Background: an optimization exercise with open tools, aiming at small area. Do not read the settings as production practice.
In this exercise RTL edits were held to simulation tests only and were not proved equivalent to the original.
Not every run is shown, and edits may drop behaviour that the tests do not exercise.
Power figures rest on the tool's default switching activity, not on a simulated workload.

==> flow/design.v <==
`timescale 1ns / 1ps
module cla_4(
    input	[3:0]	a,
	input	[3:0]	b,
	input			cin,
	output	[3:0]	sum,
	output			cout
	);
	wire	[3:0]	p;  
	wire	[3:0]	g;  
	wire	c1, c2, c3, c4;
	assign	p = a ^ b;
	assign	g = a & b;
	assign	c1 = g[0] | (p[0] & cin);
	assign	c2 = g[1] | (p[1] & g[0]) | (p[1] & p[0] & cin);
	assign	c3 = g[2] | (p[2] & g[1]) | (p[2] & p[1] & g[0]) | (p[2] & p[1] & p[0] & cin);
	assign	c4 = g[3] | (p[3] & g[2]) | (p[3] & p[2] & g[1]) | (p[3] & p[2] & p[1] & g[0]) | (p[3] & p[2] & p[1] & p[0] & cin);
	assign  sum = p ^ {c3, c2, c1, cin};
	assign  cout = c4;
endmodule
`timescale 1ns / 1ps
module cla_64(
	input	[63:0]	a,
	input	[63:0]	b,
	input 			cin,
	output	[63:0]	sum,
	output			cout,
	output          cin_msb
	);
	wire c4, c8, c12, c16, c20, c24, c28, c32, c36, c40, c44, c48, c52, c56, c60;
	cla_4 cla0 	(.a(a[3:0]),	.b(b[3:0]),		.cin(cin), 	.sum(sum[3:0]),		.cout(c4));
	cla_4 cla1 	(.a(a[7:4]), 	.b(b[7:4]),		.cin(c4) , 	.sum(sum[7:4]),		.cout(c8));
	cla_4 cla2 	(.a(a[11:8]), 	.b(b[11:8]),	.cin(c8) , 	.sum(sum[11:8]),	.cout(c12));
	cla_4 cla3 	(.a(a[15:12]), 	.b(b[15:12]),	.cin(c12) , .sum(sum[15:12]),	.cout(c16));
	cla_4 cla4 	(.a(a[19:16]), 	.b(b[19:16]), 	.cin(c16) , .sum(sum[19:16]), 	.cout(c20));
	cla_4 cla5 	(.a(a[23:20]), 	.b(b[23:20]), 	.cin(c20) , .sum(sum[23:20]), 	.cout(c24));
	cla_4 cla6 	(.a(a[27:24]), 	.b(b[27:24]), 	.cin(c24) , .sum(sum[27:24]), 	.cout(c28));
	cla_4 cla7 	(.a(a[31:28]), 	.b(b[31:28]), 	.cin(c28) , .sum(sum[31:28]),	.cout(c32));
	cla_4 cla8 	(.a(a[35:32]), 	.b(b[35:32]), 	.cin(c32) , .sum(sum[35:32]), 	.cout(c36));
	cla_4 cla9 	(.a(a[39:36]), 	.b(b[39:36]), 	.cin(c36) , .sum(sum[39:36]), 	.cout(c40));
	cla_4 cla10 (.a(a[43:40]), 	.b(b[43:40]), 	.cin(c40) , .sum(sum[43:40]), 	.cout(c44));
	cla_4 cla11 (.a(a[47:44]), 	.b(b[47:44]), 	.cin(c44) , .sum(sum[47:44]), 	.cout(c48));
	cla_4 cla12 (.a(a[51:48]), 	.b(b[51:48]), 	.cin(c48) , .sum(sum[51:48]), 	.cout(c52));
	cla_4 cla13 (.a(a[55:52]), 	.b(b[55:52]), 	.cin(c52) , .sum(sum[55:52]), 	.cout(c56));
	cla_4 cla14 (.a(a[59:56]), 	.b(b[59:56]), 	.cin(c56) , .sum(sum[59:56]),	.cout(c60));
	cla_4 cla15 (.a(a[63:60]), 	.b(b[63:60]), 	.cin(c60) , .sum(sum[63:60]), 	.cout(cout));
	assign cin_msb = a[63] ^ b[63] ^ sum[63];
endmodule
`timescale 1ns / 1ps
module alu_64 #(
	parameter SUB_START = 0,
	parameter SUB_WIDTH = 16
)	(
	input		[63:0]	A,
	input		[63:0]	B,
	output reg	[63:0]	Z,
	output reg			overflow,
	input		[3:0]	aluctrl, 	 
	input 		[63:0]	cmp_val,  
	input		clk,
	input		reset
	);
	reg		[63:0]	result;
	reg             overflow_nxt;
	wire	[63:0]	b_input;  
	wire			cin;
	wire	[63:0]	add_sub_result;
	wire			cout;
	wire            cin_msb;
	assign	b_input = (aluctrl == 4'b0001) ? ~B : B;
	assign	cin = (aluctrl == 4'b0001) ? 1'b1 : 1'b0;
	wire 	[SUB_WIDTH-1:0] sub_a;
	wire 	[SUB_WIDTH-1:0] sub_b;
	assign sub_a = A[SUB_START + SUB_WIDTH - 1 : SUB_START];
	assign sub_b = B[SUB_START + SUB_WIDTH - 1 : SUB_START];
	wire	[63:0]	shifted_data_left;
	wire	[63:0]	shifted_data_right;
	assign	shifted_data_left = A << B[5:0];
	assign	shifted_data_right = A >> B[5:0];
	cla_64 cla_adder(
		.a(A),
		.b(b_input),
		.cin(cin),
		.sum(add_sub_result),
		.cout(cout),
		.cin_msb(cin_msb)
	);
	always@(posedge clk) begin
		if (reset) begin
			Z <= 64'b0;
			overflow <= 0;
		end
		else begin
			Z <= result;
			overflow <= overflow_nxt;
		end
	end
	always@(*) begin
		overflow_nxt = 1'b0;
		case(aluctrl)
			4'b0000: 
			 begin 
			     result = add_sub_result;
			     overflow_nxt = cin_msb ^ cout;
			 end
			4'b0001: 
			 begin 
			     result = add_sub_result;
			     overflow_nxt = cin_msb ^ cout;
			 end
			4'b0010: result = A & B;
			4'b0011: result = A | B;
			4'b0100: result = ~(A ^ B);
			4'b0101: result = {63'b0, (A == B)};
			4'b0110: result = A << B[5:0];
			4'b0111: result = A >> B[5:0];
			4'b1000: result = {63'b0, (sub_a == sub_b)};
			4'b1001: result = {63'b0, (shifted_data_left == cmp_val)};
			4'b1010: result = {63'b0, (shifted_data_right == cmp_val)};
			default: result = 64'b0;
		endcase
	end
endmodule
==> flow/run.sh <==
#!/bin/bash
# synth_recipe.tcl (not shown) runs the flow's synth.tcl, then flattens the netlist and writes it again
# the make line also repeats each setting of config.mk as NAME=value (left out here)
make -C /OpenROAD-flow-scripts/flow DESIGN_CONFIG=/design/flow/config.mk WORK_HOME=/design/flow/orfs CLKGATE_MAP_FILE= SYNTH_SCRIPT=/design/flow/synth_recipe.tcl finish
==> flow/config.mk <==
export PLATFORM = sky130hd
export DESIGN_NAME = alu_64
export DESIGN_NICKNAME = alu_64
export VERILOG_FILES = /design/flow/design.v
export SDC_FILE = /design/flow/constraint.sdc
export NUM_CORES = 4
export LEC_CHECK = 0
export CAP_MARGIN = 35
export CORE_MARGIN = 2
export CORE_UTILIZATION = 30
export SETUP_SLACK_MARGIN = 0.2
export SLEW_MARGIN = 30
==> flow/constraint.sdc <==
create_clock -name core_clock -period 8.0 [get_ports {clk}]
set_input_delay 1.6000 -clock core_clock [delete_from_list [all_inputs] [get_ports {clk}]]
set_output_delay 1.6000 -clock core_clock [all_outputs]
set_load 0.01 [all_outputs]
==> run summary, run 1 <==
cell family with most CP delay compound AO/OA/AOI/OAI gates; CP Launch Type input port; Via density 6.87; hold depth 5; total power 2.85 mW; Psw 1.55 mW; number of fill cells in the layout 7046; crit path time final 7.12 ns; Final setup violation count 0; P_clk 437 uW; # Taps 873; grt total ovfl 0; GPL Wtd Cong 1.11; Synth async-reset ratio 0%; cts repair resizes 0; Peak VDD IR 86.8 uV; final instance area 24400 um2; core area 67300 um2; Max Slew Vio Count 0; clock-pin slew on the worst setup and hold paths 0.07 ns; drt wl/cell 38.5 um; Synth Area in Adders 13.3%; Mapped Avg Cell Area 8.10 um2; Die W 265 um; Logic pwr share 72.3%; max-cap viol count 0; min-delay src B[4]; worst path required time 8.26 ns; Largest register FFs 64; Pint 1.30 mW; count leader, synth nor2_1; Signal buffers 357; Hold Fails Final Rpt 0; Post-CTS Hold Fix Bufs 0; most frequent cells in the layout 256 x clkdlybuf4s50_1, 227 x nor2_1, 196 x nand2_1; crit path to Z[61]; Synth area leader mux4_2; compound-cell area share of the yosys netlist 24.3%; area grow syn2layout 19.5%; Stages on worst setup path 20; Synth Cell Area 20400 um2; Slowest cell on crit path clkdlybuf4s50_1; combinational power 2.06 mW; clk sinks 65; post-CTS setup buffer count 0; initial antenna violation count 11; relative slew slack 25.1%; pre-CTS setup slack 0.670 ns; mux contribution to synthesized area 27.4%; Final clock-cell share 1.21%; worst hold path type in2reg; buffer depth of the longest clock path 2; Largest Register Z; first-pass GRT wire length 185 mm; die area 70200 um2; M1 wire length 53.2 mm; critical path arrival 7.38 ns; Sw Ratio 54.4%; Signal buf overhead 14.0%; critical-path cell list clkdlybuf4s50_1 -> nor4b_2 -> buf_12 -> buf_4 -> xnor2_1 -> ha_1 -> a21o_1 -> a21oi_1 -> o21bai_1 -> a31o_2 -> a2111oi_0 -> nand4_1 -> nand3_1 -> nand3_1 -> a21oi_1 -> fa_1 -> xor2_1 -> o22ai_1 -> a2111oi_0 -> nor2_1; share of cells above drive strength 1 15.0%; synth cell count leaders 231 x nor2_1, 197 x nand2_1, 193 x ha_1; largest class multi-input combinational cells; CP max FO 36; fin util 36.3%; DR pass1 iterations 6; Num CTS Buffers 9; initial drt markers 4412; Worst Setup SP aluctrl[1]; Clk pwr share 15.3%; Power Density 117 nW/um2; Post-synth EDFFs 0; setup_tns 0 ns; status finished clean; unrepaired setup endpoints after global routing no; CP bufs+invs 3; synth unique cells 90
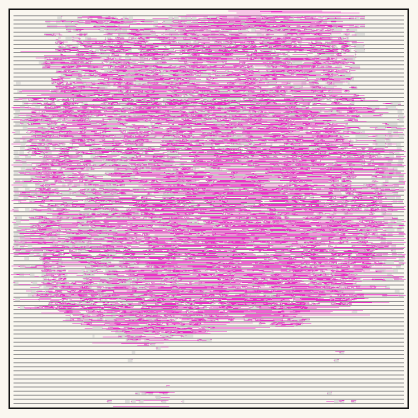
run_1/met1.png
(1.5 px per um) Supply wires on this layer in grey.
share of all routed wire: 39%
wire length on this layer: 53.2 mm
longest straight run: 116 um
nets with wire on the layer: 2805
DRT Wirelength: 137 mm
Via Count: 24500

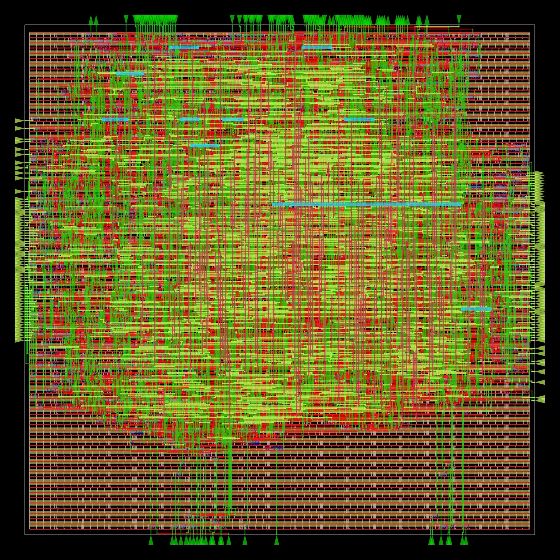
run_1/final_routing.png
met3 WL: 21.9 mm
top sig layer: met5

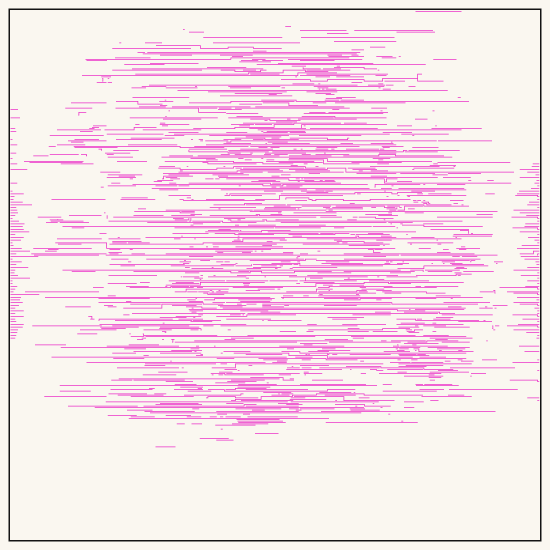
run_1/met3.png
(2 px per um)
nets with wire on the layer: 687
wire length on this layer: 21.9 mm
main direction: horizontal
share of all routed wire: 16%
longest straight run: 179 um
met3 Resource Use GR: 17.8%

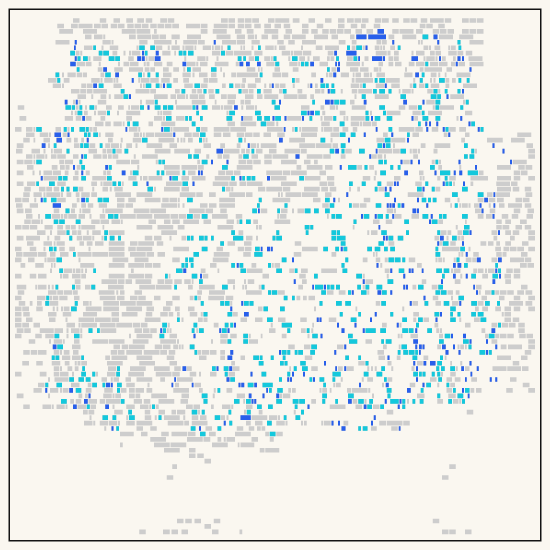
run_1/gate_families.png
(2 px per um)
legend:
  blue:
    family: NOR gates
    cells: 321
    most_used: nor2_1
    where: widely spread
  cyan:
    family: inverting AOI/OAI gates
    cells: 620
    most_used: a21oi_1
Finished Layout Cells: 3566
commonest non-fill, non-tap cell in the layout: clkdlybuf4s50_1
multi-input combinational area share: 72.5%

## Run 2: files that changed since run 1, shown whole
==> flow/design.v <==
`timescale 1ns / 1ps
module alu_omux (input s, input sn, input x, input y, output z);
	assign z = ~((sn | x) & (s | y));
endmodule
module alu_xor2 (input a, input b, output y);
	assign y = a ^ b;
endmodule
module alu_xnor2 (input a, input b, output y);
	assign y = ~(a ^ b);
endmodule
module alu_nand2 (input a, input b, output y);
	assign y = ~(a & b);
endmodule
module alu_ha (input a, input b, output s, output c);
	assign s = a ^ b;
	assign c = a & b;
endmodule
module alu_a222oi (input a1, input a2, input b1, input b2, input c1, input c2, output y);
	assign y = ~((a1 & a2) | (b1 & b2) | (c1 & c2));
endmodule
module alu_cla4 (input [3:0] p, input [3:0] g, input cin, output [3:1] c, output G, output P);
	assign c[1] = g[0] | (p[0] & cin);
	assign c[2] = g[1] | (p[1] & c[1]);
	assign c[3] = g[2] | (p[2] & c[2]);
	assign G = g[3] | (p[3] & g[2]) | (p[3] & p[2] & g[1]) | (p[3] & p[2] & p[1] & g[0]);
	assign P = &p;
endmodule
module alu_64 (
	input		[63:0]	A,
	input		[63:0]	B,
	output reg	[63:0]	Z,
	output reg			overflow,
	input		[3:0]	aluctrl,
	input 		[63:0]	cmp_val,
	input		clk,
	input		reset
	);
	wire	[15:0]	dec = 16'b1 << aluctrl;
	wire	run = ~reset;
	wire	sub = dec[1];
	wire	inv = dec[1] | dec[4];		 
	wire	kA = run & (dec[0] | dec[1]);	 
	wire	kG = run & (dec[2] | dec[3]);	 
	wire	kP = run & (dec[3] | dec[4]);	 
	wire	kS = run & (dec[6] | dec[7]);	 
	wire	kE = run & dec[5];
	wire	kE16 = run & dec[8];
	wire	kT = run & (dec[9] | dec[10]);
	wire	left = ~(aluctrl[3] ^ aluctrl[0]);	 
	wire	leftn = ~left;
	wire	[5:0]	sa = B[5:0];
	wire	[5:0]	san = ~B[5:0];
	genvar i, j, k;
	wire	[63:0]	bx, p, g;
	generate for (i = 0; i < 64; i = i + 1) begin : g_pg
		alu_xor2 u_bx (.a(B[i]), .b(inv), .y(bx[i]));
		alu_ha u_ha (.a(A[i]), .b(bx[i]), .s(p[i]), .c(g[i]));
	end endgenerate
	wire	[64:0]	c;
	wire	[15:0]	G, P;
	wire	[3:0]	SG, SP;
	wire	[4:0]	SC;
	assign SC[0] = sub;
	generate for (j = 0; j < 4; j = j + 1) begin : g_sg
		alu_cla4 u_sg (.p(P[4*j+3:4*j]), .g(G[4*j+3:4*j]), .cin(SC[j]),
			.c({c[16*j+12], c[16*j+8], c[16*j+4]}), .G(SG[j]), .P(SP[j]));
		assign SC[j+1] = SG[j] | (SP[j] & SC[j]);
		assign c[16*j] = SC[j];
	end endgenerate
	assign c[64] = SC[4];
	generate for (j = 0; j < 16; j = j + 1) begin : g_grp
		alu_cla4 u_g (.p(p[4*j+3:4*j]), .g(g[4*j+3:4*j]), .cin(c[4*j]),
			.c(c[4*j+3:4*j+1]), .G(G[j]), .P(P[j]));
	end endgenerate
	wire	[63:0]	y;
	generate for (i = 0; i < 64; i = i + 1) begin : g_sum
		alu_xor2 u_s (.a(p[i]), .b(c[i]), .y(y[i]));
	end endgenerate
	wire	[7*64-1:0]	st;	 
	wire	[63:0]	t;
	generate for (i = 0; i < 64; i = i + 1) begin : g_rin
		alu_omux u (.s(left), .sn(leftn), .x(A[63-i]), .y(A[i]), .z(st[64*(0) + i]));
	end endgenerate
	generate for (k = 0; k < 6; k = k + 1) begin : g_st
		for (i = 0; i < 64; i = i + 1) begin : g_b
			if (i + (1 << k) < 64) begin : g_m
				alu_omux u (.s(sa[k]), .sn(san[k]), .x(st[64*(k) + i + (1 << k)]), .y(st[64*(k) + i]), .z(st[64*(k+1) + i]));
			end else if (k % 2 == 0) begin : g_z0
				assign st[64*(k+1) + i] = ~(sa[k] | st[64*(k) + i]);
			end else begin : g_z1
				assign st[64*(k+1) + i] = ~(san[k] & st[64*(k) + i]);
			end
		end
	end endgenerate
	generate for (i = 0; i < 64; i = i + 1) begin : g_rout
		alu_omux u (.s(left), .sn(leftn), .x(st[64*(6) + 63-i]), .y(st[64*(6) + i]), .z(t[i]));
	end endgenerate
	wire	[63:0]	te;
	generate for (i = 0; i < 64; i = i + 1) begin : g_teq
		alu_xnor2 u (.a(t[i]), .b(cmp_val[i]), .y(te[i]));
	end endgenerate
	wire	teq = &te;
	wire	eq = ~|p;		 
	wire	eq16 = ~|p[15:0];
	wire	[63:0]	w, v, r;
	generate for (i = 0; i < 64; i = i + 1) begin : g_z
		alu_a222oi u_w (.a1(kA), .a2(y[i]), .b1(kP), .b2(p[i]), .c1(kG), .c2(g[i]), .y(w[i]));
		alu_nand2 u_v (.a(kS), .b(t[i]), .y(v[i]));
		alu_nand2 u_r (.a(w[i]), .b(v[i]), .y(r[i]));
	end endgenerate
	always @(posedge clk) begin
		Z <= {r[63:1], r[0] | (kE & eq) | (kE16 & eq16) | (kT & teq)};
		overflow <= kA & (c[63] ^ c[64]);
	end
endmodule
==> flow/config.mk <==
export PLATFORM = sky130hd
export DESIGN_NAME = alu_64
export DESIGN_NICKNAME = alu_64
export VERILOG_FILES = /design/flow/design.v
export SDC_FILE = /design/flow/constraint.sdc
export NUM_CORES = 4
export LEC_CHECK = 0
export CAP_MARGIN = 35
export CORE_MARGIN = 2
export CORE_UTILIZATION = 30
export SETUP_SLACK_MARGIN = 0.2
export SLEW_MARGIN = 30
export SYNTH_HIERARCHICAL = 1
export SYNTH_MINIMUM_KEEP_SIZE = 0
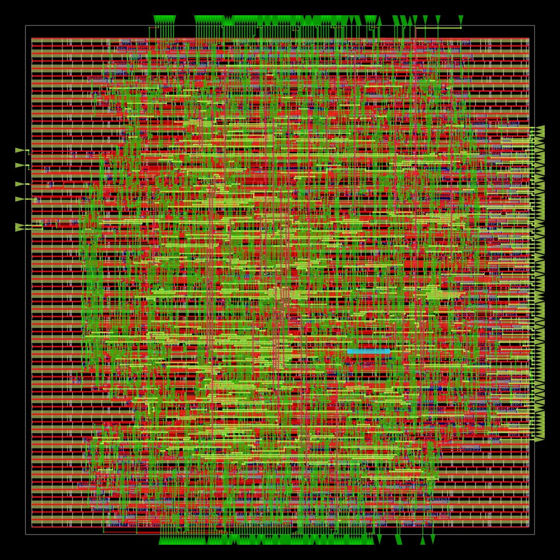
run_2/final_routing.png
drt wl/cell: 26.8 um
met3 WL: 5.40 mm
DRT Wirelength: 55.0 mm
Via Count: 13400

==> run summary, run 2 <==
status finished clean; Finished Layout Cells 2053 (-42%); compound-cell area share of the yosys netlist 45.6% (+21 points); top sig layer met5; total power 2.12 mW (-25%); met3 Resource Use GR 6.18% (-12 points); number of fill cells in the layout 3301 (-53%); multi-input combinational area share 62.3% (-10 points); final instance area 13500 um2 (-45%); Peak VDD IR 105 uV (+21%); M1 wire length 24.2 mm (-55%); min-delay src B[3]; synth unique cells 41 (-54%); Power Density 158 nW/um2 (+35%); Synth async-reset ratio 0% (unchanged); Stages on worst setup path 17 (-15%); Synth Area in Adders 8.22% (-5.1 points); GPL Wtd Cong 1.01 (-9.3%); core area 31800 um2 (-53%); count leader, synth o22ai_1; Signal buffers 289 (-19%); combinational power 1.28 mW (-38%); fin util 42.4% (+6.1 points); initial drt markers 2456 (-44%); CP bufs+invs 2 (-1); Pint 1.19 mW (-8.3%); Post-CTS Hold Fix Bufs 0 (unchanged); Final clock-cell share 2.64% (+1.4 points); post-CTS setup buffer count 0 (unchanged); crit path to Z[0]; Clk pwr share 23.0% (+7.7 points); combinational family with the most area after synthesis compound AO/OA/AOI/OAI gates; critical-path cell list clkdlybuf4s50_1 -> xor2_4 -> buf_12 -> o22ai_1 -> o22ai_1 -> o22ai_1 -> o22ai_1 -> o22ai_1 -> o22ai_1 -> o22ai_1 -> o22ai_1 -> xnor2_1 -> nand4_1 -> or4_1 -> nor3_2 -> a41oi_1 -> nand2_1; Largest register FFs 64 (unchanged); worst path required time 8.30 ns (+0.04 ns); CP max FO 128 (+260%); Mapped Avg Cell Area 7.37 um2 (-9.1%); critical path arrival 7.03 ns (-0.35 ns); Post-synth EDFFs 0 (unchanged); Synth Cell Area 9740 um2 (-52%); initial antenna violation count 1 (-10); cell family with most CP delay compound AO/OA/AOI/OAI gates; P_clk 489 uW (+12%); setup_tns 0 ns (unchanged); most frequent cells in the layout 449 x o22ai_1, 256 x clkdlybuf4s50_1, 204 x nand2_1; worst hold path type in2reg; area grow syn2layout 38.4%; die area 33900 um2 (-52%); pre-CTS setup slack 1.11 ns (+0.439 ns); Logic pwr share 60.1% (-12 points); Hold Fails Final Rpt 0 (unchanged); clk sinks 65 (unchanged); CP Launch Type input port; largest class multi-input combinational cells; # Taps 435 (-50%); relative slew slack 43.5% (+18 points); unrepaired setup endpoints after global routing no; Psw 933 uW (-40%); share of cells above drive strength 1 3.77% (-11 points); Via density 6.51 (-5.3%); Signal buf overhead 21.2% (+7.2 points); Slowest cell on crit path clkdlybuf4s50_1; mux contribution to synthesized area 0% (-27 points); clock-pin slew on the worst setup and hold paths 0.06 ns (about the same); synth cell count leaders 449 x o22ai_1, 204 x nand2_1, 129 x xor2_1; cts repair resizes 0 (unchanged)
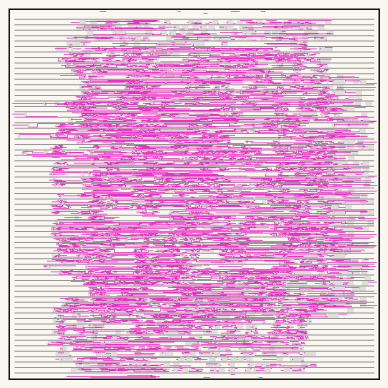
run_2/met1.png
(2 px per um) Supply wires on this layer in grey.
grt met1 use: 43.7%

==> run 3: a larger rewrite; changed files in full <==
removed: flow/run.sh
==> flow/design.v <==
`timescale 1ns / 1ps
module alu_omux (input s, input sn, input x, input y, output z);
	assign z = ~((sn | x) & (s | y));
endmodule
module alu_xor2 (input a, input b, output y);
	assign y = a ^ b;
endmodule
module alu_xnor2 (input a, input b, output y);
	assign y = ~(a ^ b);
endmodule
module alu_nand2 (input a, input b, output y);
	assign y = ~(a & b);
endmodule
module alu_nor2 (input a, input b, output y);
	assign y = ~(a | b);
endmodule
module alu_and2 (input a, input b, output y);
	assign y = a & b;
endmodule
module alu_inv (input a, output y);
	assign y = ~a;
endmodule
module alu_a21oi (input a1, input a2, input b1, output y);
	assign y = ~((a1 & a2) | b1);
endmodule
module alu_o21ai (input a1, input a2, input b1, output y);
	assign y = ~((a1 | a2) & b1);
endmodule
module alu_a21o (input a1, input a2, input b1, output y);
	assign y = (a1 & a2) | b1;
endmodule
module alu_blk8 (input [7:0] pn, input [7:0] gn, input cin, output [7:1] cx, output G, output P);
	wire g10, p10, g32, p32, g54, p54, g76, p76;
	wire g30n, p30n, g74n, p74n, cinn, c4, c4n;
	alu_o21ai u_g10 (.a1(pn[1]), .a2(gn[0]), .b1(gn[1]), .y(g10));
	alu_nor2  u_p10 (.a(pn[1]), .b(pn[0]), .y(p10));
	alu_o21ai u_g32 (.a1(pn[3]), .a2(gn[2]), .b1(gn[3]), .y(g32));
	alu_nor2  u_p32 (.a(pn[3]), .b(pn[2]), .y(p32));
	alu_o21ai u_g54 (.a1(pn[5]), .a2(gn[4]), .b1(gn[5]), .y(g54));
	alu_nor2  u_p54 (.a(pn[5]), .b(pn[4]), .y(p54));
	alu_o21ai u_g76 (.a1(pn[7]), .a2(gn[6]), .b1(gn[7]), .y(g76));
	alu_nor2  u_p76 (.a(pn[7]), .b(pn[6]), .y(p76));
	alu_a21oi u_g30 (.a1(p32), .a2(g10), .b1(g32), .y(g30n));
	alu_nand2 u_p30 (.a(p32), .b(p10), .y(p30n));
	alu_a21oi u_g74 (.a1(p76), .a2(g54), .b1(g76), .y(g74n));
	alu_nand2 u_p74 (.a(p76), .b(p54), .y(p74n));
	alu_o21ai u_G (.a1(p74n), .a2(g30n), .b1(g74n), .y(G));
	alu_nor2  u_P (.a(p74n), .b(p30n), .y(P));
	alu_inv   u_cinn (.a(cin), .y(cinn));
	alu_o21ai u_c1 (.a1(pn[0]), .a2(cinn), .b1(gn[0]), .y(cx[1]));
	alu_a21oi u_c2 (.a1(p10), .a2(cin), .b1(g10), .y(cx[2]));
	alu_o21ai u_c3 (.a1(pn[2]), .a2(cx[2]), .b1(gn[2]), .y(cx[3]));
	alu_o21ai u_c4 (.a1(p30n), .a2(cinn), .b1(g30n), .y(c4));
	alu_inv   u_c4n (.a(c4), .y(c4n));
	assign cx[4] = c4n;
	alu_o21ai u_c5 (.a1(pn[4]), .a2(c4n), .b1(gn[4]), .y(cx[5]));
	alu_a21oi u_c6 (.a1(p54), .a2(c4), .b1(g54), .y(cx[6]));
	alu_o21ai u_c7 (.a1(pn[6]), .a2(cx[6]), .b1(gn[6]), .y(cx[7]));
endmodule
module alu_o221ai (input a1, input a2, input b1, input b2, input c1, output y);
	assign y = ~((a1 | a2) & (b1 | b2) & c1);
endmodule
module alu_a22oi (input a1, input a2, input b1, input b2, output y);
	assign y = ~((a1 & a2) | (b1 & b2));
endmodule
module alu_64 (
	input		[63:0]	A,
	input		[63:0]	B,
	output reg	[63:0]	Z,
	output reg			overflow,
	input		[3:0]	aluctrl,
	input 		[63:0]	cmp_val,
	input		clk,
	input		reset
	);
	wire	[15:0]	dec = 16'b1 << aluctrl;
	wire	run = ~reset;
	wire	sub = dec[1];
	wire	inv = dec[1] | dec[4];		 
	wire	kA = run & (dec[0] | dec[1]);	 
	wire	kG = run & (dec[2] | dec[3]);	 
	wire	kP = run & (dec[3] | dec[4]);	 
	wire	kS = run & (dec[6] | dec[7]);	 
	wire	kE = run & dec[5];
	wire	kE16 = run & dec[8];
	wire	kT = run & (dec[9] | dec[10]);
	wire	left = ~(aluctrl[3] ^ aluctrl[0]);	 
	wire	leftn = ~left;
	wire	[5:0]	sa = B[5:0];
	wire	[5:0]	san = ~B[5:0];
	genvar i, j, k;
	wire	[63:0]	bx, pn, gn;
	generate for (i = 0; i < 64; i = i + 1) begin : g_pg
		alu_xor2 u_bx (.a(B[i]), .b(inv), .y(bx[i]));
		alu_xnor2 u_p (.a(A[i]), .b(bx[i]), .y(pn[i]));
		alu_nand2 u_g (.a(A[i]), .b(bx[i]), .y(gn[i]));
	end endgenerate
	wire	[64:0]	cx;
	wire	[7:0]	G, P;
	assign cx[0] = sub;
	generate for (j = 0; j < 8; j = j + 1) begin : g_blk
		alu_blk8 u_b (.pn(pn[8*j+7:8*j]), .gn(gn[8*j+7:8*j]), .cin(cx[8*j]),
			.cx(cx[8*j+7:8*j+1]), .G(G[j]), .P(P[j]));
		alu_a21o u_c (.a1(P[j]), .a2(cx[8*j]), .b1(G[j]), .y(cx[8*j+8]));
	end endgenerate
	wire	[63:0]	y;
	generate for (i = 0; i < 64; i = i + 1) begin : g_sum
		if (i % 2 == 1 || i % 8 == 0) begin : g_t
			alu_xnor2 u_s (.a(pn[i]), .b(cx[i]), .y(y[i]));
		end else begin : g_n
			alu_xor2 u_s (.a(pn[i]), .b(cx[i]), .y(y[i]));
		end
	end endgenerate
	wire	[7*64-1:0]	st;	 
	wire	[63:0]	t;
	generate for (i = 0; i < 64; i = i + 1) begin : g_rin
		alu_omux u (.s(left), .sn(leftn), .x(A[63-i]), .y(A[i]), .z(st[64*(0) + i]));
	end endgenerate
	generate for (k = 0; k < 6; k = k + 1) begin : g_st
		for (i = 0; i < 64; i = i + 1) begin : g_b
			if (i + (1 << k) < 64) begin : g_m
				alu_omux u (.s(sa[k]), .sn(san[k]), .x(st[64*(k) + i + (1 << k)]), .y(st[64*(k) + i]), .z(st[64*(k+1) + i]));
			end else if (k % 2 == 0) begin : g_z0
				assign st[64*(k+1) + i] = ~(sa[k] | st[64*(k) + i]);
			end else begin : g_z1
				assign st[64*(k+1) + i] = ~(san[k] & st[64*(k) + i]);
			end
		end
	end endgenerate
	generate for (i = 0; i < 64; i = i + 1) begin : g_rout
		alu_omux u (.s(left), .sn(leftn), .x(st[64*(6) + 63-i]), .y(st[64*(6) + i]), .z(t[i]));
	end endgenerate
	wire	[63:0]	te;
	generate for (i = 0; i < 64; i = i + 1) begin : g_teq
		alu_xnor2 u (.a(t[i]), .b(cmp_val[i]), .y(te[i]));
	end endgenerate
	wire	teq = &te;
	wire	eq = &pn;		 
	wire	eq16 = &pn[15:0];
	wire	kPn = ~kP;
	wire	kGn = ~kG;
	wire	[63:0]	w, r;
	generate for (i = 0; i < 64; i = i + 1) begin : g_z
		alu_a22oi u_w (.a1(kA), .a2(y[i]), .b1(kS), .b2(t[i]), .y(w[i]));
		alu_o221ai u_r (.a1(kPn), .a2(pn[i]), .b1(kGn), .b2(gn[i]), .c1(w[i]), .y(r[i]));
	end endgenerate
	always @(posedge clk) begin
		Z <= {r[63:1], r[0] | (kE & eq) | (kE16 & eq16) | (kT & teq)};
		overflow <= kA & (cx[63] ^ cx[64]);
	end
endmodule
==> flow/flow/run.sh <==
#!/bin/bash
# The standard ORFS layout with three changes:
#  - synthesis maps with an area-oriented ABC script (flow/abc_area.script);
#    the design's small leaf modules are kept apart by SYNTH_HIERARCHICAL,
#    and the netlist is flattened and renamed as synth_recipe.tcl does;
#  - the port buffers are made from the smallest buffer cell;
#  - power (and with it area) recovery after global routing.
# make's full output goes to standard.log; each ORFS step logs under orfs/logs.
set -euo pipefail
here=$(pwd)
{
  head -n 1 synth_recipe.tcl
  cat <<EOT
proc abc {args} {
  set i [lsearch -exact \$args -script]
  if {\$i >= 0} { lset args [expr {\$i + 1}] $here/flow/abc_area.script }
  yosys abc {*}\$args
}
EOT
  tail -n +2 synth_recipe.tcl
} > my_synth.tcl
sed "s#SYNTH_SCRIPT=[^ ]*#SYNTH_SCRIPT=$here/my_synth.tcl#" standard.sh > my_standard.sh
grep -q "SYNTH_SCRIPT=$here/my_synth.tcl" my_standard.sh
bash my_standard.sh \
  BUFFER_PORTS_ARGS="-buffer_cell sky130_fd_sc_hd__buf_1" \
  RECOVER_POWER=100 \
  finish > standard.log 2>&1
==> flow/flow/abc_area.script <==
strash
dch
amap
topo
stime -c
==> flow/standard.sh <==
#!/bin/bash
# synth_recipe.tcl (not shown) runs the flow's synth.tcl, then flattens the netlist and writes it again
# the make line also repeats each setting of config.mk as NAME=value (left out here)
make -C /OpenROAD-flow-scripts/flow DESIGN_CONFIG=/design/flow/config.mk WORK_HOME=/design/flow/orfs CLKGATE_MAP_FILE= SYNTH_SCRIPT=/design/flow/synth_recipe.tcl "${@:-finish}"
==> flow/config.mk <==
export PLATFORM = sky130hd
export DESIGN_NAME = alu_64
export DESIGN_NICKNAME = alu_64
export VERILOG_FILES = /design/flow/design.v
export SDC_FILE = /design/flow/constraint.sdc
export NUM_CORES = 4
export LEC_CHECK = 0
export CAP_MARGIN = 10
export CORE_MARGIN = 2
export CORE_UTILIZATION = 40
export CTS_BUF_LIST = sky130_fd_sc_hd__clkbuf_8
export SETUP_SLACK_MARGIN = 0.1
export SLEW_MARGIN = 10
export SYNTH_HIERARCHICAL = 1
export SYNTH_MINIMUM_KEEP_SIZE = 0
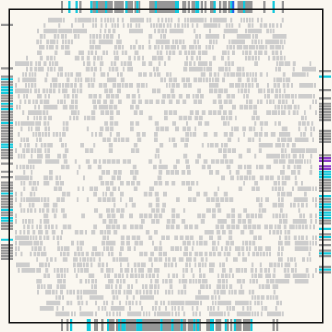
run_3/pins.png
(2 px per um) Pins as bars across the die edge, other pins in grey.
legend:
  blue:
    port: overflow
    pins: 1
    direction: output
    edge: top
  cyan:
    port: B
    pins: 64
    direction: input
    edge: 20 bottom, 16 top, 14 right, 14 left
  purple:
    port: aluctrl
    pins: 4
    direction: input
    edge: right
port buffer count: 262
Die W: 156 um
Chip Height: 156 um

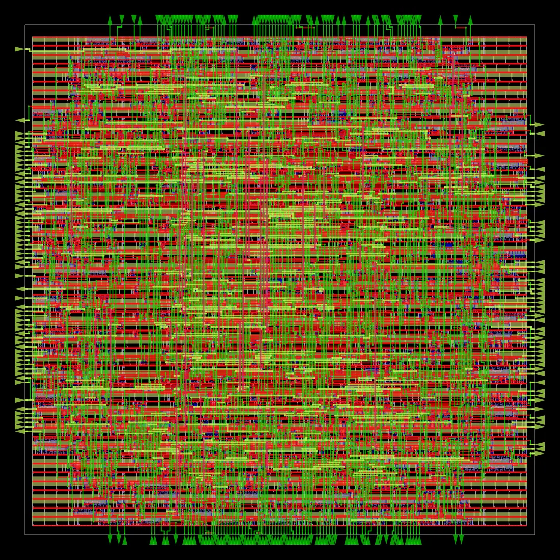
run_3/final_routing.png
top sig layer: met4
DRT Wirelength: 43.8 mm
met3 WL: 4.18 mm
DR WL met2: 19.0 mm
GRT Util Overall: 34.0%

==> run summary, run 3 <==
status finished clean; area grow syn2layout 18.8%; Clk pwr share 18.0% (-5.0 points); crit path time final 7.42 ns; xor/xnor share of the synthesized area 0%; Finished Layout Cells 2138 (+4.1%); DRC 0; Post-DRT Antenna Nets 0; Signal buffers 290 (+0.35%); share of cells above drive strength 1 2.86% (-0.91 points); Peak Freq 135 MHz; critical path arrival 7.73 ns (+0.70 ns); setup_tns 0 ns (unchanged); clk sinks 65 (unchanged); ant diodes 0; first-pass GRT wire length 65.3 mm; Num CTS Buffers 9; Hold Fails Final Rpt 0 (unchanged); Sequential Area 1300 um2; max-cap viol count 0; hold slack final 1.61 ns; # Taps 285 (-34%); Post-CTS Hold Fix Bufs 0 (unchanged); Mapped Avg Cell Area 5.94 um2 (-19%); yosys warns 7; # placed instances 2122; main flop type after synthesis dfxtp_1; met3 Resource Use GR 5.67% (-0.52 points); worst path required time 8.31 ns (about the same); combinational family with the most area after synthesis compound AO/OA/AOI/OAI gates; Slowest cell on crit path clkinvlp_2; mux contribution to synthesized area 0% (unchanged); CP max FO 71 (-45%); synth cell count leaders 450 x o22ai_1, 294 x nand2_1, 251 x o21ai_0; Final clock-cell share 1.41% (-1.2 points); cts repair resizes 0 (unchanged); initial drt markers 1758 (-28%); Sw Ratio 51.4%; CP peak stage delay 1.00 ns; GPL Wtd Cong 0.963 (-4.4%); core area 22600 um2 (-29%); Via density 6.58 (+1.0%); count leader, synth o22ai_1; Std-Cell Rows 55; io pins 263; fin util 48.5% (+6.1 points); Multi-input gate area 7820 um2; M1 wire length 19.5 mm (-19%); Logic pwr share 58.9% (-1.2 points); Starting Density 40.8%; most frequent cells in the layout 449 x o22ai_1, 294 x nand2_1, 255 x buf_1; synthesis-stage register bit count 65; grt total ovfl 0; Worst Setup SP aluctrl[3]; CP bufs+invs 4 (+2); worst-margin pin slew 1.22 ns; clock buffer count 9; Psw 783 uW (-16%); Stages on worst setup path 18 (+1); kind of end point of the critical path flip-flop; Hold Path End Z[29]; critical path type in2reg; Leak 3.38 nW; Peak VDD IR 67.0 uV (-36%); initial antenna violation count 0 (-1); final instance area 11000 um2 (-19%); largest class multi-input combinational cells; Pint 741 uW (-38%); min setup slack post-route 0.577 ns; sequential power share 23.1%; grt met1 use 48.9% (+5.1 points); Max Slew Vio Count 0; synth unique cells 18 (-56%); crit path to Z[0]; GR Util met2 52.7%; critical-path cell list clkbuf_1 -> clkinv_4 -> o22ai_4 -> clkinvlp_2 -> buf_12 -> o22ai_1 -> o22ai_1 -> o22ai_1 -> o22ai_1 -> o22ai_1 -> o22ai_1 -> o22ai_1 -> o22ai_1 -> o21ai_0 -> nand4_1 -> nor4_1 -> nand4_1 -> o21ai_1; buffer depth of the longest clock path 2; total power 1.52 mW (-28%); largest power group combinational logic; Post-synth EDFFs 0 (unchanged); min-delay src A[29]; Largest Register Z; CP Launch Type input port; simple-gate share of the synthesized area 21.5%; Power Density 139 nW/um2 (-12%); Via Count 14100 (+5.2%); DR pass1 iterations 9; cell family with most CP delay compound AO/OA/AOI/OAI gates; Synth area leader o22ai_1; hold depth 3; multi-input combinational area share 71.2% (+8.9 points); largest net degree at the start of global routing 129; Largest register FFs 64 (unchanged); die area 24300 um2 (-28%); combinational power 897 uW (-30%); inverters 27; P_clk 275 uW (-44%); relative slew slack 17.9% (-26 points); clock-pin slew on the worst setup and hold paths 0.09 ns (+0.03 ns); number of fill cells in the layout 2467 (-25%); compound-cell area share of the yosys netlist 62.7% (+17 points); HPWL Detailed 33.1 mm; Syn Inst Count 1555; unrepaired setup endpoints after global routing no; Synth top area share 30.5%; pre-CTS setup slack 0.525 ns (-0.585 ns); vias in the first global route 11600; Synth async-reset ratio 0% (unchanged); worst hold path type in2reg; drt wl/cell 20.5 um (-23%); fraction of area in registers 11.9%; Synth Cell Area 9240 um2 (-5.1%); busiest grt layer met2; Synth Area in Adders 0% (-8.2 points); post-CTS setup buffer count 0 (unchanged); Signal buf overhead 11.2% (-10 points)
==> run 3 -> run 4 <==
==> flow/config.mk (replaced) <==
export PLATFORM = sky130hd
export DESIGN_NAME = alu_64
export DESIGN_NICKNAME = alu_64
export VERILOG_FILES = /design/flow/design.v
export SDC_FILE = /design/flow/constraint.sdc
export NUM_CORES = 4
export LEC_CHECK = 0
export CAP_MARGIN = 35
export CORE_MARGIN = 2
export CORE_UTILIZATION = 30
export CTS_BUF_LIST = sky130_fd_sc_hd__clkbuf_8
export SETUP_SLACK_MARGIN = 0.2
export SLEW_MARGIN = 30
export SYNTH_HIERARCHICAL = 1
export SYNTH_MINIMUM_KEEP_SIZE = 0
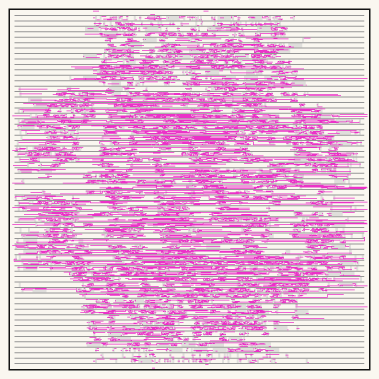
run_4/met1.png
(2 px per um) Supply wires on this layer in grey.
main direction: horizontal
longest straight run: 103 um
nets with wire on the layer: 1879
share of all routed wire: 43%
wire length on this layer: 19900 um
grt met1 use: 36.8%
DRT Wirelength: 46.1 mm
Via Count: 14200

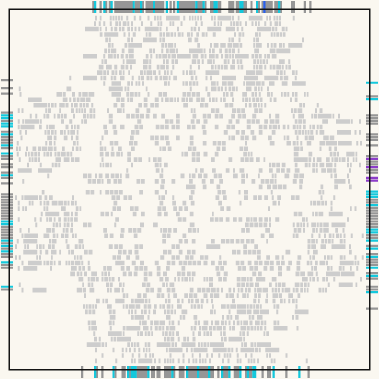
run_4/pins.png
(2 px per um) Pins as bars across the die edge, other pins in grey.
legend:
  blue:
    port: overflow
    pins: 1
    direction: output
    edge: top
  cyan:
    port: B
    pins: 64
    direction: input
    edge: 19 bottom, 16 top, 15 left, 14 right
  purple:
    port: aluctrl
    pins: 4
    direction: input
    edge: right
all pins by edge: 84 top, 71 bottom, 54 right, 54 left
Die W: 180 um
Chip Height: 180 um

==> run summary, run 4 <==
main flop type after synthesis dfxtp_1; unrepaired setup endpoints after global routing no; Synth Cell Area 9240 um2 (unchanged); seq_cells 65; Largest regs Z x64, overflow x1; DR WL met2 20.5 mm (+7.9%); # placed instances 2232 (+5.2%); multi-input gates 1455; synth cell count leaders 450 x o22ai_1, 294 x nand2_1, 251 x o21ai_0; Synth Area in Adders 0% (unchanged); grt total ovfl 0 (unchanged); Pint 795 uW (+7.2%); Worst Setup SP aluctrl[0]; Synth top area share 30.5% (unchanged); Final clock-cell share 1.90% (+0.48 points); top sig layer met4; fin util 36.6% (-12 points); GPL Wtd Cong 1.01 (+5.4%); total power 1.57 mW (+2.9%); inverters 27 (unchanged); Sequential Area 1300 um2 (unchanged); Synth async-reset ratio 0% (unchanged); GR Util met2 42.8% (-9.9 points); register area share after synthesis 14.1%; Logic pwr share 57.4% (-1.5 points); clk sinks 65 (unchanged); die area 32200 um2 (+32%); Multi-input gate area 7810 um2 (-0.18%); GRT Util Overall 27.0% (-7.0 points); M1 wire length 19.9 mm (+2.1%); Stages on worst setup path 25 (+7); worst hold path type in2reg; initial drt markers 1748 (-0.57%); pre-CTS setup slack 0.660 ns (+0.135 ns); Synth area leader o22ai_1; hold depth 3 (unchanged); drt wl/cell 20.5 um (+0.13%); final net count 2045; Peak VDD IR 66.8 uV (-0.39%); HPWL Detailed 35.8 mm (+8.1%); DRC 0 (unchanged); largest net degree at the start of global routing 72 (-44%); Hold Fails Final Rpt 0 (unchanged); # H-tree levels 3; min setup slack post-route 0.901 ns (+0.324 ns); Power Density 141 nW/um2 (+1.4%); synth unique cells 18 (unchanged); post-CTS setup buffer count 0 (unchanged); Clk pwr share 20.1% (+2.1 points); Largest Register Z; synthesis-stage register bit count 65 (unchanged); initial antenna violation count 0 (unchanged); xor/xnor share of the synthesized area 0% (unchanged); Peak Freq 141 MHz (+4.6%); busiest grt layer met2; Syn Inst Count 1555 (unchanged); Signal buffers 289 (-0.34%); yosys warns 7 (unchanged); CP bufs+invs 4 (unchanged); crit path time final 7.10 ns (-0.324 ns); Final Cycle Share 88.7%; Starting Density 30.4% (-10 points); first-pass GRT wire length 69.6 mm (+6.6%); Hold Path End Z[5]; Via density 6.31 (-4.1%); final instance area 11100 um2 (+1.5%); ant diodes 0 (unchanged); most frequent cells in the layout 450 x o22ai_1, 294 x nand2_1, 255 x buf_1; Post-CTS Hold Fix Bufs 0 (unchanged); share of cells above drive strength 1 2.97% (+0.11 points); kind of end point of the critical path flip-flop; Sw Ratio 49.3% (-2.0 points); status finished clean; P_clk 315 uW (+15%); Slowest cell on crit path buf_4; cts repair resizes 0 (unchanged); CTS tree yes; clock buffer count 15 (+6); met3 WL 4.20 mm (+0.50%); max-cap viol count 0 (unchanged); met3 Resource Use GR 4.84% (-0.82 points); Mapped Avg Cell Area 5.94 um2 (unchanged); setup_tns 0 ns (unchanged); critical path type in2reg; hold slack final 1.61 ns (-0.00586 ns); vias in the first global route 12200 (+4.8%); CTS root buffer clkbuf_8; Post-DRT Antenna Nets 0 (unchanged); Synth area leaders o22ai_1 30%, dfxtp_1 14%, o21ai_0 14%; relative slew slack 45.5% (+28 points); Leak 3.39 nW (+0.27%); Signal buf overhead 10.9% (-0.31 points); Psw 774 uW (-1.2%); io pins 263 (unchanged); count leader, synth o22ai_1; core area 30400 um2 (+34%); Finished Layout Cells 2248 (+5.1%); number of fill cells in the layout 3467 (+41%); clock-pin slew on the worst setup and hold paths 0.08 ns (about the same); largest class multi-input combinational cells; cell family with most CP delay compound AO/OA/AOI/OAI gates; port buffer count 262 (unchanged); Final setup violation count 0; largest power group combinational logic; mux contribution to synthesized area 0% (unchanged); area grow syn2layout 20.5%; buffer depth of the longest clock path 2 (unchanged); simple-gate share of the synthesized area 21.5% (unchanged); combinational power 900 uW (about the same); multi-input combinational area share 70.1% (-1.2 points); combinational family with the most area after synthesis compound AO/OA/AOI/OAI gates; # Taps 396 (+39%); CP Launch Type input port; Std-Cell Rows 64 (+16%); worst-margin pin slew 0.817 ns (-0.408 ns); P_seq 353 uW; Num CTS Buffers 9 (unchanged); Largest register FFs 64 (unchanged); min-delay src A[5]; CP peak stage delay 0.36 ns (-0.64 ns); critical path arrival 7.35 ns (-0.38 ns); commonest non-fill, non-tap cell in the layout o22ai_1; Max Slew Vio Count 0 (unchanged); Post-synth EDFFs 0 (unchanged); DR pass1 iterations 9 (unchanged); fraction of area in registers 11.7% (-0.17 points); sequential power share 22.5% (-0.6 points); CP max FO 31 (-56%); crit path to Z[63]; worst path required time 8.25 ns (-0.06 ns); cell area after placement 11000 um2; compound-cell area share of the yosys netlist 62.7% (unchanged)
==> run 4 -> run 5 <==
--- a/flow/flow/run.sh
+++ b/flow/flow/run.sh
@@ -5,5 +5,6 @@
 #    and the netlist is flattened and renamed as synth_recipe.tcl does;
 #  - the port buffers are made from the smallest buffer cell;
-#  - power (and with it area) recovery after global routing.
+#  - power (and with it area) recovery after global routing;
+#  - a clock tree with fewer, larger sink clusters and no dummy loads.
 # make's full output goes to standard.log; each ORFS step logs under orfs/logs.
 set -euo pipefail
@@ -25,3 +26,4 @@
   BUFFER_PORTS_ARGS="-buffer_cell sky130_fd_sc_hd__buf_1" \
   RECOVER_POWER=100 \
+  CTS_ARGS="-sink_clustering_enable -repair_clock_nets -dont_use_dummy_load -root_buf sky130_fd_sc_hd__clkbuf_8 -buf_list sky130_fd_sc_hd__clkbuf_4" \
   finish > standard.log 2>&1
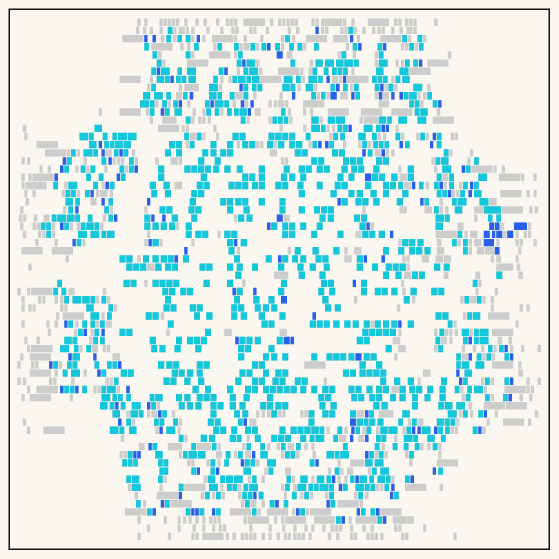
run_5/gate_families.png
(3 px per um)
legend:
  cyan:
    family: inverting AOI/OAI gates
    cells: 950
    most_used: o22ai_1
  blue:
    family: NOR gates
    cells: 166
    most_used: nor2_1
    where: widely spread
multi-input combinational area share: 70.6%
commonest non-fill, non-tap cell in the layout: o22ai_1

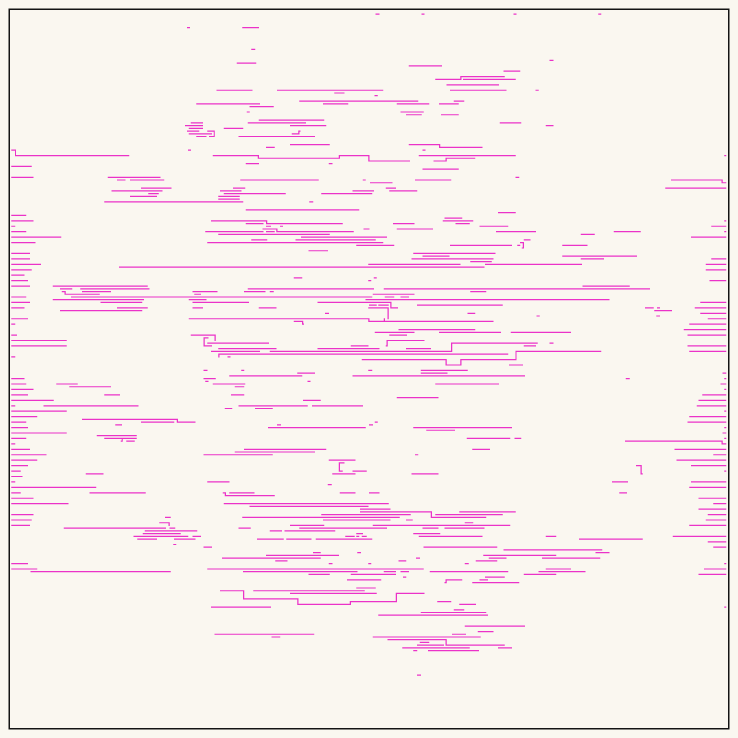
run_5/met3.png
(4 px per um)
share of all routed wire: 9.4%
longest straight run: 91.1 um
main direction: horizontal
nets with wire on the layer: 338
Via Count: 14100
DRT Wirelength: 46.0 mm
met3 Resource Use GR: 5.65%

==> run summary, run 5 <==
status finished clean; Synth Cell Area 9240 um2 (unchanged); Finished Layout Cells 2241 (-0.31%); Final Cycle Share 88.6% (-0.13 points); fin util 36.3% (-0.28 points); # placed instances 2232 (unchanged); Peak VDD IR 69.9 uV (+4.7%); HPWL Detailed 35.8 mm (unchanged); most frequent cells in the layout 450 x o22ai_1, 294 x nand2_1, 255 x buf_1; clk sinks 65 (unchanged); CTS tree yes; main flop type after synthesis dfxtp_1; Signal buffers 289 (unchanged); # H-tree levels 3 (unchanged); simple-gate share of the synthesized area 21.5% (unchanged); GRT Util Overall 27.0% (-0.069 points); met3 WL 4.33 mm (+3.1%); ant diodes 0 (unchanged); Final clock-cell share 1.12% (-0.78 points); grt met1 use 36.1% (-0.67 points); CTS root buffer clkbuf_8; grt total ovfl 0 (unchanged); io pins 263 (unchanged); Pint 733 uW (-7.8%); multi-input gates 1455 (unchanged); pre-CTS setup slack 0.660 ns (unchanged); DR pass1 iterations 9 (unchanged); Largest register FFs 64 (unchanged); # Taps 396 (unchanged); clock buffer count 9 (-6); critical path arrival 7.35 ns (about the same); top sig layer met4; Post-synth EDFFs 0 (unchanged); critical path type in2reg; clock-pin slew on the worst setup and hold paths 0.08 ns (about the same); combinational power 901 uW (about the same); Synth top area share 30.5% (unchanged); cell area after placement 11000 um2 (unchanged); Max Slew Vio Count 0 (unchanged); min setup slack post-route 0.911 ns (+0.0104 ns); buffer depth of the longest clock path 2 (unchanged); relative slew slack 45.6% (+0.052 points); synth cell count leaders 450 x o22ai_1, 294 x nand2_1, 251 x o21ai_0; share of cells above drive strength 1 2.66% (-0.31 points); Logic pwr share 60.3% (+2.9 points); unrepaired setup endpoints after global routing no; CP max FO 31 (unchanged); DR WL met2 20.5 mm (-0.25%); GR Util met2 42.7% (-0.11 points); Hold Path End Z[7]; hold slack final 1.59 ns (-0.0136 ns); count leader, synth o22ai_1; Largest Register Z; Largest regs Z x64, overflow x1; port buffer count 262 (unchanged); worst path required time 8.26 ns (about the same); Psw 760 uW (-1.7%); Clk pwr share 16.0% (-4.1 points); busiest grt layer met2; Sequential Area 1300 um2 (unchanged); yosys warns 7 (unchanged); Synth Area in Adders 0% (unchanged); core area 30400 um2 (unchanged); initial antenna violation count 0 (unchanged); CP Launch Type input port; mux contribution to synthesized area 0% (unchanged); min-delay src A[7]; CP bufs+invs 4 (unchanged); cts repair resizes 0 (unchanged); total power 1.49 mW (-4.8%); Multi-input gate area 7810 um2 (unchanged); DRC 0 (unchanged); Starting Density 30.4% (unchanged); post-CTS setup buffer count 0 (unchanged); Power Density 135 nW/um2 (-4.1%); xor/xnor share of the synthesized area 0% (unchanged); inverters 27 (unchanged); drt wl/cell 20.5 um (about the same); Num CTS Buffers 9 (unchanged); Hold Fails Final Rpt 0 (unchanged); compound-cell area share of the yosys netlist 62.7% (unchanged); final net count 2045 (unchanged); final instance area 11100 um2 (-0.75%); vias in the first global route 12100 (-0.50%); Synth area leader o22ai_1; max-cap viol count 0 (unchanged); M1 wire length 19.6 mm (-1.4%); largest net degree at the start of global routing 72 (unchanged); synthesis-stage register bit count 65 (unchanged); fraction of area in registers 11.8% (+0.089 points); initial drt markers 1752 (+0.23%); Synth async-reset ratio 0% (unchanged); P_seq 354 uW (about the same); synth unique cells 18 (unchanged); area grow syn2layout 19.6%; Std-Cell Rows 64 (unchanged); setup_tns 0 ns (unchanged); worst-margin pin slew 0.816 ns (-0.000773 ns); Stages on worst setup path 25 (unchanged); Slowest cell on crit path o21ai_0; Mapped Avg Cell Area 5.94 um2 (unchanged); Peak Freq 141 MHz (+0.15%); number of fill cells in the layout 3472 (+0.14%); P_clk 239 uW (-24%); Via density 6.27 (-0.56%); crit path time final 7.09 ns (-0.0104 ns); die area 32200 um2 (unchanged); Leak 3.35 nW (-1.3%); Post-DRT Antenna Nets 0 (unchanged); hold depth 3 (unchanged); sequential power share 23.7% (+1.2 points); first-pass GRT wire length 69.2 mm (-0.70%); Post-CTS Hold Fix Bufs 0 (unchanged); combinational family with the most area after synthesis compound AO/OA/AOI/OAI gates; Sw Ratio 50.9% (+1.6 points); register area share after synthesis 14.1% (unchanged); Signal buf overhead 11.0% (+0.12 points); largest class multi-input combinational cells; Final setup violation count 0 (unchanged); Die W 180 um (unchanged); seq_cells 65 (unchanged); cell family with most CP delay compound AO/OA/AOI/OAI gates; GPL Wtd Cong 1.01 (unchanged); Chip Height 180 um (unchanged); Syn Inst Count 1555 (unchanged); crit path to Z[63]; Synth area leaders o22ai_1 30%, dfxtp_1 14%, o21ai_0 14%; largest power group combinational logic; kind of end point of the critical path flip-flop; CP peak stage delay 0.36 ns (about the same); worst hold path type in2reg; Worst Setup SP aluctrl[0]
==> run 5 -> run 6 <==
--- a/flow/flow/run.sh
+++ b/flow/flow/run.sh
@@ -26,4 +26,4 @@
   BUFFER_PORTS_ARGS="-buffer_cell sky130_fd_sc_hd__buf_1" \
   RECOVER_POWER=100 \
-  CTS_ARGS="-sink_clustering_enable -repair_clock_nets -dont_use_dummy_load -root_buf sky130_fd_sc_hd__clkbuf_8 -buf_list sky130_fd_sc_hd__clkbuf_4" \
+  CTS_ARGS="-sink_clustering_enable -repair_clock_nets -dont_use_dummy_load -buf_list sky130_fd_sc_hd__clkbuf_8 -sink_clustering_size 24 -sink_clustering_max_diameter 120" \
   finish > standard.log 2>&1
==> run summary, run 6 <==
DRC 0 (unchanged); Pint 733 uW (unchanged); simple-gate share of the synthesized area 21.5% (unchanged); Signal buf overhead 11.0% (unchanged); CP bufs+invs 4 (unchanged); worst-margin pin slew 0.816 ns (unchanged); final net count 2045 (unchanged); Via Count 14100 (unchanged); Via density 6.27 (unchanged); synth cell count leaders 450 x o22ai_1, 294 x nand2_1, 251 x o21ai_0; Chip Height 180 um (unchanged); pre-CTS setup slack 0.660 ns (unchanged); P_clk 239 uW (about the same); sequential power share 23.7% (about the same); CP Launch Type input port; Power Density 135 nW/um2 (unchanged); Leak 3.35 nW (unchanged); yosys warns 7 (unchanged); Post-CTS Hold Fix Bufs 0 (unchanged); Synth area leader o22ai_1; compound-cell area share of the yosys netlist 62.7% (unchanged); vias in the first global route 12100 (unchanged); Finished Layout Cells 2241 (unchanged); critical path type in2reg; cell area after placement 11000 um2 (unchanged); most frequent cells in the layout 450 x o22ai_1, 294 x nand2_1, 255 x buf_1; status finished clean; largest class multi-input combinational cells; unrepaired setup endpoints after global routing no; number of fill cells in the layout 3472 (unchanged); relative slew slack 45.6% (unchanged); largest power group combinational logic; DR pass1 iterations 9 (unchanged); Synth Area in Adders 0% (unchanged); Hold Fails Final Rpt 0 (unchanged); critical path arrival 7.35 ns (about the same); drt wl/cell 20.5 um (unchanged); Starting Density 30.4% (unchanged); Die W 180 um (unchanged); synth unique cells 18 (unchanged); Synth top area share 30.5% (unchanged); Stages on worst setup path 25 (unchanged); Multi-input gate area 7810 um2 (unchanged); area grow syn2layout 19.6% (unchanged); mux contribution to synthesized area 0% (unchanged); Synth async-reset ratio 0% (unchanged); combinational power 901 uW (about the same); Peak VDD IR 69.9 uV (unchanged); largest net degree at the start of global routing 72 (unchanged); initial antenna violation count 0 (unchanged); Largest register FFs 64 (unchanged); Max Slew Vio Count 0 (unchanged); worst hold path type in2reg; Psw 760 uW (unchanged); setup_tns 0 ns (unchanged); final instance area 11100 um2 (unchanged); clk sinks 65 (unchanged); Std-Cell Rows 64 (unchanged); combinational family with the most area after synthesis compound AO/OA/AOI/OAI gates; CTS tree yes
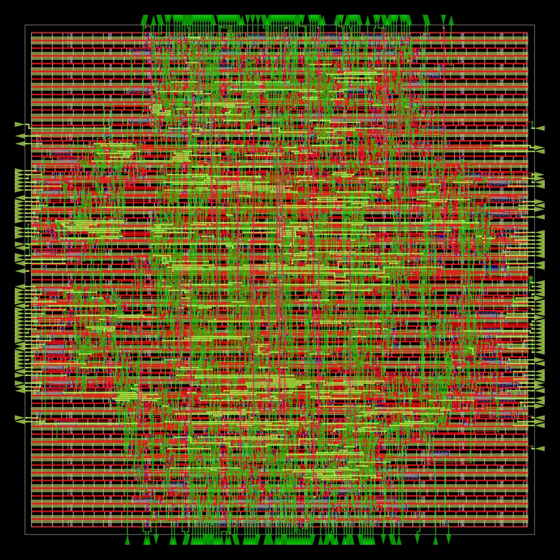
run_6/final_routing.png
M1 wire length: 19.6 mm
DR WL met2: 20.5 mm
GRT Util Overall: 27.0%

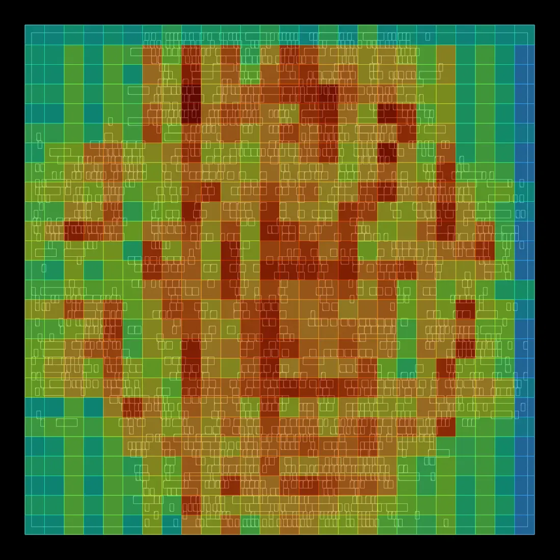
run_6/final_congestion.png
busiest grt layer: met2
GR Util met2: 42.7%

==> run 6 -> run 7 <==
==> flow/config.mk (replaced) <==
export PLATFORM = sky130hd
export DESIGN_NAME = alu_64
export DESIGN_NICKNAME = alu_64
export VERILOG_FILES = /design/flow/design.v
export SDC_FILE = /design/flow/constraint.sdc
export NUM_CORES = 4
export LEC_CHECK = 0
export CAP_MARGIN = 10
export CORE_MARGIN = 2
export CORE_UTILIZATION = 40
export CTS_BUF_LIST = sky130_fd_sc_hd__clkbuf_8
export SETUP_SLACK_MARGIN = 0.1
export SLEW_MARGIN = 10
export SYNTH_HIERARCHICAL = 1
export SYNTH_MINIMUM_KEEP_SIZE = 0
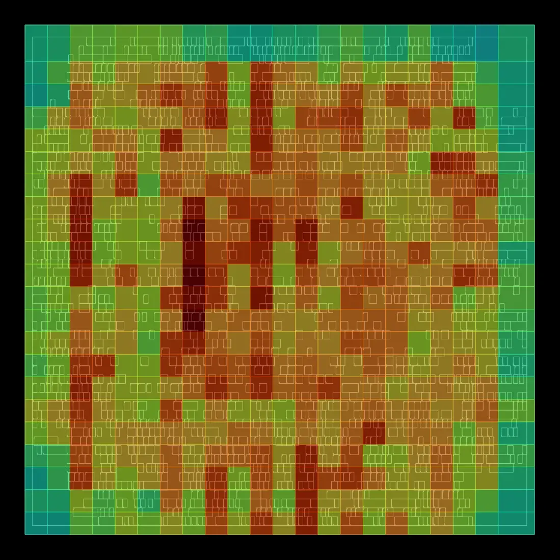
run_7/final_congestion.png
drt wl/cell: 20.6 um
grt met1 use: 48.8%

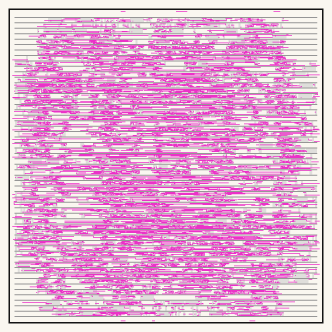
run_7/met1.png
(2 px per um) Supply wires on this layer in grey.
Via Count: 14000
DRT Wirelength: 43.9 mm

==> run summary, run 7 <==
final net count 2046 (+0.049%); Leak 3.35 nW (about the same); number of fill cells in the layout 2465 (-29%); multi-input gates 1455; DR WL met2 19.1 mm (-6.6%); Synth Cell Area 9240 um2; final instance area 10900 um2 (-0.98%); Final setup violation count 0; grt total ovfl 0; synth cell count leaders 450 x o22ai_1, 294 x nand2_1, 251 x o21ai_0; Synth area leader o22ai_1; Synth Area in Adders 0% (unchanged); worst hold path type in2reg; Max Slew Vio Count 0 (unchanged); CP max FO 71; Synth async-reset ratio 0% (unchanged); synth unique cells 18 (unchanged); Pint 735 uW (+0.26%); post-CTS setup buffer count 0; Post-CTS Hold Fix Bufs 0 (unchanged); status finished clean; min-delay src A[29]; mux contribution to synthesized area 0% (unchanged); Hold Path End Z[29]; clk sinks 65 (unchanged); Logic pwr share 59.7%; most frequent cells in the layout 449 x o22ai_1, 294 x nand2_1, 255 x buf_1; simple-gate share of the synthesized area 21.5% (unchanged); Psw 767 uW (+0.89%); CTS tree yes; Final clock-cell share 1.13%; yosys warns 7 (unchanged); Stages on worst setup path 18 (-28%); min setup slack post-route 0.472 ns; P_clk 253 uW (+6%); multi-input combinational area share 71.4%; max-cap viol count 0; met3 Resource Use GR 5.89%; clock-pin slew on the worst setup and hold paths 0.08 ns; Largest regs Z x64, overflow x1; CP bufs+invs 4 (unchanged); Power Density 137 nW/um2 (+1.6%); initial drt markers 1727; port buffer count 262; hold slack final 1.62 ns; hold depth 3; largest net degree at the start of global routing 129 (+79%); combinational family with the most area after synthesis compound AO/OA/AOI/OAI gates; Std-Cell Rows 55 (-14%); DR pass1 iterations 7 (-2); Signal buf overhead 11.2% (+0.22 points); largest class multi-input combinational cells; Clk pwr share 16.9%; Signal buffers 290; Via density 6.58 (+5.0%); critical-path cell list clkbuf_1 -> clkinv_4 -> o22ai_4 -> clkinvlp_2 -> buf_12 -> o22ai_1 -> o22ai_1 -> o22ai_1 -> o22ai_1 -> o22ai_1 -> o22ai_1 -> o22ai_1 -> o22ai_1 -> o21ai_0 -> nand4_1 -> nor4_1 -> nand4_1 -> o21ai_1; total power 1.50 mW; critical path arrival 7.83 ns (+0.48 ns); relative slew slack 18.7% (-27 points); GR Util met2 52.4% (+9.8 points); Multi-input gate area 7820 um2 (+0.18%); unrepaired setup endpoints after global routing no; Synth top area share 30.5% (unchanged); Hold Fails Final Rpt 0 (unchanged); M1 wire length 19.5 mm (-0.75%); Mapped Avg Cell Area 5.94 um2; GPL Wtd Cong 0.963; Largest register FFs 64 (unchanged); critical path type in2reg; Chip Height 156 um (-13%); fraction of area in registers 11.9%; vias in the first global route 11600 (-4.0%); Num CTS Buffers 9; cts repair resizes 0; Final Cycle Share 94.1%; area grow syn2layout 18.5%; Finished Layout Cells 2131 (-4.9%); Starting Density 40.8% (+10 points); fin util 48.4%; Post-synth EDFFs 0; DRC 0 (unchanged); GRT Util Overall 34.0% (+7.1 points); Slowest cell on crit path clkinvlp_2; Sequential Area 1300 um2; initial antenna violation count 0 (unchanged); cell area after placement 10800 um2 (-1.1%); busiest grt layer met2; compound-cell area share of the yosys netlist 62.7% (unchanged); first-pass GRT wire length 65.3 mm; CTS root buffer clkbuf_8; main flop type after synthesis dfxtp_1; crit path to Z[0]; # Taps 285; setup_tns 0 ns (unchanged); Peak VDD IR 67.0 uV (-4.1%); worst-margin pin slew 1.21 ns (+0.397 ns); pre-CTS setup slack 0.525 ns (-0.135 ns); combinational power 896 uW (-0.6%); CP Launch Type input port; Die W 156 um (-13%); sequential power share 23.4% (-0.3 points); worst path required time 8.30 ns; largest power group combinational logic
run_7/met3.png
(4 px per um)
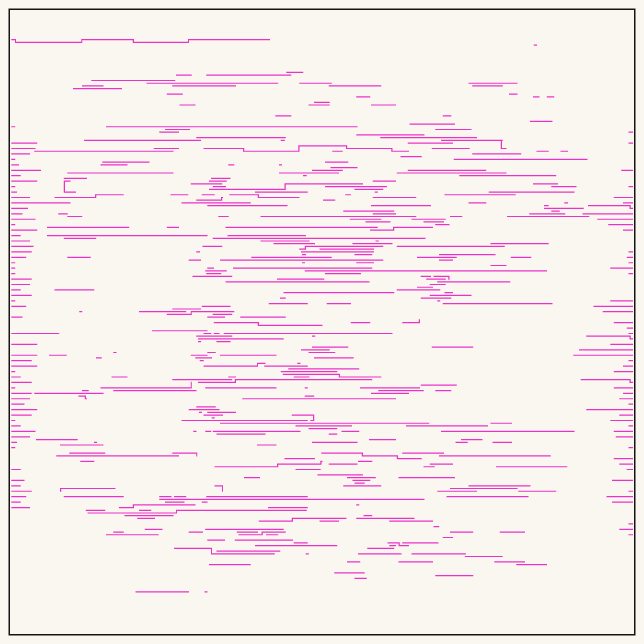

==> run 7 -> run 8 <==
--- a/flow/config.mk
+++ b/flow/config.mk
@@ -10,5 +10,7 @@
 export CORE_UTILIZATION = 40
 export CTS_BUF_LIST = sky130_fd_sc_hd__clkbuf_8
-export SETUP_SLACK_MARGIN = 0.1
+export GPL_TIMING_DRIVEN = 0
+export PLACE_DENSITY = 0.75
+export SETUP_SLACK_MARGIN = 0
 export SLEW_MARGIN = 10
 export SYNTH_HIERARCHICAL = 1
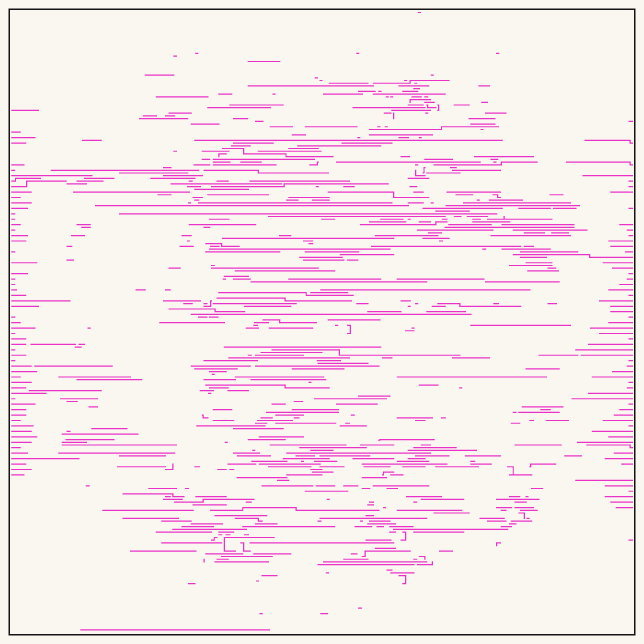
run_8/met3.png
(4 px per um)
met3 Resource Use GR: 6.08%
Via Count: 14500
DRT Wirelength: 44.2 mm

==> run summary, run 8 <==
status finished clean; Num CTS Buffers 9 (unchanged); worst hold path type in2reg; Die W 156 um (unchanged); initial drt markers 2294 (+33%); port buffer count 262 (unchanged); Synth top area share 30.5% (unchanged); P_clk 244 uW (-4%); Leak 3.49 nW (+4.2%); M1 wire length 18.1 mm (-7.1%); Largest register FFs 64 (unchanged); sequential power share 23.2% (-0.2 points); Mapped Avg Cell Area 5.94 um2 (unchanged); Signal buffers 296 (+2.1%); first-pass GRT wire length 66.1 mm (+1.2%); max-cap viol count 0 (unchanged); Finished Layout Cells 2139 (+0.38%); critical-path cell list clkbuf_1 -> clkinvlp_2 -> nand2_1 -> nor2_2 -> or2_4 -> a21oi_1 -> o21ai_0 -> o21ai_0 -> a21oi_1 -> o21ai_0 -> a21o_1 -> a21o_1 -> a21o_1 -> a21o_1 -> a21o_1 -> a21o_1 -> a21o_1 -> clkinv_1 -> o21ai_0 -> a21oi_1 -> o21ai_0 -> o21ai_0 -> a22oi_1 -> o221ai_1; Stages on worst setup path 24 (+6); Starting Density 40.8% (unchanged); Final Cycle Share 94.7% (+0.59 points); GPL Wtd Cong 1.00 (+4.2%); combinational power 924 uW (+3.1%); relative slew slack 43.3% (+25 points); Power Density 136 nW/um2 (-1.1%); fraction of area in registers 11.6% (-0.28 points); core area 22600 um2; Std-Cell Rows 55 (unchanged); pre-CTS setup slack -0.123 ns (-0.648 ns); compound-cell area share of the yosys netlist 62.7% (unchanged); combinational family with the most area after synthesis compound AO/OA/AOI/OAI gates; CTS root buffer clkbuf_8; die area 24300 um2; final net count 2054 (+0.39%); Clk pwr share 16.1% (-0.8 points); synth unique cells 18 (unchanged); busiest grt layer met2; Synth Cell Area 9240 um2 (unchanged); DR pass1 iterations 7 (unchanged); Signal buf overhead 13.0% (+1.8 points); yosys warns 7 (unchanged); Hold Path End Z[41]; Psw 771 uW (+0.48%); Peak VDD IR 63.3 uV (-5.5%); critical path type in2reg; cell area after placement 11100 um2 (+2.1%); Largest regs Z x64, overflow x1; CP peak stage delay 0.38 ns; Sequential Area 1300 um2 (unchanged); CP max FO 17 (-76%); hold slack final 1.62 ns (-0.00550 ns); Final clock-cell share 1.10% (-0.027 points); Synth area leader o22ai_1; Pint 750 uW (+2.1%); Synth async-reset ratio 0% (unchanged); # Taps 285 (unchanged); DRC 0 (unchanged); multi-input gates 1457 (+0.14%); final instance area 11200 um2 (+2.4%); vias in the first global route 12200 (+4.6%); worst path required time 8.24 ns (-0.06 ns); Max Slew Vio Count 0 (unchanged); unrepaired setup endpoints after global routing no; simple-gate share of the synthesized area 21.5% (unchanged); min-delay src A[41]; worst-margin pin slew 0.851 ns (-0.362 ns); CTS tree yes; number of fill cells in the layout 2362 (-4.2%); largest class multi-input combinational cells; Via density 6.79 (+3.1%); area grow syn2layout 21.3%; largest net degree at the start of global routing 129 (unchanged); clock-pin slew on the worst setup and hold paths 0.08 ns (about the same); initial antenna violation count 1 (+1); crit path to Z[63]; post-CTS setup buffer count 0 (unchanged); multi-input combinational area share 70.0% (-1.4 points); share of cells above drive strength 1 3.67%; setup_tns 0 ns (unchanged); grt total ovfl 0 (unchanged); Slowest cell on crit path clkinvlp_2; CP Launch Type input port; mux contribution to synthesized area 0% (unchanged); Synth Area in Adders 0% (unchanged); Post-synth EDFFs 0 (unchanged); Final setup violation count 0 (unchanged); cts repair resizes 0 (unchanged); CP bufs+invs 3 (-1); DR WL met2 19.0 mm (-0.67%); clk sinks 65 (unchanged); total power 1.52 mW (+1.2%); Multi-input gate area 7850 um2 (+0.34%); largest power group combinational logic
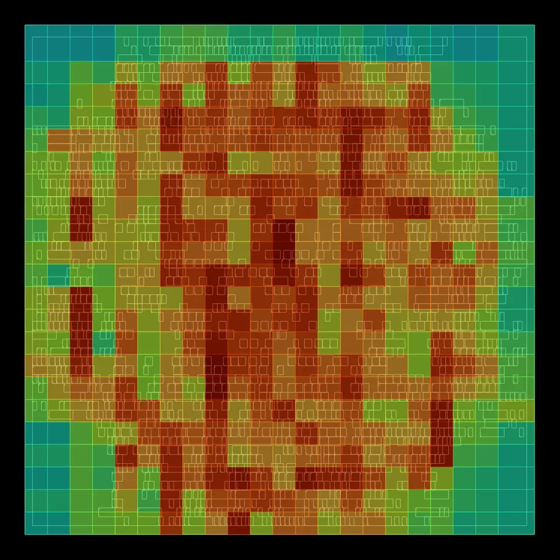
run_8/final_congestion.png
fin util: 49.5%
GR Util met2: 52.5%
grt met1 use: 47.5%
drt wl/cell: 20.7 um
GRT Util Overall: 34.1%

==> run 8 -> run 9 <==
--- a/flow/flow/run.sh
+++ b/flow/flow/run.sh
@@ -1,8 +1,10 @@
 #!/bin/bash
-# The standard ORFS layout with three changes:
+# The standard ORFS layout with these changes:
 #  - synthesis maps with an area-oriented ABC script (flow/abc_area.script);
 #    the design's small leaf modules are kept apart by SYNTH_HIERARCHICAL,
 #    and the netlist is flattened and renamed as synth_recipe.tcl does;
 #  - the port buffers are made from the smallest buffer cell;
+#  - no pre-placement timing repair (it only upsizes cells whose high-fanout
+#    nets are not buffered yet);
 #  - power (and with it area) recovery after global routing;
 #  - a clock tree with fewer, larger sink clusters and no dummy loads.
@@ -26,4 +28,5 @@
   BUFFER_PORTS_ARGS="-buffer_cell sky130_fd_sc_hd__buf_1" \
   RECOVER_POWER=100 \
+  REMOVE_ABC_BUFFERS=1 \
   CTS_ARGS="-sink_clustering_enable -repair_clock_nets -dont_use_dummy_load -buf_list sky130_fd_sc_hd__clkbuf_8 -sink_clustering_size 24 -sink_clustering_max_diameter 120" \
   finish > standard.log 2>&1
==> flow/config.mk (replaced) <==
export PLATFORM = sky130hd
export DESIGN_NAME = alu_64
export DESIGN_NICKNAME = alu_64
export VERILOG_FILES = /design/flow/design.v
export SDC_FILE = /design/flow/constraint.sdc
export NUM_CORES = 4
export LEC_CHECK = 0
export CAP_MARGIN = 35
export CORE_MARGIN = 2
export CORE_UTILIZATION = 30
export CTS_BUF_LIST = sky130_fd_sc_hd__clkbuf_8
export GPL_TIMING_DRIVEN = 0
export SETUP_SLACK_MARGIN = 0.2
export SLEW_MARGIN = 30
export SYNTH_HIERARCHICAL = 1
export SYNTH_MINIMUM_KEEP_SIZE = 0
==> run summary, run 9 <==
Die W 180 um (+15%); Synth async-reset ratio 0% (unchanged); Synth top area share 30.5% (unchanged); CTS root buffer clkbuf_8; GR Util met2 43.7% (-8.9 points); synthesis-stage register bit count 65; DRC 0 (unchanged); Psw 756 uW (-2.0%); mux contribution to synthesized area 0% (unchanged); main flop type after synthesis dfxtp_1; relative slew slack 20.6% (-23 points); area grow syn2layout 24.0%; register area share after synthesis 14.1%; Slowest cell on crit path clkbuf_1; port buffer count 262 (unchanged); largest power group combinational logic; sequential power share 23.5% (+0.3 points); seq_cells 65; first-pass GRT wire length 70.0 mm (+5.9%); most frequent cells in the layout 450 x o22ai_1, 294 x nand2_1, 254 x buf_1; core area 30400 um2 (+34%); Finished Layout Cells 2255 (+5.4%); hold slack final 1.61 ns (-0.0107 ns); worst-margin pin slew 1.19 ns (+0.341 ns); final net count 2058 (+0.19%); commonest non-fill, non-tap cell in the layout o22ai_1; CP max FO 54 (+37); fin util 37.7% (-12 points); combinational power 916 uW (-0.9%); Hold Fails Final Rpt 0; Logic pwr share 60.9%; CTS tree yes; ant diodes 1; xor/xnor share of the synthesized area 0%; Mapped Avg Cell Area 5.94 um2 (unchanged); clock buffer count 9; Num CTS Buffers 9 (unchanged); worst hold path type in2reg; synth unique cells 18 (unchanged); Syn Inst Count 1555; multi-input gates 1456 (-0.069%); cts repair resizes 0 (unchanged); buffer depth of the longest clock path 2; kind of end point of the critical path flip-flop; met3 Resource Use GR 5.73% (-0.35 points); Signal buf overhead 13.9% (+0.93 points); simple-gate share of the synthesized area 21.5% (unchanged); HPWL Detailed 37.0 mm; max-cap viol count 0 (unchanged); clock-pin slew on the worst setup and hold paths 0.08 ns (about the same); Synth Cell Area 9240 um2 (unchanged); GRT Util Overall 27.0% (-7.1 points); Std-Cell Rows 64 (+16%); final instance area 11500 um2 (+2.2%); Stages on worst setup path 25 (+4.2%); Peak VDD IR 60.3 uV (-4.9%); DR WL met2 20.5 mm (+7.7%); count leader, synth o22ai_1; # H-tree levels 3; DR pass1 iterations 6 (-1); Leak 3.55 nW (+1.7%); CP peak stage delay 0.35 ns (-0.03 ns); largest net degree at the start of global routing 73 (-43%); Pint 749 uW (-0.12%); Peak Freq 135 MHz; largest class multi-input combinational cells; total power 1.50 mW (-1.1%); Worst Setup SP aluctrl[2]; P_seq 353 uW; pre-CTS setup slack -0.0618 ns (+0.0611 ns); # placed instances 2244; unrepaired setup endpoints after global routing no; Chip Height 180 um; fraction of area in registers 11.4% (-0.25 points); initial antenna violation count 2 (+1); Sequential Area 1300 um2 (unchanged); setup_tns 0 ns (unchanged); crit path to Z[63]; die area 32200 um2 (+32%); number of fill cells in the layout 3401 (+44%); Final setup violation count 0 (unchanged); post-CTS setup buffer count 0 (unchanged); Synth area leader o22ai_1; P_clk 235 uW (-4%); Largest register FFs 64 (unchanged); synth cell count leaders 450 x o22ai_1, 294 x nand2_1, 251 x o21ai_0; Via density 6.24 (-8.0%); critical path arrival 7.68 ns; Post-CTS Hold Fix Bufs 0; grt total ovfl 0 (unchanged); clk sinks 65 (unchanged); cell area after placement 11300 um2 (+2.4%); Power Density 131 nW/um2 (-3.2%); Synth area leaders o22ai_1 30%, dfxtp_1 14%, o21ai_0 14%; worst path required time 8.27 ns (+0.03 ns); GPL Wtd Cong 0.962 (-4.1%); min-delay src A[33]; # Taps 396 (+39%); Post-synth EDFFs 0 (unchanged); Largest Register Z; Hold Path End Z[33]; compound-cell area share of the yosys netlist 62.7% (unchanged); Post-DRT Antenna Nets 0; io pins 263; min setup slack post-route 0.593 ns; inverters 27; hold depth 3; CP Launch Type input port; Final Cycle Share 92.6% (-2.1 points); CP dominant cell by count a21o_1; combinational family with the most area after synthesis compound AO/OA/AOI/OAI gates; Max Slew Vio Count 0 (unchanged); Synth Area in Adders 0% (unchanged); critical path type in2reg; multi-input combinational area share 68.3% (-1.7 points); vias in the first global route 12600 (+3.3%); share of cells above drive strength 1 3.71% (+0.046 points); Starting Density 30.4% (-10 points); initial drt markers 1375 (-40%); Final clock-cell share 1.08% (-0.024 points); Clk pwr share 15.6% (-0.5 points); busiest grt layer met2; Signal buffers 301 (+1.7%); status finished clean; Multi-input gate area 7830 um2 (-0.22%); yosys warns 7 (unchanged); Sw Ratio 50.2%; Largest regs Z x64, overflow x1; cell family with most CP delay compound AO/OA/AOI/OAI gates; crit path time final 7.41 ns; CP bufs+invs 3 (unchanged)
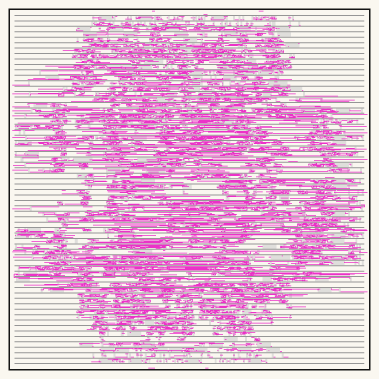
run_9/met1.png
(2 px per um) Supply wires on this layer in grey.
grt met1 use: 35.5%
DRT Wirelength: 45.6 mm
Via Count: 14100

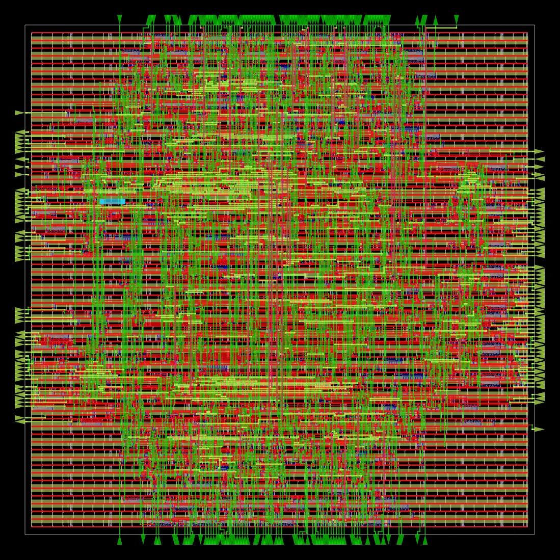
run_9/final_routing.png
top sig layer: met5
M1 wire length: 19.6 mm
drt wl/cell: 20.2 um
met3 WL: 4.07 mm

==> run 9 -> run 10 <==
--- a/flow/config.mk
+++ b/flow/config.mk
@@ -10,5 +10,4 @@
 export CORE_UTILIZATION = 30
 export CTS_BUF_LIST = sky130_fd_sc_hd__clkbuf_8
-export GPL_TIMING_DRIVEN = 0
 export SETUP_SLACK_MARGIN = 0.2
 export SLEW_MARGIN = 30
==> run summary, run 10 <==
Largest Register Z; worst path required time 8.33 ns (+0.06 ns); Power Density 134 nW/um2 (+2.3%); Psw 754 uW (-0.26%); Signal buf overhead 11.0% (-2.9 points); Clk pwr share 15.9% (+0.3 points); register area share after synthesis 14.1% (unchanged); Final clock-cell share 1.12% (+0.040 points); Via density 6.37 (+2.0%); combinational power 895 uW (-2.3%); DR pass1 iterations 7 (+1); relative slew slack 30.0% (+9.5 points); Sequential Area 1300 um2 (unchanged); core area 30400 um2 (unchanged); Std-Cell Rows 64 (unchanged); Slowest cell on crit path nor4_1; Signal buffers 287 (-4.7%); Post-DRT Antenna Nets 0 (unchanged); GR Util met2 41.3% (-2.3 points); Synth top area share 30.5% (unchanged); crit path to Z[0]; total power 1.48 mW (-1.3%); Logic pwr share 60.3% (-0.6 points); Hold Fails Final Rpt 0 (unchanged); Final setup violation count 0 (unchanged); share of cells above drive strength 1 2.50% (-1.2 points); min setup slack post-route 0.533 ns (-0.0594 ns); CTS tree yes; most frequent cells in the layout 450 x o22ai_1, 294 x nand2_1, 256 x buf_1; Hold Path End Z[15]; largest net degree at the start of global routing 129 (+77%); Sw Ratio 50.8% (+0.55 points); Largest register FFs 64 (unchanged); commonest non-fill, non-tap cell in the layout o22ai_1; P_seq 353 uW (about the same); status finished clean; M1 wire length 19.6 mm (about the same); # H-tree levels 3 (unchanged); synth unique cells 18 (unchanged); Mapped Avg Cell Area 5.94 um2 (unchanged); Max Slew Vio Count 0 (unchanged); post-CTS setup buffer count 0 (unchanged); CP peak stage delay 0.83 ns (+0.48 ns); initial drt markers 1776 (+29%); kind of end point of the critical path flip-flop; Synth Cell Area 9240 um2 (unchanged); Starting Density 30.4% (unchanged); largest class multi-input combinational cells; final net count 2043 (-0.73%); io pins 263 (unchanged); Post-CTS Hold Fix Bufs 0 (unchanged); setup_tns 0 ns (unchanged); xor/xnor share of the synthesized area 0% (unchanged); met3 Resource Use GR 5.47% (-0.26 points); HPWL Detailed 35.6 mm (-3.6%); simple-gate share of the synthesized area 21.5% (unchanged); CP bufs+invs 4 (+1); Post-synth EDFFs 0 (unchanged); P_clk 236 uW (about the same); CP dominant cell by count o22ai_1; final instance area 11100 um2 (-3.5%); cell area after placement 10900 um2 (-3.4%); port buffer count 262 (unchanged); ant diodes 0 (-1); critical path arrival 7.79 ns (+0.11 ns); fin util 36.3% (-1.3 points); synth cell count leaders 450 x o22ai_1, 294 x nand2_1, 251 x o21ai_0; Finished Layout Cells 2239 (-0.71%); critical path type in2reg; cell family with most CP delay compound AO/OA/AOI/OAI gates; GPL Wtd Cong 1.01 (+4.8%); busiest grt layer met2; hold depth 3 (unchanged); DR WL met2 19.7 mm (-3.7%); seq_cells 65 (unchanged); inverters 27 (unchanged); first-pass GRT wire length 70.2 mm (+0.23%); unrepaired setup endpoints after global routing no; Synth async-reset ratio 0% (unchanged); Leak 3.34 nW (-6.1%); # Taps 396 (unchanged); grt total ovfl 0 (unchanged); Syn Inst Count 1555 (unchanged); largest power group combinational logic; synthesis-stage register bit count 65 (unchanged); Largest regs Z x64, overflow x1; combinational family with the most area after synthesis compound AO/OA/AOI/OAI gates; clock-pin slew on the worst setup and hold paths 0.08 ns (about the same); CP max FO 25 (-54%); cts repair resizes 0 (unchanged); sequential power share 23.8% (+0.3 points); fraction of area in registers 11.8% (+0.42 points); Multi-input gate area 7810 um2 (-0.22%); hold slack final 1.62 ns (+0.0135 ns); main flop type after synthesis dfxtp_1; die area 32200 um2 (unchanged); Synth area leader o22ai_1; clk sinks 65 (unchanged); Peak VDD IR 70.8 uV (+18%); drt wl/cell 20.5 um (+1.5%); worst hold path type in2reg; Peak Freq 134 MHz (-0.80%); pre-CTS setup slack 0.367 ns (+0.429 ns); Pint 731 uW (-2.4%); buffer depth of the longest clock path 2 (unchanged); vias in the first global route 12300 (-2.0%); clock buffer count 9 (unchanged); CP Launch Type input port; Synth Area in Adders 0% (unchanged); # placed instances 2230 (-0.62%); mux contribution to synthesized area 0% (unchanged)
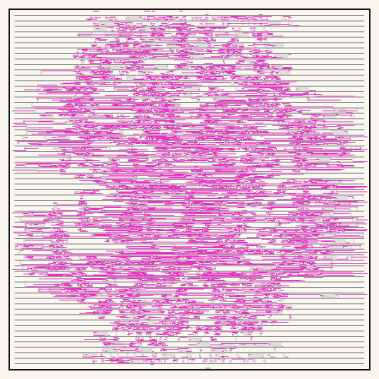
run_10/met1.png
(2 px per um) Supply wires on this layer in grey.
wire length on this layer: 19600 um
longest straight run: 58.9 um
share of all routed wire: 43%
main direction: horizontal
DRT Wirelength: 45.9 mm
Via Count: 14300
grt met1 use: 36.4%

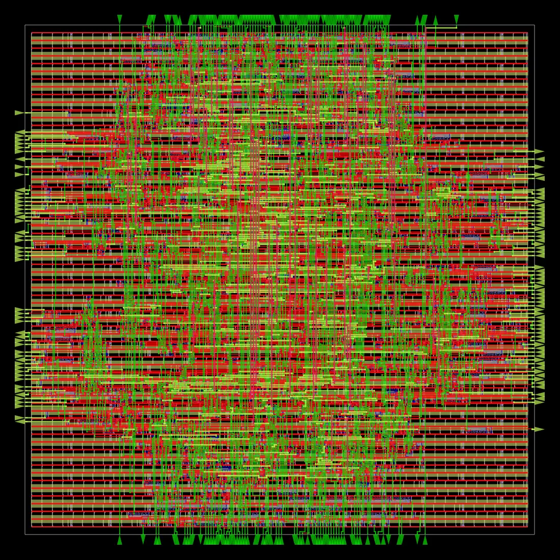
run_10/final_routing.png
GRT Util Overall: 27.0%
met3 WL: 4.55 mm

run_10/final_congestion.png
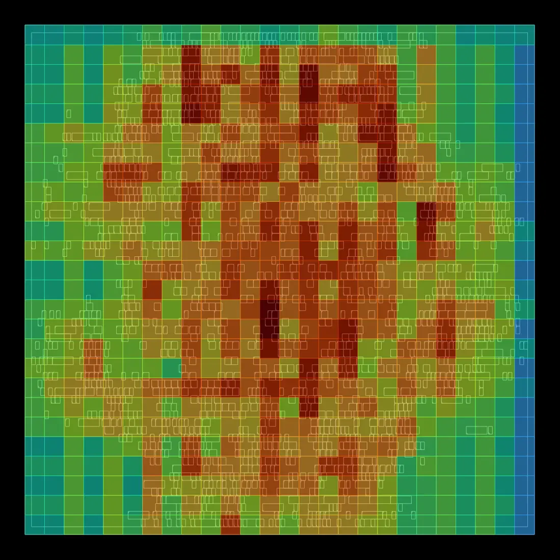

==> run 10 -> run 11 <==
--- a/flow/config.mk
+++ b/flow/config.mk
@@ -10,4 +10,5 @@
 export CORE_UTILIZATION = 30
 export CTS_BUF_LIST = sky130_fd_sc_hd__clkbuf_8
+export PLACE_DENSITY = 0.95
 export SETUP_SLACK_MARGIN = 0.2
 export SLEW_MARGIN = 30
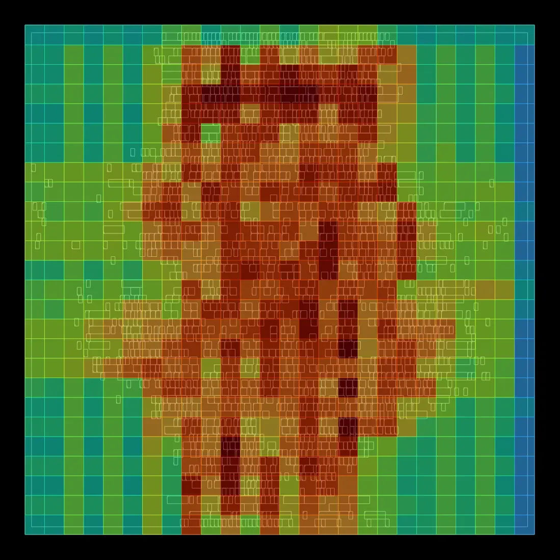
run_11/final_congestion.png
drt wl/cell: 20.5 um
fin util: 36.2%
met3 Resource Use GR: 7.25%
GRT Util Overall: 26.7%
GR Util met2: 40.4%

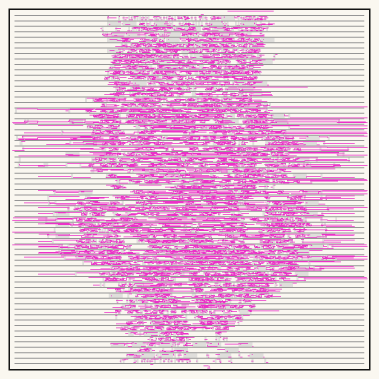
run_11/met1.png
(2 px per um) Supply wires on this layer in grey.
main direction: horizontal
longest straight run: 51.1 um
wire length on this layer: 17700 um
Via Count: 14700
grt met1 use: 33.8%
DRT Wirelength: 46.0 mm

==> run summary, run 11 <==
# H-tree levels 3 (unchanged); largest class multi-input combinational cells; CP max FO 68 (+170%); critical path arrival 7.64 ns (-0.15 ns); seq_cells 65 (unchanged); commonest non-fill, non-tap cell in the layout o22ai_1; cell area after placement 10900 um2 (-0.55%); setup_tns 0 ns (unchanged); CP Launch Type input port; Pint 730 uW (-0.15%); crit path to Z[0]; total power 1.48 mW (-0.18%); DR WL met2 19.4 mm (-1.8%); Hold Fails Final Rpt 0 (unchanged); clock-pin slew on the worst setup and hold paths 0.08 ns (about the same); critical path type in2reg; worst hold path type in2reg; Peak VDD IR 76.9 uV (+8.5%); # Taps 396 (unchanged); first-pass GRT wire length 69.7 mm (-0.60%); Starting Density 30.4% (unchanged); Psw 752 uW (-0.21%); status complete, but fails checks; share of cells above drive strength 1 2.55% (+0.053 points); grt total ovfl 0 (unchanged); most frequent cells in the layout 450 x o22ai_1, 294 x nand2_1, 256 x buf_1; Final clock-cell share 1.12% (+0.0029 points); max-cap viol count 1; Failing Checks max-capacitance violations, max-slew violations; mux contribution to synthesized area 0% (unchanged); Sequential Area 1300 um2 (unchanged); largest net degree at the start of global routing 106 (-18%); Synth area leader o22ai_1; inverters 27 (unchanged); sequential power share 23.9% (about the same); Synth Area in Adders 0% (unchanged); CP bufs+invs 4 (unchanged); Logic pwr share 60.2% (about the same); Multi-input gate area 7820 um2 (about the same); Peak Freq 137 MHz (+2.3%); Post-synth EDFFs 0 (unchanged); kind of end point of the critical path flip-flop; cts repair resizes 0 (unchanged); CP peak stage delay 1.16 ns (+0.33 ns); Signal buf overhead 10.7% (-0.29 points); Synth Cell Area 9240 um2 (unchanged); buffer depth of the longest clock path 2 (unchanged); clk sinks 65 (unchanged); Final setup violation count 0 (unchanged); register area share after synthesis 14.1% (unchanged); M1 wire length 17.7 mm (-9.3%); Sw Ratio 50.8% (about the same); Leak 3.33 nW (about the same); Mapped Avg Cell Area 5.94 um2 (unchanged); worst path required time 8.33 ns (about the same); Largest Register Z; P_seq 354 uW (about the same); Syn Inst Count 1555 (unchanged); Hold Path End Z[1]; DR pass1 iterations 7 (unchanged); io pins 263 (unchanged); min setup slack post-route 0.699 ns (+0.166 ns); Signal buffers 287 (unchanged); Via density 6.57 (+3.3%); CP dominant cell by count o22ai_1; cell family with most CP delay compound AO/OA/AOI/OAI gates; pre-CTS setup slack 0.452 ns (+0.0845 ns); combinational family with the most area after synthesis compound AO/OA/AOI/OAI gates; vias in the first global route 12700 (+3.0%); synth cell count leaders 450 x o22ai_1, 294 x nand2_1, 251 x o21ai_0; hold depth 3 (unchanged); Max Slew Vio Count 38 (+38); CTS tree yes; Largest register FFs 64 (unchanged)
==> run 11 -> run 12 <==
--- a/flow/config.mk
+++ b/flow/config.mk
@@ -10,5 +10,5 @@
 export CORE_UTILIZATION = 30
 export CTS_BUF_LIST = sky130_fd_sc_hd__clkbuf_8
-export PLACE_DENSITY = 0.95
+export PLACE_DENSITY = 0.9
 export SETUP_SLACK_MARGIN = 0.2
 export SLEW_MARGIN = 30
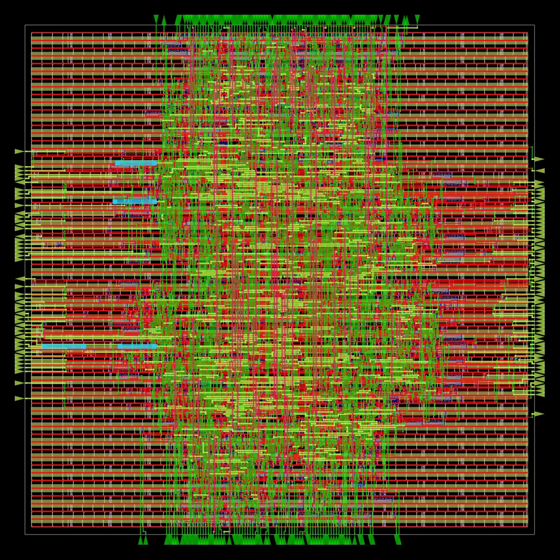
run_12/final_routing.png
DRT Wirelength: 44.9 mm
met3 WL: 5.04 mm

==> run summary, run 12 <==
Mapped Avg Cell Area 5.94 um2 (unchanged); CP bufs+invs 5 (+1); total power 1.47 mW (-0.61%); crit path to Z[0]; setup_tns 0 ns (unchanged); status complete, but fails checks; Synth Cell Area 9240 um2 (unchanged); Largest Register Z; Syn Inst Count 1555 (unchanged); Signal buffers 289 (+0.70%); register area share after synthesis 14.1% (unchanged); CP max FO 82 (+21%); Starting Density 30.4% (unchanged); GR Util met2 39.7% (-0.69 points); M1 wire length 17.8 mm (+0.28%); Synth area leader o22ai_1; Via density 6.44 (-2.0%); CP Launch Type input port; Peak Freq 136 MHz (-0.82%); grt total ovfl 0 (unchanged); clock buffer count 9; max-cap viol count 1 (unchanged); met3 Resource Use GR 6.50% (-0.75 points); Hold Path End Z[1]; Num CTS Buffers 9; cts repair resizes 0 (unchanged); CP peak stage delay 1.42 ns (+0.26 ns); buffer depth of the longest clock path 2 (unchanged); Logic pwr share 60.1% (about the same); critical path type in2reg; Post-synth EDFFs 0 (unchanged); most frequent cells in the layout 450 x o22ai_1, 294 x nand2_1, 256 x buf_1; Via Count 14400 (-1.9%); Sw Ratio 50.4% (-0.39 points); inverters 27 (unchanged); Largest register FFs 64 (unchanged); cell family with most CP delay compound AO/OA/AOI/OAI gates; share of cells above drive strength 1 2.55% (about the same); Pint 731 uW (+0.18%); Failing Checks max-capacitance violations, max-slew violations; kind of end point of the critical path flip-flop; Multi-input gate area 7810 um2 (-0.14%); largest class multi-input combinational cells; DR WL met2 19.2 mm (-0.84%); io pins 263 (unchanged); combinational family with the most area after synthesis compound AO/OA/AOI/OAI gates; mux contribution to synthesized area 0% (unchanged); clock-pin slew on the worst setup and hold paths 0.08 ns (about the same); first-pass GRT wire length 66.9 mm (-4.1%); hold depth 3 (unchanged); Max Slew Vio Count 48 (+26%); DR pass1 iterations 9 (+2); commonest non-fill, non-tap cell in the layout o22ai_1; Sequential Area 1300 um2 (unchanged); Leak 3.34 nW (+0.29%); Hold Fails Final Rpt 0 (unchanged); worst path required time 8.31 ns (-0.02 ns); min setup slack post-route 0.638 ns (-0.0608 ns); largest net degree at the start of global routing 106 (unchanged); P_seq 355 uW (about the same); sequential power share 24.1% (+0.2 points); fraction of area in registers 11.8%; pre-CTS setup slack 0.598 ns (+0.146 ns); Final setup violation count 0 (unchanged); Final clock-cell share 1.12% (-0.0031 points); Psw 742 uW (-1.4%); vias in the first global route 12100 (-4.4%); main flop type after synthesis dfxtp_1; critical path arrival 7.67 ns (+0.03 ns); Peak VDD IR 77.5 uV (+0.86%); # H-tree levels 3 (unchanged); Signal buf overhead 11.0% (+0.31 points); cell area after placement 10900 um2 (+0.14%); seq_cells 65 (unchanged); # Taps 396 (unchanged); synth cell count leaders 450 x o22ai_1, 294 x nand2_1, 251 x o21ai_0; post-CTS setup buffer count 0
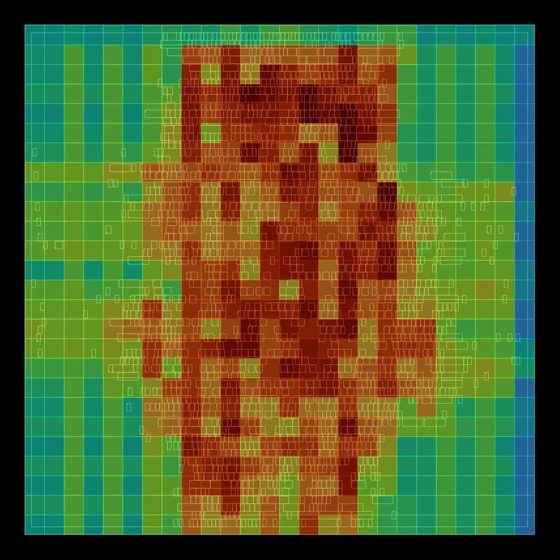
run_12/final_congestion.png
grt met1 use: 32.2%
fin util: 36.3%
GRT Util Overall: 25.8%
drt wl/cell: 20.0 um

==> run 12 -> run 13 <==
--- a/flow/config.mk
+++ b/flow/config.mk
@@ -10,5 +10,5 @@
 export CORE_UTILIZATION = 30
 export CTS_BUF_LIST = sky130_fd_sc_hd__clkbuf_8
-export PLACE_DENSITY = 0.9
+export PLACE_DENSITY = 0.85
 export SETUP_SLACK_MARGIN = 0.2
 export SLEW_MARGIN = 30
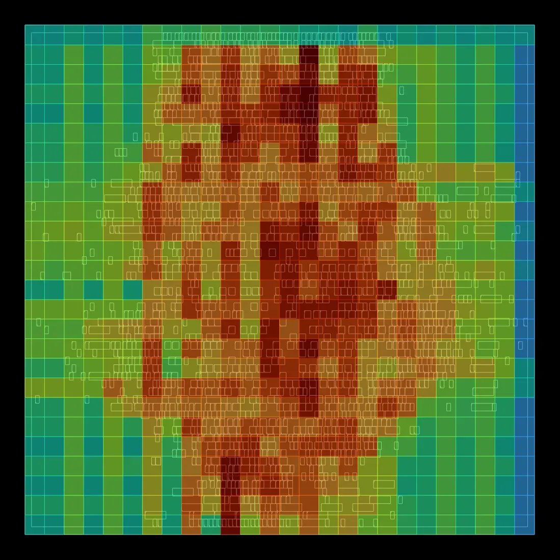
run_13/final_congestion.png
grt met1 use: 33.6%
GRT Util Overall: 25.9%
met3 Resource Use GR: 6.22%
fin util: 36.1%

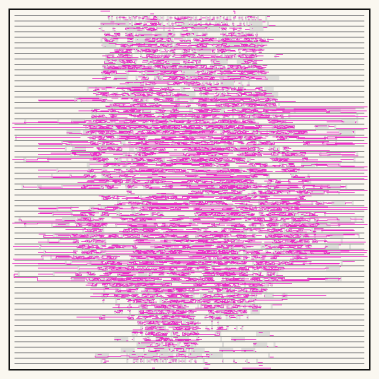
run_13/met1.png
(2 px per um) Supply wires on this layer in grey.
longest straight run: 52.4 um
wire length on this layer: 17800 um
Via Count: 14300
DRT Wirelength: 44.2 mm

==> run summary, run 13 <==
fraction of area in registers 11.8% (+0.066 points); Peak Freq 138 MHz (+1.3%); Signal buffers 283 (-2.1%); share of cells above drive strength 1 2.28% (-0.26 points); most frequent cells in the layout 450 x o22ai_1, 294 x nand2_1, 256 x buf_1; Via density 6.37 (-1.0%); cts repair resizes 0 (unchanged); Starting Density 30.4% (unchanged); Logic pwr share 59.6% (-0.5 points); pre-CTS setup slack 0.429 ns (-0.169 ns); cell family with most CP delay compound AO/OA/AOI/OAI gates; io pins 263 (unchanged); synth unique cells 18; crit path to Z[63]; Final setup violation count 0 (unchanged); seq_cells 65 (unchanged); P_seq 354 uW (about the same); count leader, synth o22ai_1; combinational power 877 uW; total power 1.47 mW (about the same); worst path required time 8.25 ns (-0.06 ns); Syn Inst Count 1555 (unchanged); DR pass1 iterations 8 (-1); Peak VDD IR 81.0 uV (+4.5%); Num CTS Buffers 9 (unchanged); Sw Ratio 50.6% (+0.19 points); Hold Path End Z[15]; cell area after placement 10900 um2 (-0.16%); largest net degree at the start of global routing 129 (+22%); met3 WL 4.98 mm (-1.3%); Pint 728 uW (-0.35%); multi-input combinational area share 71.0%; inverters 27 (unchanged); Final Cycle Share 90.8%; Chip Height 180 um; kind of end point of the critical path flip-flop; vias in the first global route 12400 (+2.3%); clock buffer count 9 (unchanged); sequential power share 24.0% (about the same); synth cell count leaders 450 x o22ai_1, 294 x nand2_1, 251 x o21ai_0; Multi-input gate area 7810 um2 (unchanged); # Taps 396 (unchanged); unrepaired setup endpoints after global routing no; min setup slack post-route 0.736 ns (+0.0976 ns); CP max FO 43 (-48%); Signal buf overhead 10.6% (-0.50 points); worst hold path type in2reg; Synth area leader o22ai_1; Final clock-cell share 1.13% (+0.0063 points); setup_tns 0 ns (unchanged); largest class multi-input combinational cells; Post-synth EDFFs 0 (unchanged); Synth async-reset ratio 0%; critical path type in2reg; status finished clean; Synth Cell Area 9240 um2 (unchanged); Sequential Area 1300 um2 (unchanged); M1 wire length 17.8 mm (-0.19%); clock-pin slew on the worst setup and hold paths 0.08 ns (about the same); GR Util met2 39.5% (-0.21 points); Leak 3.31 nW (-1.1%); Largest Register Z; DR WL met2 18.8 mm (-1.8%); max-cap viol count 0 (-1); buffer depth of the longest clock path 2 (unchanged); synthesis-stage register bit count 65; first-pass GRT wire length 67.9 mm (+1.5%); main flop type after synthesis dfxtp_1; CP bufs+invs 3 (-2); combinational family with the most area after synthesis compound AO/OA/AOI/OAI gates; Psw 745 uW (+0.42%); Mapped Avg Cell Area 5.94 um2 (unchanged); grt total ovfl 0 (unchanged); Hold Fails Final Rpt 0 (unchanged); Largest register FFs 64 (unchanged); # H-tree levels 3 (unchanged); drt wl/cell 19.7 um (-1.4%); hold depth 3 (unchanged); ant diodes 1; register area share after synthesis 14.1% (unchanged); CP peak stage delay 0.63 ns (-0.79 ns); mux contribution to synthesized area 0% (unchanged); crit path time final 7.26 ns; yosys warns 7; CP Launch Type input port; critical path arrival 7.52 ns (-0.15 ns); Max Slew Vio Count 0 (-100%); port buffer count 262; post-CTS setup buffer count 0 (unchanged); commonest non-fill, non-tap cell in the layout o22ai_1
run_13/gate_families.png
(3 px per um)
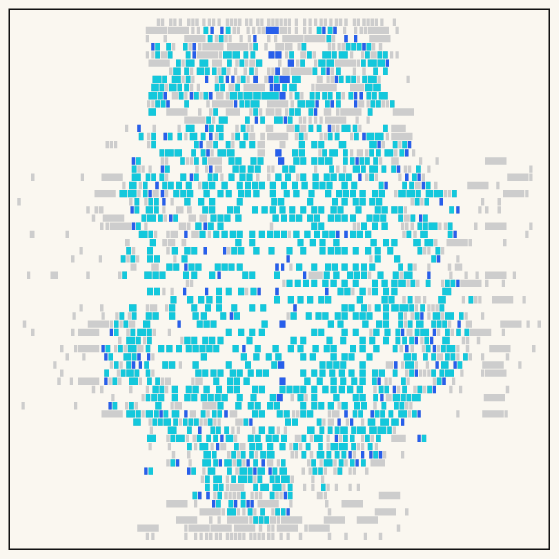

==> run 13 -> run 14 <==
--- a/flow/config.mk
+++ b/flow/config.mk
@@ -8,5 +8,5 @@
 export CAP_MARGIN = 35
 export CORE_MARGIN = 2
-export CORE_UTILIZATION = 30
+export CORE_UTILIZATION = 40
 export CTS_BUF_LIST = sky130_fd_sc_hd__clkbuf_8
 export PLACE_DENSITY = 0.85
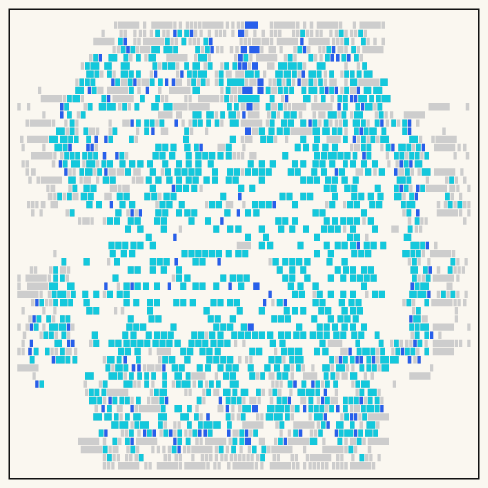
run_14/gate_families.png
(3 px per um)
legend:
  blue:
    family: NOR gates
    cells: 166
    most_used: nor2_1
    where: widely spread
  cyan:
    family: inverting AOI/OAI gates
    cells: 950
    most_used: o22ai_1
Finished Layout Cells: 2129
multi-input combinational area share: 71.8%

==> run summary, run 14 <==
commonest non-fill, non-tap cell in the layout o22ai_1; Mapped Avg Cell Area 5.94 um2 (unchanged); largest power group combinational logic; Largest Register Z; grt met1 use 46.4% (+13 points); Synth area leader o22ai_1; Peak VDD IR 61.5 uV (-24%); ant diodes 0 (-1); Synth Cell Area 9240 um2 (unchanged); DR WL met2 19.0 mm (+0.84%); grt total ovfl 0 (unchanged); # Taps 285 (-28%); Psw 759 uW (+1.9%); status complete, but fails checks; clock-pin slew on the worst setup and hold paths 0.08 ns (about the same); mux contribution to synthesized area 0% (unchanged); min setup slack post-route 0.463 ns (-0.273 ns); total power 1.49 mW (+1.1%); Num CTS Buffers 9 (unchanged); largest net degree at the start of global routing 129 (unchanged); Synth async-reset ratio 0% (unchanged); worst-margin pin slew 1.63 ns; DRC 0; CP peak stage delay 1.23 ns (+0.60 ns); Sw Ratio 51.0% (+0.40 points); final instance area 10900 um2; Failing Checks max-capacitance violations, max-slew violations; Syn Inst Count 1555 (unchanged); Post-CTS Hold Fix Bufs 0; Hold Path End Z[55]; critical path type in2reg; DR pass1 iterations 9 (+1); combinational power 896 uW (+2%); largest class multi-input combinational cells; Hold Fails Final Rpt 0 (unchanged); CP max FO 36 (-16%); Max Slew Vio Count 37 (+37); drt wl/cell 20.7 um (+4.6%); crit path time final 7.54 ns (+0.273 ns); worst path required time 8.31 ns (+0.06 ns); max-cap viol count 1 (+1); Signal buf overhead 10.9% (+0.39 points); vias in the first global route 12300 (-1.1%); fin util 48.2% (+12 points); Post-synth EDFFs 0 (unchanged); io pins 263 (unchanged); Signal buffers 288 (+1.8%); buffer depth of the longest clock path 2 (unchanged); M1 wire length 18.0 mm (+1.6%); combinational family with the most area after synthesis compound AO/OA/AOI/OAI gates; Sequential Area 1300 um2 (unchanged); most frequent cells in the layout 449 x o22ai_1, 294 x nand2_1, 256 x buf_1; post-CTS setup buffer count 0 (unchanged); synthesis-stage register bit count 65 (unchanged); register area share after synthesis 14.1% (unchanged); Via Count 14500 (+1.7%); main flop type after synthesis dfxtp_1; critical path arrival 7.85 ns (+0.33 ns); Final Cycle Share 94.2% (+3.4 points); CTS tree yes; synth unique cells 18 (unchanged); cell family with most CP delay buffers and inverters; count leader, synth o22ai_1; cell area after placement 10800 um2 (-0.93%); GR Util met2 52.5% (+13 points); worst hold path type in2reg; met3 WL 5.09 mm (+2.3%); CTS root buffer clkbuf_8; inverters 27 (unchanged); Leak 3.33 nW (+0.70%); yosys warns 7 (unchanged); cts repair resizes 0 (unchanged); Peak Freq 133 MHz (-3.6%); # H-tree levels 3 (unchanged); share of cells above drive strength 1 2.49% (+0.21 points); GRT Util Overall 34.0% (+8.0 points); Largest register FFs 64 (unchanged); kind of end point of the critical path flip-flop; synth cell count leaders 450 x o22ai_1, 294 x nand2_1, 251 x o21ai_0; sequential power share 23.7% (-0.3 points); CP Launch Type input port; pre-CTS setup slack 0.308 ns (-0.121 ns); first-pass GRT wire length 66.0 mm (-2.8%); Final setup violation count 0 (unchanged); setup_tns 0 ns (unchanged); Chip Height 156 um (-13%); hold depth 3 (unchanged); clock buffer count 9 (unchanged)
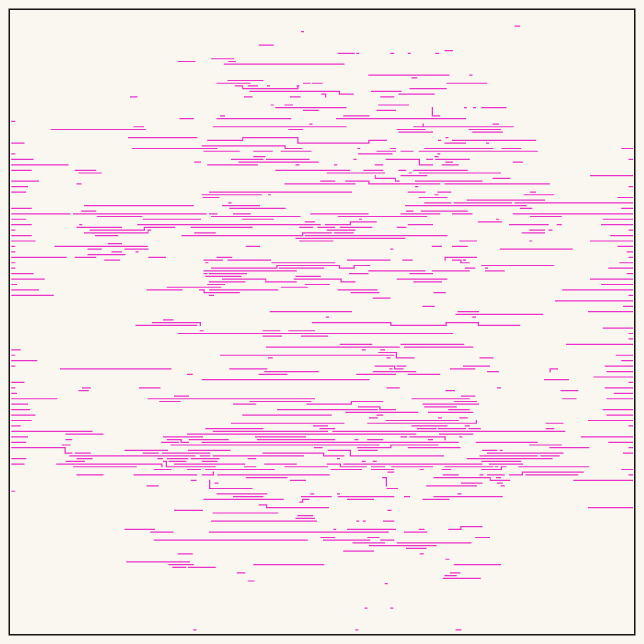
run_14/met3.png
(4 px per um)
wire length on this layer: 5090 um
nets with wire on the layer: 396
share of all routed wire: 12%
main direction: horizontal
longest straight run: 68.5 um
met3 Resource Use GR: 6.69%
DRT Wirelength: 44.0 mm

==> run 14 -> run 15 <==
--- a/flow/config.mk
+++ b/flow/config.mk
@@ -8,7 +8,7 @@
 export CAP_MARGIN = 35
 export CORE_MARGIN = 2
-export CORE_UTILIZATION = 40
+export CORE_UTILIZATION = 45
 export CTS_BUF_LIST = sky130_fd_sc_hd__clkbuf_8
-export PLACE_DENSITY = 0.85
+export PLACE_DENSITY = 0.7
 export SETUP_SLACK_MARGIN = 0.2
 export SLEW_MARGIN = 30
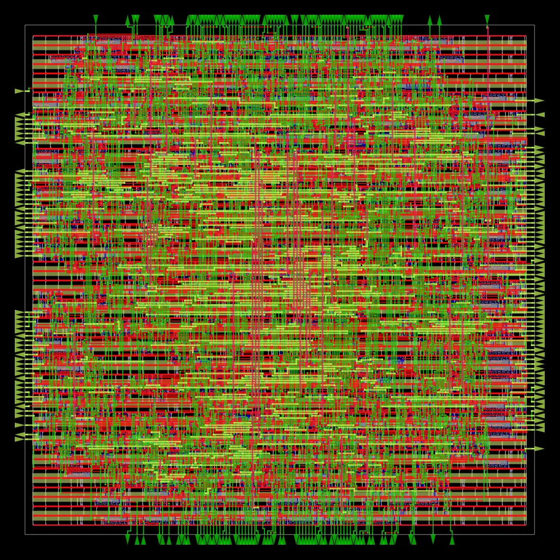
run_15/final_routing.png
Via Count: 14500
DR WL met2: 18.4 mm
GRT Util Overall: 36.4%
drt wl/cell: 20.1 um

==> run summary, run 15 <==
status finished clean; final instance area 10900 um2 (about the same); Clk pwr share 16.0%; Signal buffers 287 (-0.35%); worst hold path type in2reg; met3 WL 5.08 mm (-0.20%); final net count 2044; Power Density 136 nW/um2; synth unique cells 18 (unchanged); Pint 731 uW; worst-margin pin slew 1.01 ns (-0.622 ns); # Taps 270 (-5.3%); DRT Wirelength 42.5 mm (-3.3%); simple-gate share of the synthesized area 21.5%; most frequent cells in the layout 449 x o22ai_1, 294 x nand2_1, 256 x buf_1; combinational family with the most area after synthesis compound AO/OA/AOI/OAI gates; clock buffer count 9 (unchanged); Signal buf overhead 11.1% (+0.12 points); Largest Register Z; fraction of area in registers 11.9%; pre-CTS setup slack 0.448 ns (+0.140 ns); seq_cells 65; Std-Cell Rows 52; Num CTS Buffers 9 (unchanged); compound-cell area share of the yosys netlist 62.7%; min-delay src A[53]; Synth Cell Area 9240 um2 (unchanged); multi-input combinational area share 71.8% (about the same); initial antenna violation count 0; DRC 0 (unchanged); largest net degree at the start of global routing 79 (-39%); Post-synth EDFFs 0 (unchanged); Hold Path End Z[53]; Worst Setup SP aluctrl[3]; register area share after synthesis 14.1% (unchanged); Logic pwr share 60.3%; grt met1 use 52.7% (+6.3 points); critical path type in2reg; initial drt markers 2112; setup_tns 0 ns (unchanged); crit path time final 7.30 ns (-0.238 ns); Sw Ratio 50.7% (-0.26 points); vias in the first global route 11800 (-3.9%); port buffer count 262; main flop type after synthesis dfxtp_1; M1 wire length 17.8 mm (-1.2%); CP max FO 26 (-28%); largest class multi-input combinational cells; Hold Fails Final Rpt 0 (unchanged); die area 21700 um2; GPL Wtd Cong 1.04; core area 20200 um2; met3 Resource Use GR 5.71% (-0.98 points); kind of end point of the critical path flip-flop; Final Cycle Share 91.2% (-3.0 points); busiest grt layer met2; ant diodes 0 (unchanged); Post-CTS Hold Fix Bufs 0 (unchanged); Multi-input gate area 7830 um2; Synth top area share 30.5%; commonest non-fill, non-tap cell in the layout o22ai_1; Psw 752 uW (-0.97%); critical path arrival 7.61 ns (-0.24 ns); relative slew slack 32.7%; worst path required time 8.31 ns (about the same); Final setup violation count 0 (unchanged); Post-DRT Antenna Nets 0; sequential power share 23.8% (about the same); Peak VDD IR 71.6 uV (+16%); P_clk 237 uW; Sequential Area 1300 um2 (unchanged); P_seq 353 uW; cts repair resizes 0 (unchanged); yosys warns 7 (unchanged); critical-path cell list clkbuf_1 -> clkinv_1 -> o22ai_4 -> clkinvlp_2 -> clkbuf_1 -> o22ai_1 -> o22ai_1 -> o22ai_1 -> o22ai_1 -> o22ai_1 -> o22ai_1 -> o22ai_1 -> o22ai_1 -> o21ai_0 -> nand4_1 -> nor4_1 -> nand4_1 -> o21ai_0; io pins 263 (unchanged); area grow syn2layout 18.0%; number of fill cells in the layout 2147; xor/xnor share of the synthesized area 0%; Final clock-cell share 1.14%; Synth area leaders o22ai_1 30%, dfxtp_1 14%, o21ai_0 14%; inverters 27 (unchanged); max-cap viol count 0 (-1); Mapped Avg Cell Area 5.94 um2 (unchanged); combinational power 894 uW (about the same); Leak 3.34 nW (+0.34%); Peak Freq 137 MHz (+3.3%); CP Launch Type input port; Synth Area in Adders 0%; first-pass GRT wire length 63.8 mm (-3.2%); Largest regs Z x64, overflow x1; CP peak stage delay 0.80 ns (-0.43 ns); cell family with most CP delay compound AO/OA/AOI/OAI gates; # H-tree levels 3 (unchanged); CP bufs+invs 4; Synth async-reset ratio 0% (unchanged); hold depth 3 (unchanged); Synth area leader o22ai_1; CTS root buffer clkbuf_8; Max Slew Vio Count 0 (-100%); synthesis-stage register bit count 65 (unchanged); crit path to Z[0]; post-CTS setup buffer count 0 (unchanged); # placed instances 2103; total power 1.48 mW (-0.45%); grt total ovfl 0 (unchanged); buffer depth of the longest clock path 2 (unchanged); cell area after placement 10700 um2 (-0.31%); count leader, synth o22ai_1; CP dominant cell by count o22ai_1; mux contribution to synthesized area 0% (unchanged); Starting Density 45.8%; Via density 6.84; clock-pin slew on the worst setup and hold paths 0.09 ns (about the same); largest power group combinational logic; Finished Layout Cells 2114 (-0.70%); Stages on worst setup path 18; share of cells above drive strength 1 2.60% (+0.11 points); GR Util met2 55.7% (+3.2 points); synth cell count leaders 450 x o22ai_1, 294 x nand2_1, 251 x o21ai_0; Slowest cell on crit path clkinvlp_2; Syn Inst Count 1555 (unchanged); Largest register FFs 64 (unchanged); fin util 54.1% (+5.9 points); DR pass1 iterations 8 (-1); min setup slack post-route 0.701 ns (+0.238 ns); CTS tree yes
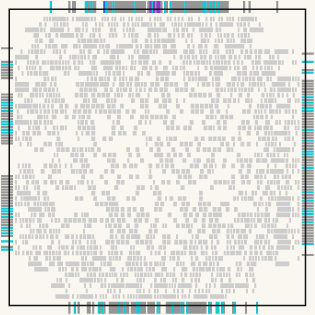
run_15/pins.png
(2 px per um) Pins as bars across the die edge, other pins in grey.
legend:
  cyan:
    port: B
    pins: 64
    direction: input
    edge: 17 right, 17 bottom, 15 left, 15 top
  blue:
    port: overflow
    pins: 1
    direction: output
    edge: top
  purple:
    port: aluctrl
    pins: 4
    direction: input
    edge: top
all pins by edge: 78 top, 66 right, 66 bottom, 53 left
Chip Height: 147 um
Die W: 147 um

==> run 15 -> run 16 <==
--- a/flow/flow/run.sh
+++ b/flow/flow/run.sh
@@ -1,10 +1,8 @@
 #!/bin/bash
-# The standard ORFS layout with these changes:
+# The standard ORFS layout with three changes:
 #  - synthesis maps with an area-oriented ABC script (flow/abc_area.script);
 #    the design's small leaf modules are kept apart by SYNTH_HIERARCHICAL,
 #    and the netlist is flattened and renamed as synth_recipe.tcl does;
 #  - the port buffers are made from the smallest buffer cell;
-#  - no pre-placement timing repair (it only upsizes cells whose high-fanout
-#    nets are not buffered yet);
 #  - power (and with it area) recovery after global routing;
 #  - a clock tree with fewer, larger sink clusters and no dummy loads.
@@ -28,5 +26,4 @@
   BUFFER_PORTS_ARGS="-buffer_cell sky130_fd_sc_hd__buf_1" \
   RECOVER_POWER=100 \
-  REMOVE_ABC_BUFFERS=1 \
-  CTS_ARGS="-sink_clustering_enable -repair_clock_nets -dont_use_dummy_load -buf_list sky130_fd_sc_hd__clkbuf_8 -sink_clustering_size 24 -sink_clustering_max_diameter 120" \
+  CTS_ARGS="-sink_clustering_enable -repair_clock_nets -dont_use_dummy_load -root_buf sky130_fd_sc_hd__clkbuf_8 -tree_buf sky130_fd_sc_hd__clkbuf_4 -buf_list sky130_fd_sc_hd__clkbuf_4 -sink_clustering_buffer sky130_fd_sc_hd__clkbuf_4 -sink_clustering_size 30 -sink_clustering_max_diameter 150" \
   finish > standard.log 2>&1
--- a/flow/config.mk
+++ b/flow/config.mk
@@ -8,7 +8,6 @@
 export CAP_MARGIN = 35
 export CORE_MARGIN = 2
-export CORE_UTILIZATION = 45
+export CORE_UTILIZATION = 30
 export CTS_BUF_LIST = sky130_fd_sc_hd__clkbuf_8
-export PLACE_DENSITY = 0.7
 export SETUP_SLACK_MARGIN = 0.2
 export SLEW_MARGIN = 30
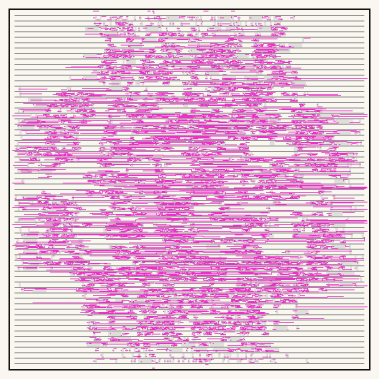
run_16/met1.png
(2 px per um) Supply wires on this layer in grey.
nets with wire on the layer: 1884
share of all routed wire: 43%
longest straight run: 86.9 um
wire length on this layer: 19600 um
main direction: horizontal
Via Count: 14100
DRT Wirelength: 46.0 mm

==> run summary, run 16 <==
clock-pin slew on the worst setup and hold paths 0.08 ns (about the same); sequential power share 23.7% (about the same); critical path type in2reg; seq_cells 65 (unchanged); Logic pwr share 60.3% (about the same); combinational power 901 uW (+0.8%); Synth area leader o22ai_1; pre-CTS setup slack 0.660 ns (+0.212 ns); status finished clean; main flop type after synthesis dfxtp_1; hold depth 3 (unchanged); GPL Wtd Cong 1.01 (-2.7%); core area 30400 um2 (+51%); Final Cycle Share 88.6% (-2.6 points); Mapped Avg Cell Area 5.94 um2 (unchanged); Final clock-cell share 1.12% (-0.016 points); GR Util met2 42.7% (-13 points); mux contribution to synthesized area 0% (unchanged); yosys warns 7 (unchanged); grt total ovfl 0 (unchanged); kind of end point of the critical path flip-flop; P_clk 239 uW (about the same); busiest grt layer met2; Signal buffers 289 (+0.70%); Pint 733 uW (+0.24%); Synth Cell Area 9240 um2 (unchanged); commonest non-fill, non-tap cell in the layout o22ai_1; CP peak stage delay 0.36 ns (-0.44 ns); GRT Util Overall 27.0% (-9.4 points); combinational family with the most area after synthesis compound AO/OA/AOI/OAI gates; synth cell count leaders 450 x o22ai_1, 294 x nand2_1, 251 x o21ai_0; clock buffer count 9 (unchanged); synthesis-stage register bit count 65 (unchanged); Sequential Area 1300 um2 (unchanged); CTS root buffer clkbuf_8; grt met1 use 36.1% (-17 points); DRC 0 (unchanged); M1 wire length 19.6 mm (+10%); cell area after placement 11000 um2 (+2.0%); Via density 6.27 (-8.3%); met3 WL 4.33 mm (-15%); worst path required time 8.26 ns (-0.05 ns); port buffer count 262 (unchanged); xor/xnor share of the synthesized area 0% (unchanged); min-delay src A[7]; vias in the first global route 12100 (+2.8%); Hold Fails Final Rpt 0 (unchanged); Peak VDD IR 69.9 uV (-2.3%); Psw 760 uW (+1.1%); count leader, synth o22ai_1; Synth top area share 30.5% (unchanged); largest power group combinational logic; # H-tree levels 3 (unchanged); crit path time final 7.09 ns (-0.210 ns); Syn Inst Count 1555 (unchanged); cell family with most CP delay compound AO/OA/AOI/OAI gates; relative slew slack 45.6% (+13 points); Hold Path End Z[7]; final net count 2045 (+0.049%); # Taps 396 (+47%); Synth area leaders o22ai_1 30%, dfxtp_1 14%, o21ai_0 14%; ant diodes 0 (unchanged); DR WL met2 20.5 mm (+12%); buffer depth of the longest clock path 2 (unchanged); Post-synth EDFFs 0 (unchanged); io pins 263 (unchanged); final instance area 11100 um2 (+1.4%); Starting Density 30.4% (-15 points); P_seq 354 uW (about the same); largest class multi-input combinational cells; CP bufs+invs 4 (unchanged); CP max FO 31 (+19%); drt wl/cell 20.5 um (+2.0%); Worst Setup SP aluctrl[0]; compound-cell area share of the yosys netlist 62.7% (unchanged); initial drt markers 1752 (-17%); setup_tns 0 ns (unchanged); most frequent cells in the layout 450 x o22ai_1, 294 x nand2_1, 255 x buf_1; fin util 36.3% (-18 points); min setup slack post-route 0.911 ns (+0.210 ns); synth unique cells 18 (unchanged); number of fill cells in the layout 3472 (+62%); Post-CTS Hold Fix Bufs 0 (unchanged); Peak Freq 141 MHz (+3.0%); inverters 27 (unchanged); Leak 3.35 nW (+0.21%); Max Slew Vio Count 0 (unchanged); Signal buf overhead 11.0% (-0.085 points); Largest register FFs 64 (unchanged); met3 Resource Use GR 5.65% (-0.062 points); DR pass1 iterations 9 (+1); Largest Register Z; crit path to Z[63]; total power 1.49 mW (+0.68%); Power Density 135 nW/um2 (-0.71%); largest net degree at the start of global routing 72 (-8.9%); Multi-input gate area 7810 um2 (-0.32%); Finished Layout Cells 2241 (+6.0%); worst-margin pin slew 0.816 ns (-0.193 ns); share of cells above drive strength 1 2.66% (+0.053 points); first-pass GRT wire length 69.2 mm (+8.4%); worst hold path type in2reg; Std-Cell Rows 64 (+23%); die area 32200 um2 (+49%); Slowest cell on crit path o21ai_0; CTS tree yes; initial antenna violation count 0 (unchanged); critical path arrival 7.35 ns (-0.26 ns); register area share after synthesis 14.1% (unchanged)
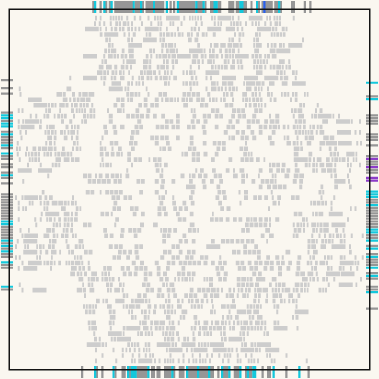
run_16/pins.png
(2 px per um) Pins as bars across the die edge, other pins in grey.
legend:
  cyan:
    port: B
    pins: 64
    direction: input
    edge: 19 bottom, 16 top, 15 left, 14 right
  purple:
    port: aluctrl
    pins: 4
    direction: input
    edge: right
  blue:
    port: overflow
    pins: 1
    direction: output
    edge: top
Chip Height: 180 um
Die W: 180 um

==> run 16 -> run 17 <==
--- a/flow/design.v
+++ b/flow/design.v
@@ -27,10 +27,7 @@
 	assign y = ~((a1 | a2) & b1);
 endmodule
-module alu_a21o (input a1, input a2, input b1, output y);
-	assign y = (a1 & a2) | b1;
-endmodule
-module alu_blk8 (input [7:0] pn, input [7:0] gn, input cin, output [7:1] cx, output G, output P);
+module alu_blk8 (input [7:0] pn, input [7:0] gn, input cin, input cinn, output [7:1] cx, output G, output P);
 	wire g10, p10, g32, p32, g54, p54, g76, p76;
-	wire g30n, p30n, g74n, p74n, cinn, c4, c4n;
+	wire g30n, p30n, g74n, p74n, c4, c4n;
 	alu_o21ai u_g10 (.a1(pn[1]), .a2(gn[0]), .b1(gn[1]), .y(g10));
 	alu_nor2  u_p10 (.a(pn[1]), .b(pn[0]), .y(p10));
@@ -47,5 +44,4 @@
 	alu_o21ai u_G (.a1(p74n), .a2(g30n), .b1(g74n), .y(G));
 	alu_nor2  u_P (.a(p74n), .b(p30n), .y(P));
-	alu_inv   u_cinn (.a(cin), .y(cinn));
 	alu_o21ai u_c1 (.a1(pn[0]), .a2(cinn), .b1(gn[0]), .y(cx[1]));
 	alu_a21oi u_c2 (.a1(p10), .a2(cin), .b1(g10), .y(cx[2]));
@@ -97,10 +93,13 @@
 	end endgenerate
 	wire	[64:0]	cx;
+	wire	[8:0]	cn;	 
 	wire	[7:0]	G, P;
 	assign cx[0] = sub;
+	assign cn[0] = ~sub;
 	generate for (j = 0; j < 8; j = j + 1) begin : g_blk
-		alu_blk8 u_b (.pn(pn[8*j+7:8*j]), .gn(gn[8*j+7:8*j]), .cin(cx[8*j]),
+		alu_blk8 u_b (.pn(pn[8*j+7:8*j]), .gn(gn[8*j+7:8*j]), .cin(cx[8*j]), .cinn(cn[j]),
 			.cx(cx[8*j+7:8*j+1]), .G(G[j]), .P(P[j]));
-		alu_a21o u_c (.a1(P[j]), .a2(cx[8*j]), .b1(G[j]), .y(cx[8*j+8]));
+		alu_a21oi u_cn (.a1(P[j]), .a2(cx[8*j]), .b1(G[j]), .y(cn[j+1]));
+		alu_inv u_c (.a(cn[j+1]), .y(cx[8*j+8]));
 	end endgenerate
 	wire	[63:0]	y;
--- a/flow/flow/run.sh
+++ b/flow/flow/run.sh
@@ -26,4 +26,4 @@
   BUFFER_PORTS_ARGS="-buffer_cell sky130_fd_sc_hd__buf_1" \
   RECOVER_POWER=100 \
-  CTS_ARGS="-sink_clustering_enable -repair_clock_nets -dont_use_dummy_load -root_buf sky130_fd_sc_hd__clkbuf_8 -tree_buf sky130_fd_sc_hd__clkbuf_4 -buf_list sky130_fd_sc_hd__clkbuf_4 -sink_clustering_buffer sky130_fd_sc_hd__clkbuf_4 -sink_clustering_size 30 -sink_clustering_max_diameter 150" \
+  CTS_ARGS="-sink_clustering_enable -repair_clock_nets -dont_use_dummy_load -buf_list sky130_fd_sc_hd__clkbuf_8 -sink_clustering_size 24 -sink_clustering_max_diameter 120" \
   finish > standard.log 2>&1
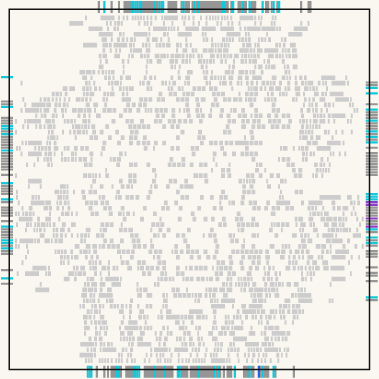
run_17/pins.png
(2 px per um) Pins as bars across the die edge, other pins in grey.
Chip Height: 179 um
Die W: 179 um

==> run summary, run 17 <==
hold depth 2 (-1); P_clk 236 uW (about the same); Synth async-reset ratio 0%; synth cell count leaders 450 x o22ai_1, 294 x nand2_1, 250 x o21ai_0; cell area after placement 11400 um2 (+4.0%); CP max FO 52 (+68%); status finished clean; worst hold path type in2reg; Final Cycle Share 93.9% (+5.3 points); Logic pwr share 61.7% (+1.4 points); combinational power 951 uW (+5.5%); simple-gate share of the synthesized area 21.4%; Synth area leader o22ai_1; grt met1 use 39.9% (+3.9 points); number of fill cells in the layout 3437 (-1.0%); crit path to Z[0]; Multi-input gate area 7790 um2 (-0.19%); Leak 3.57 nW (+6.6%); CTS tree yes; largest class multi-input combinational cells; worst-margin pin slew 1.17 ns (+0.355 ns); sequential power share 22.9% (-0.8 points); clk sinks 65; first-pass GRT wire length 70.3 mm (+1.7%); core area 30400 um2 (unchanged); yosys warns 7 (unchanged); Worst Setup SP aluctrl[3]; P_seq 353 uW (about the same); crit path time final 7.51 ns (+0.425 ns); Signal buffers 345 (+19%); DRC 0 (unchanged); grt total ovfl 0 (unchanged); CP bufs+invs 6 (+2); final net count 2102 (+2.8%); register area share after synthesis 14.1% (+0.023 points); min-delay src reset; clock buffer count 9 (unchanged); compound-cell area share of the yosys netlist 62.7% (about the same); Synth area leaders o22ai_1 31%, dfxtp_1 14%, o21ai_0 14%; Mapped Avg Cell Area 5.93 um2 (-0.23%); port buffer count 262 (unchanged); seq_cells 65 (unchanged); CP peak stage delay 1.04 ns (+0.68 ns); critical path type in2reg; met3 WL 3.93 mm (-9.3%); Synth Cell Area 9230 um2 (-0.16%); Slowest cell on crit path clkinvlp_2; min setup slack post-route 0.486 ns (-0.425 ns); DR pass1 iterations 5 (-4); Std-Cell Rows 64 (unchanged); met3 Resource Use GR 3.12% (-2.5 points); Finished Layout Cells 2298 (+2.5%); mux contribution to synthesized area 0% (unchanged); Peak VDD IR 69.5 uV (-0.66%); multi-input gates 1454; buffer depth of the longest clock path 2 (unchanged); initial antenna violation count 0 (unchanged); max-cap viol count 0; Syn Inst Count 1556 (+0.064%); count leader, synth o22ai_1; ant diodes 0 (unchanged); final instance area 11500 um2 (+3.8%); share of cells above drive strength 1 5.15% (+2.5 points); # H-tree levels 3 (unchanged); vias in the first global route 12200 (+0.82%); total power 1.54 mW (+3.1%); relative slew slack 21.5% (-24 points); critical path arrival 7.82 ns (+0.47 ns); xor/xnor share of the synthesized area 0% (unchanged); io pins 263 (unchanged); Signal buf overhead 14.2% (+3.2 points); die area 32200 um2 (-0.16%); inverters 29 (+7.4%); Peak Freq 133 MHz (-5.7%); commonest non-fill, non-tap cell in the layout o22ai_1; Via density 6.21 (-1.0%); fin util 37.7% (+1.4 points); drt wl/cell 20.5 um (about the same); Power Density 134 nW/um2 (-0.65%); Synth top area share 30.5% (+0.050 points); worst path required time 8.30 ns (+0.04 ns); clock-pin slew on the worst setup and hold paths 0.07 ns (about the same); Largest register FFs 64 (unchanged); most frequent cells in the layout 450 x o22ai_1, 294 x nand2_1, 257 x buf_1; Hold Fails Final Rpt 0 (unchanged); combinational family with the most area after synthesis compound AO/OA/AOI/OAI gates; busiest grt layer met2; GPL Wtd Cong 1.01 (-0.12%); Pint 769 uW (+4.9%); GRT Util Overall 28.3% (+1.3 points); Psw 771 uW (+1.4%); Post-synth EDFFs 0 (unchanged); CTS root buffer clkbuf_8; Post-CTS Hold Fix Bufs 0 (unchanged); synthesis-stage register bit count 65 (unchanged); GR Util met2 44.6% (+1.9 points); main flop type after synthesis dfxtp_1; DR WL met2 21.1 mm (+2.7%); Largest Register Z; initial drt markers 1547 (-12%); # Taps 396 (unchanged); cell family with most CP delay compound AO/OA/AOI/OAI gates; M1 wire length 20.8 mm (+5.8%); Sequential Area 1300 um2 (unchanged); Max Slew Vio Count 0 (unchanged); largest power group combinational logic; Final clock-cell share 1.08% (-0.041 points); largest net degree at the start of global routing 129 (+79%)
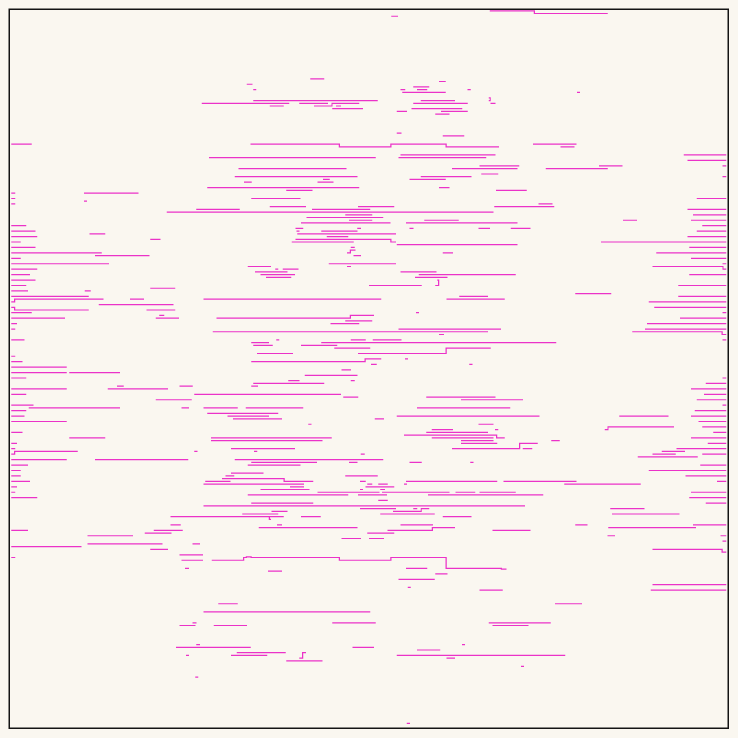
run_17/met3.png
(4 px per um)
share of all routed wire: 8.4%
longest straight run: 81.4 um
wire length on this layer: 3930 um
main direction: horizontal
Via Count: 14300
DRT Wirelength: 47.1 mm

[what the ideal ports hide]
The flow's constraints put no driver on any port. The routed layouts listed below were extracted and timed again, unchanged, in two steps. Step 1, drivers: a clkbuf_16 drives clk and a buf_2 each remaining input, both assumed. Step 2 also shifts input and output timing later by t, the mid clock arrival at the registers, as if the neighbouring blocks saw the same clock. Three values: ideal, step 1, step 2; two values: the first two.
| run | t (ns) | setup WS [ns] | latest minus earliest clock arrival (ns) |
|---|---|---|---|
| run 1 | 0.449 | 0.876 / 0.909 / 0.461 | 0.019 / 0.019 |
| run 2 | 0.407 | 1.271 / 1.296 / 0.888 | 0.009 / 0.009 |
| run 3 | 0.426 | 0.577 / 0.597 / 0.171 | 0.012 / 0.013 |
| run 4 | 0.436 | 0.901 / 0.920 / 0.484 | 0.012 / 0.012 |
| run 5 | 0.441 | 0.911 / 0.930 / 0.489 | 0.020 / 0.020 |
| run 6 | 0.441 | 0.911 / 0.930 / 0.489 | 0.020 / 0.020 |
| run 7 | 0.420 | 0.472 / 0.493 / 0.073 | 0.011 / 0.011 |
| run 8 | 0.420 | 0.425 / 0.438 / 0.018 | 0.024 / 0.025 |
| run 9 | 0.438 | 0.593 / 0.615 / 0.177 | 0.023 / 0.024 |
| run 10 | 0.430 | 0.533 / 0.557 / 0.126 | 0.024 / 0.023 |
| run 11 | 0.433 | 0.699 / 0.718 / 0.285 | 0.019 / 0.019 |
| run 12 | 0.436 | 0.638 / 0.664 / 0.228 | 0.019 / 0.020 |
| run 13 | 0.435 | 0.736 / 0.757 / 0.322 | 0.017 / 0.017 |
| run 14 | 0.416 | 0.463 / 0.462 / 0.046 | 0.017 / 0.017 |
| run 15 | 0.411 | 0.701 / 0.718 / 0.307 | 0.026 / 0.026 |
| run 16 | 0.441 | 0.911 / 0.930 / 0.489 | 0.020 / 0.020 |
| run 17 | 0.436 | 0.486 / 0.506 / 0.070 | 0.012 / 0.012 |
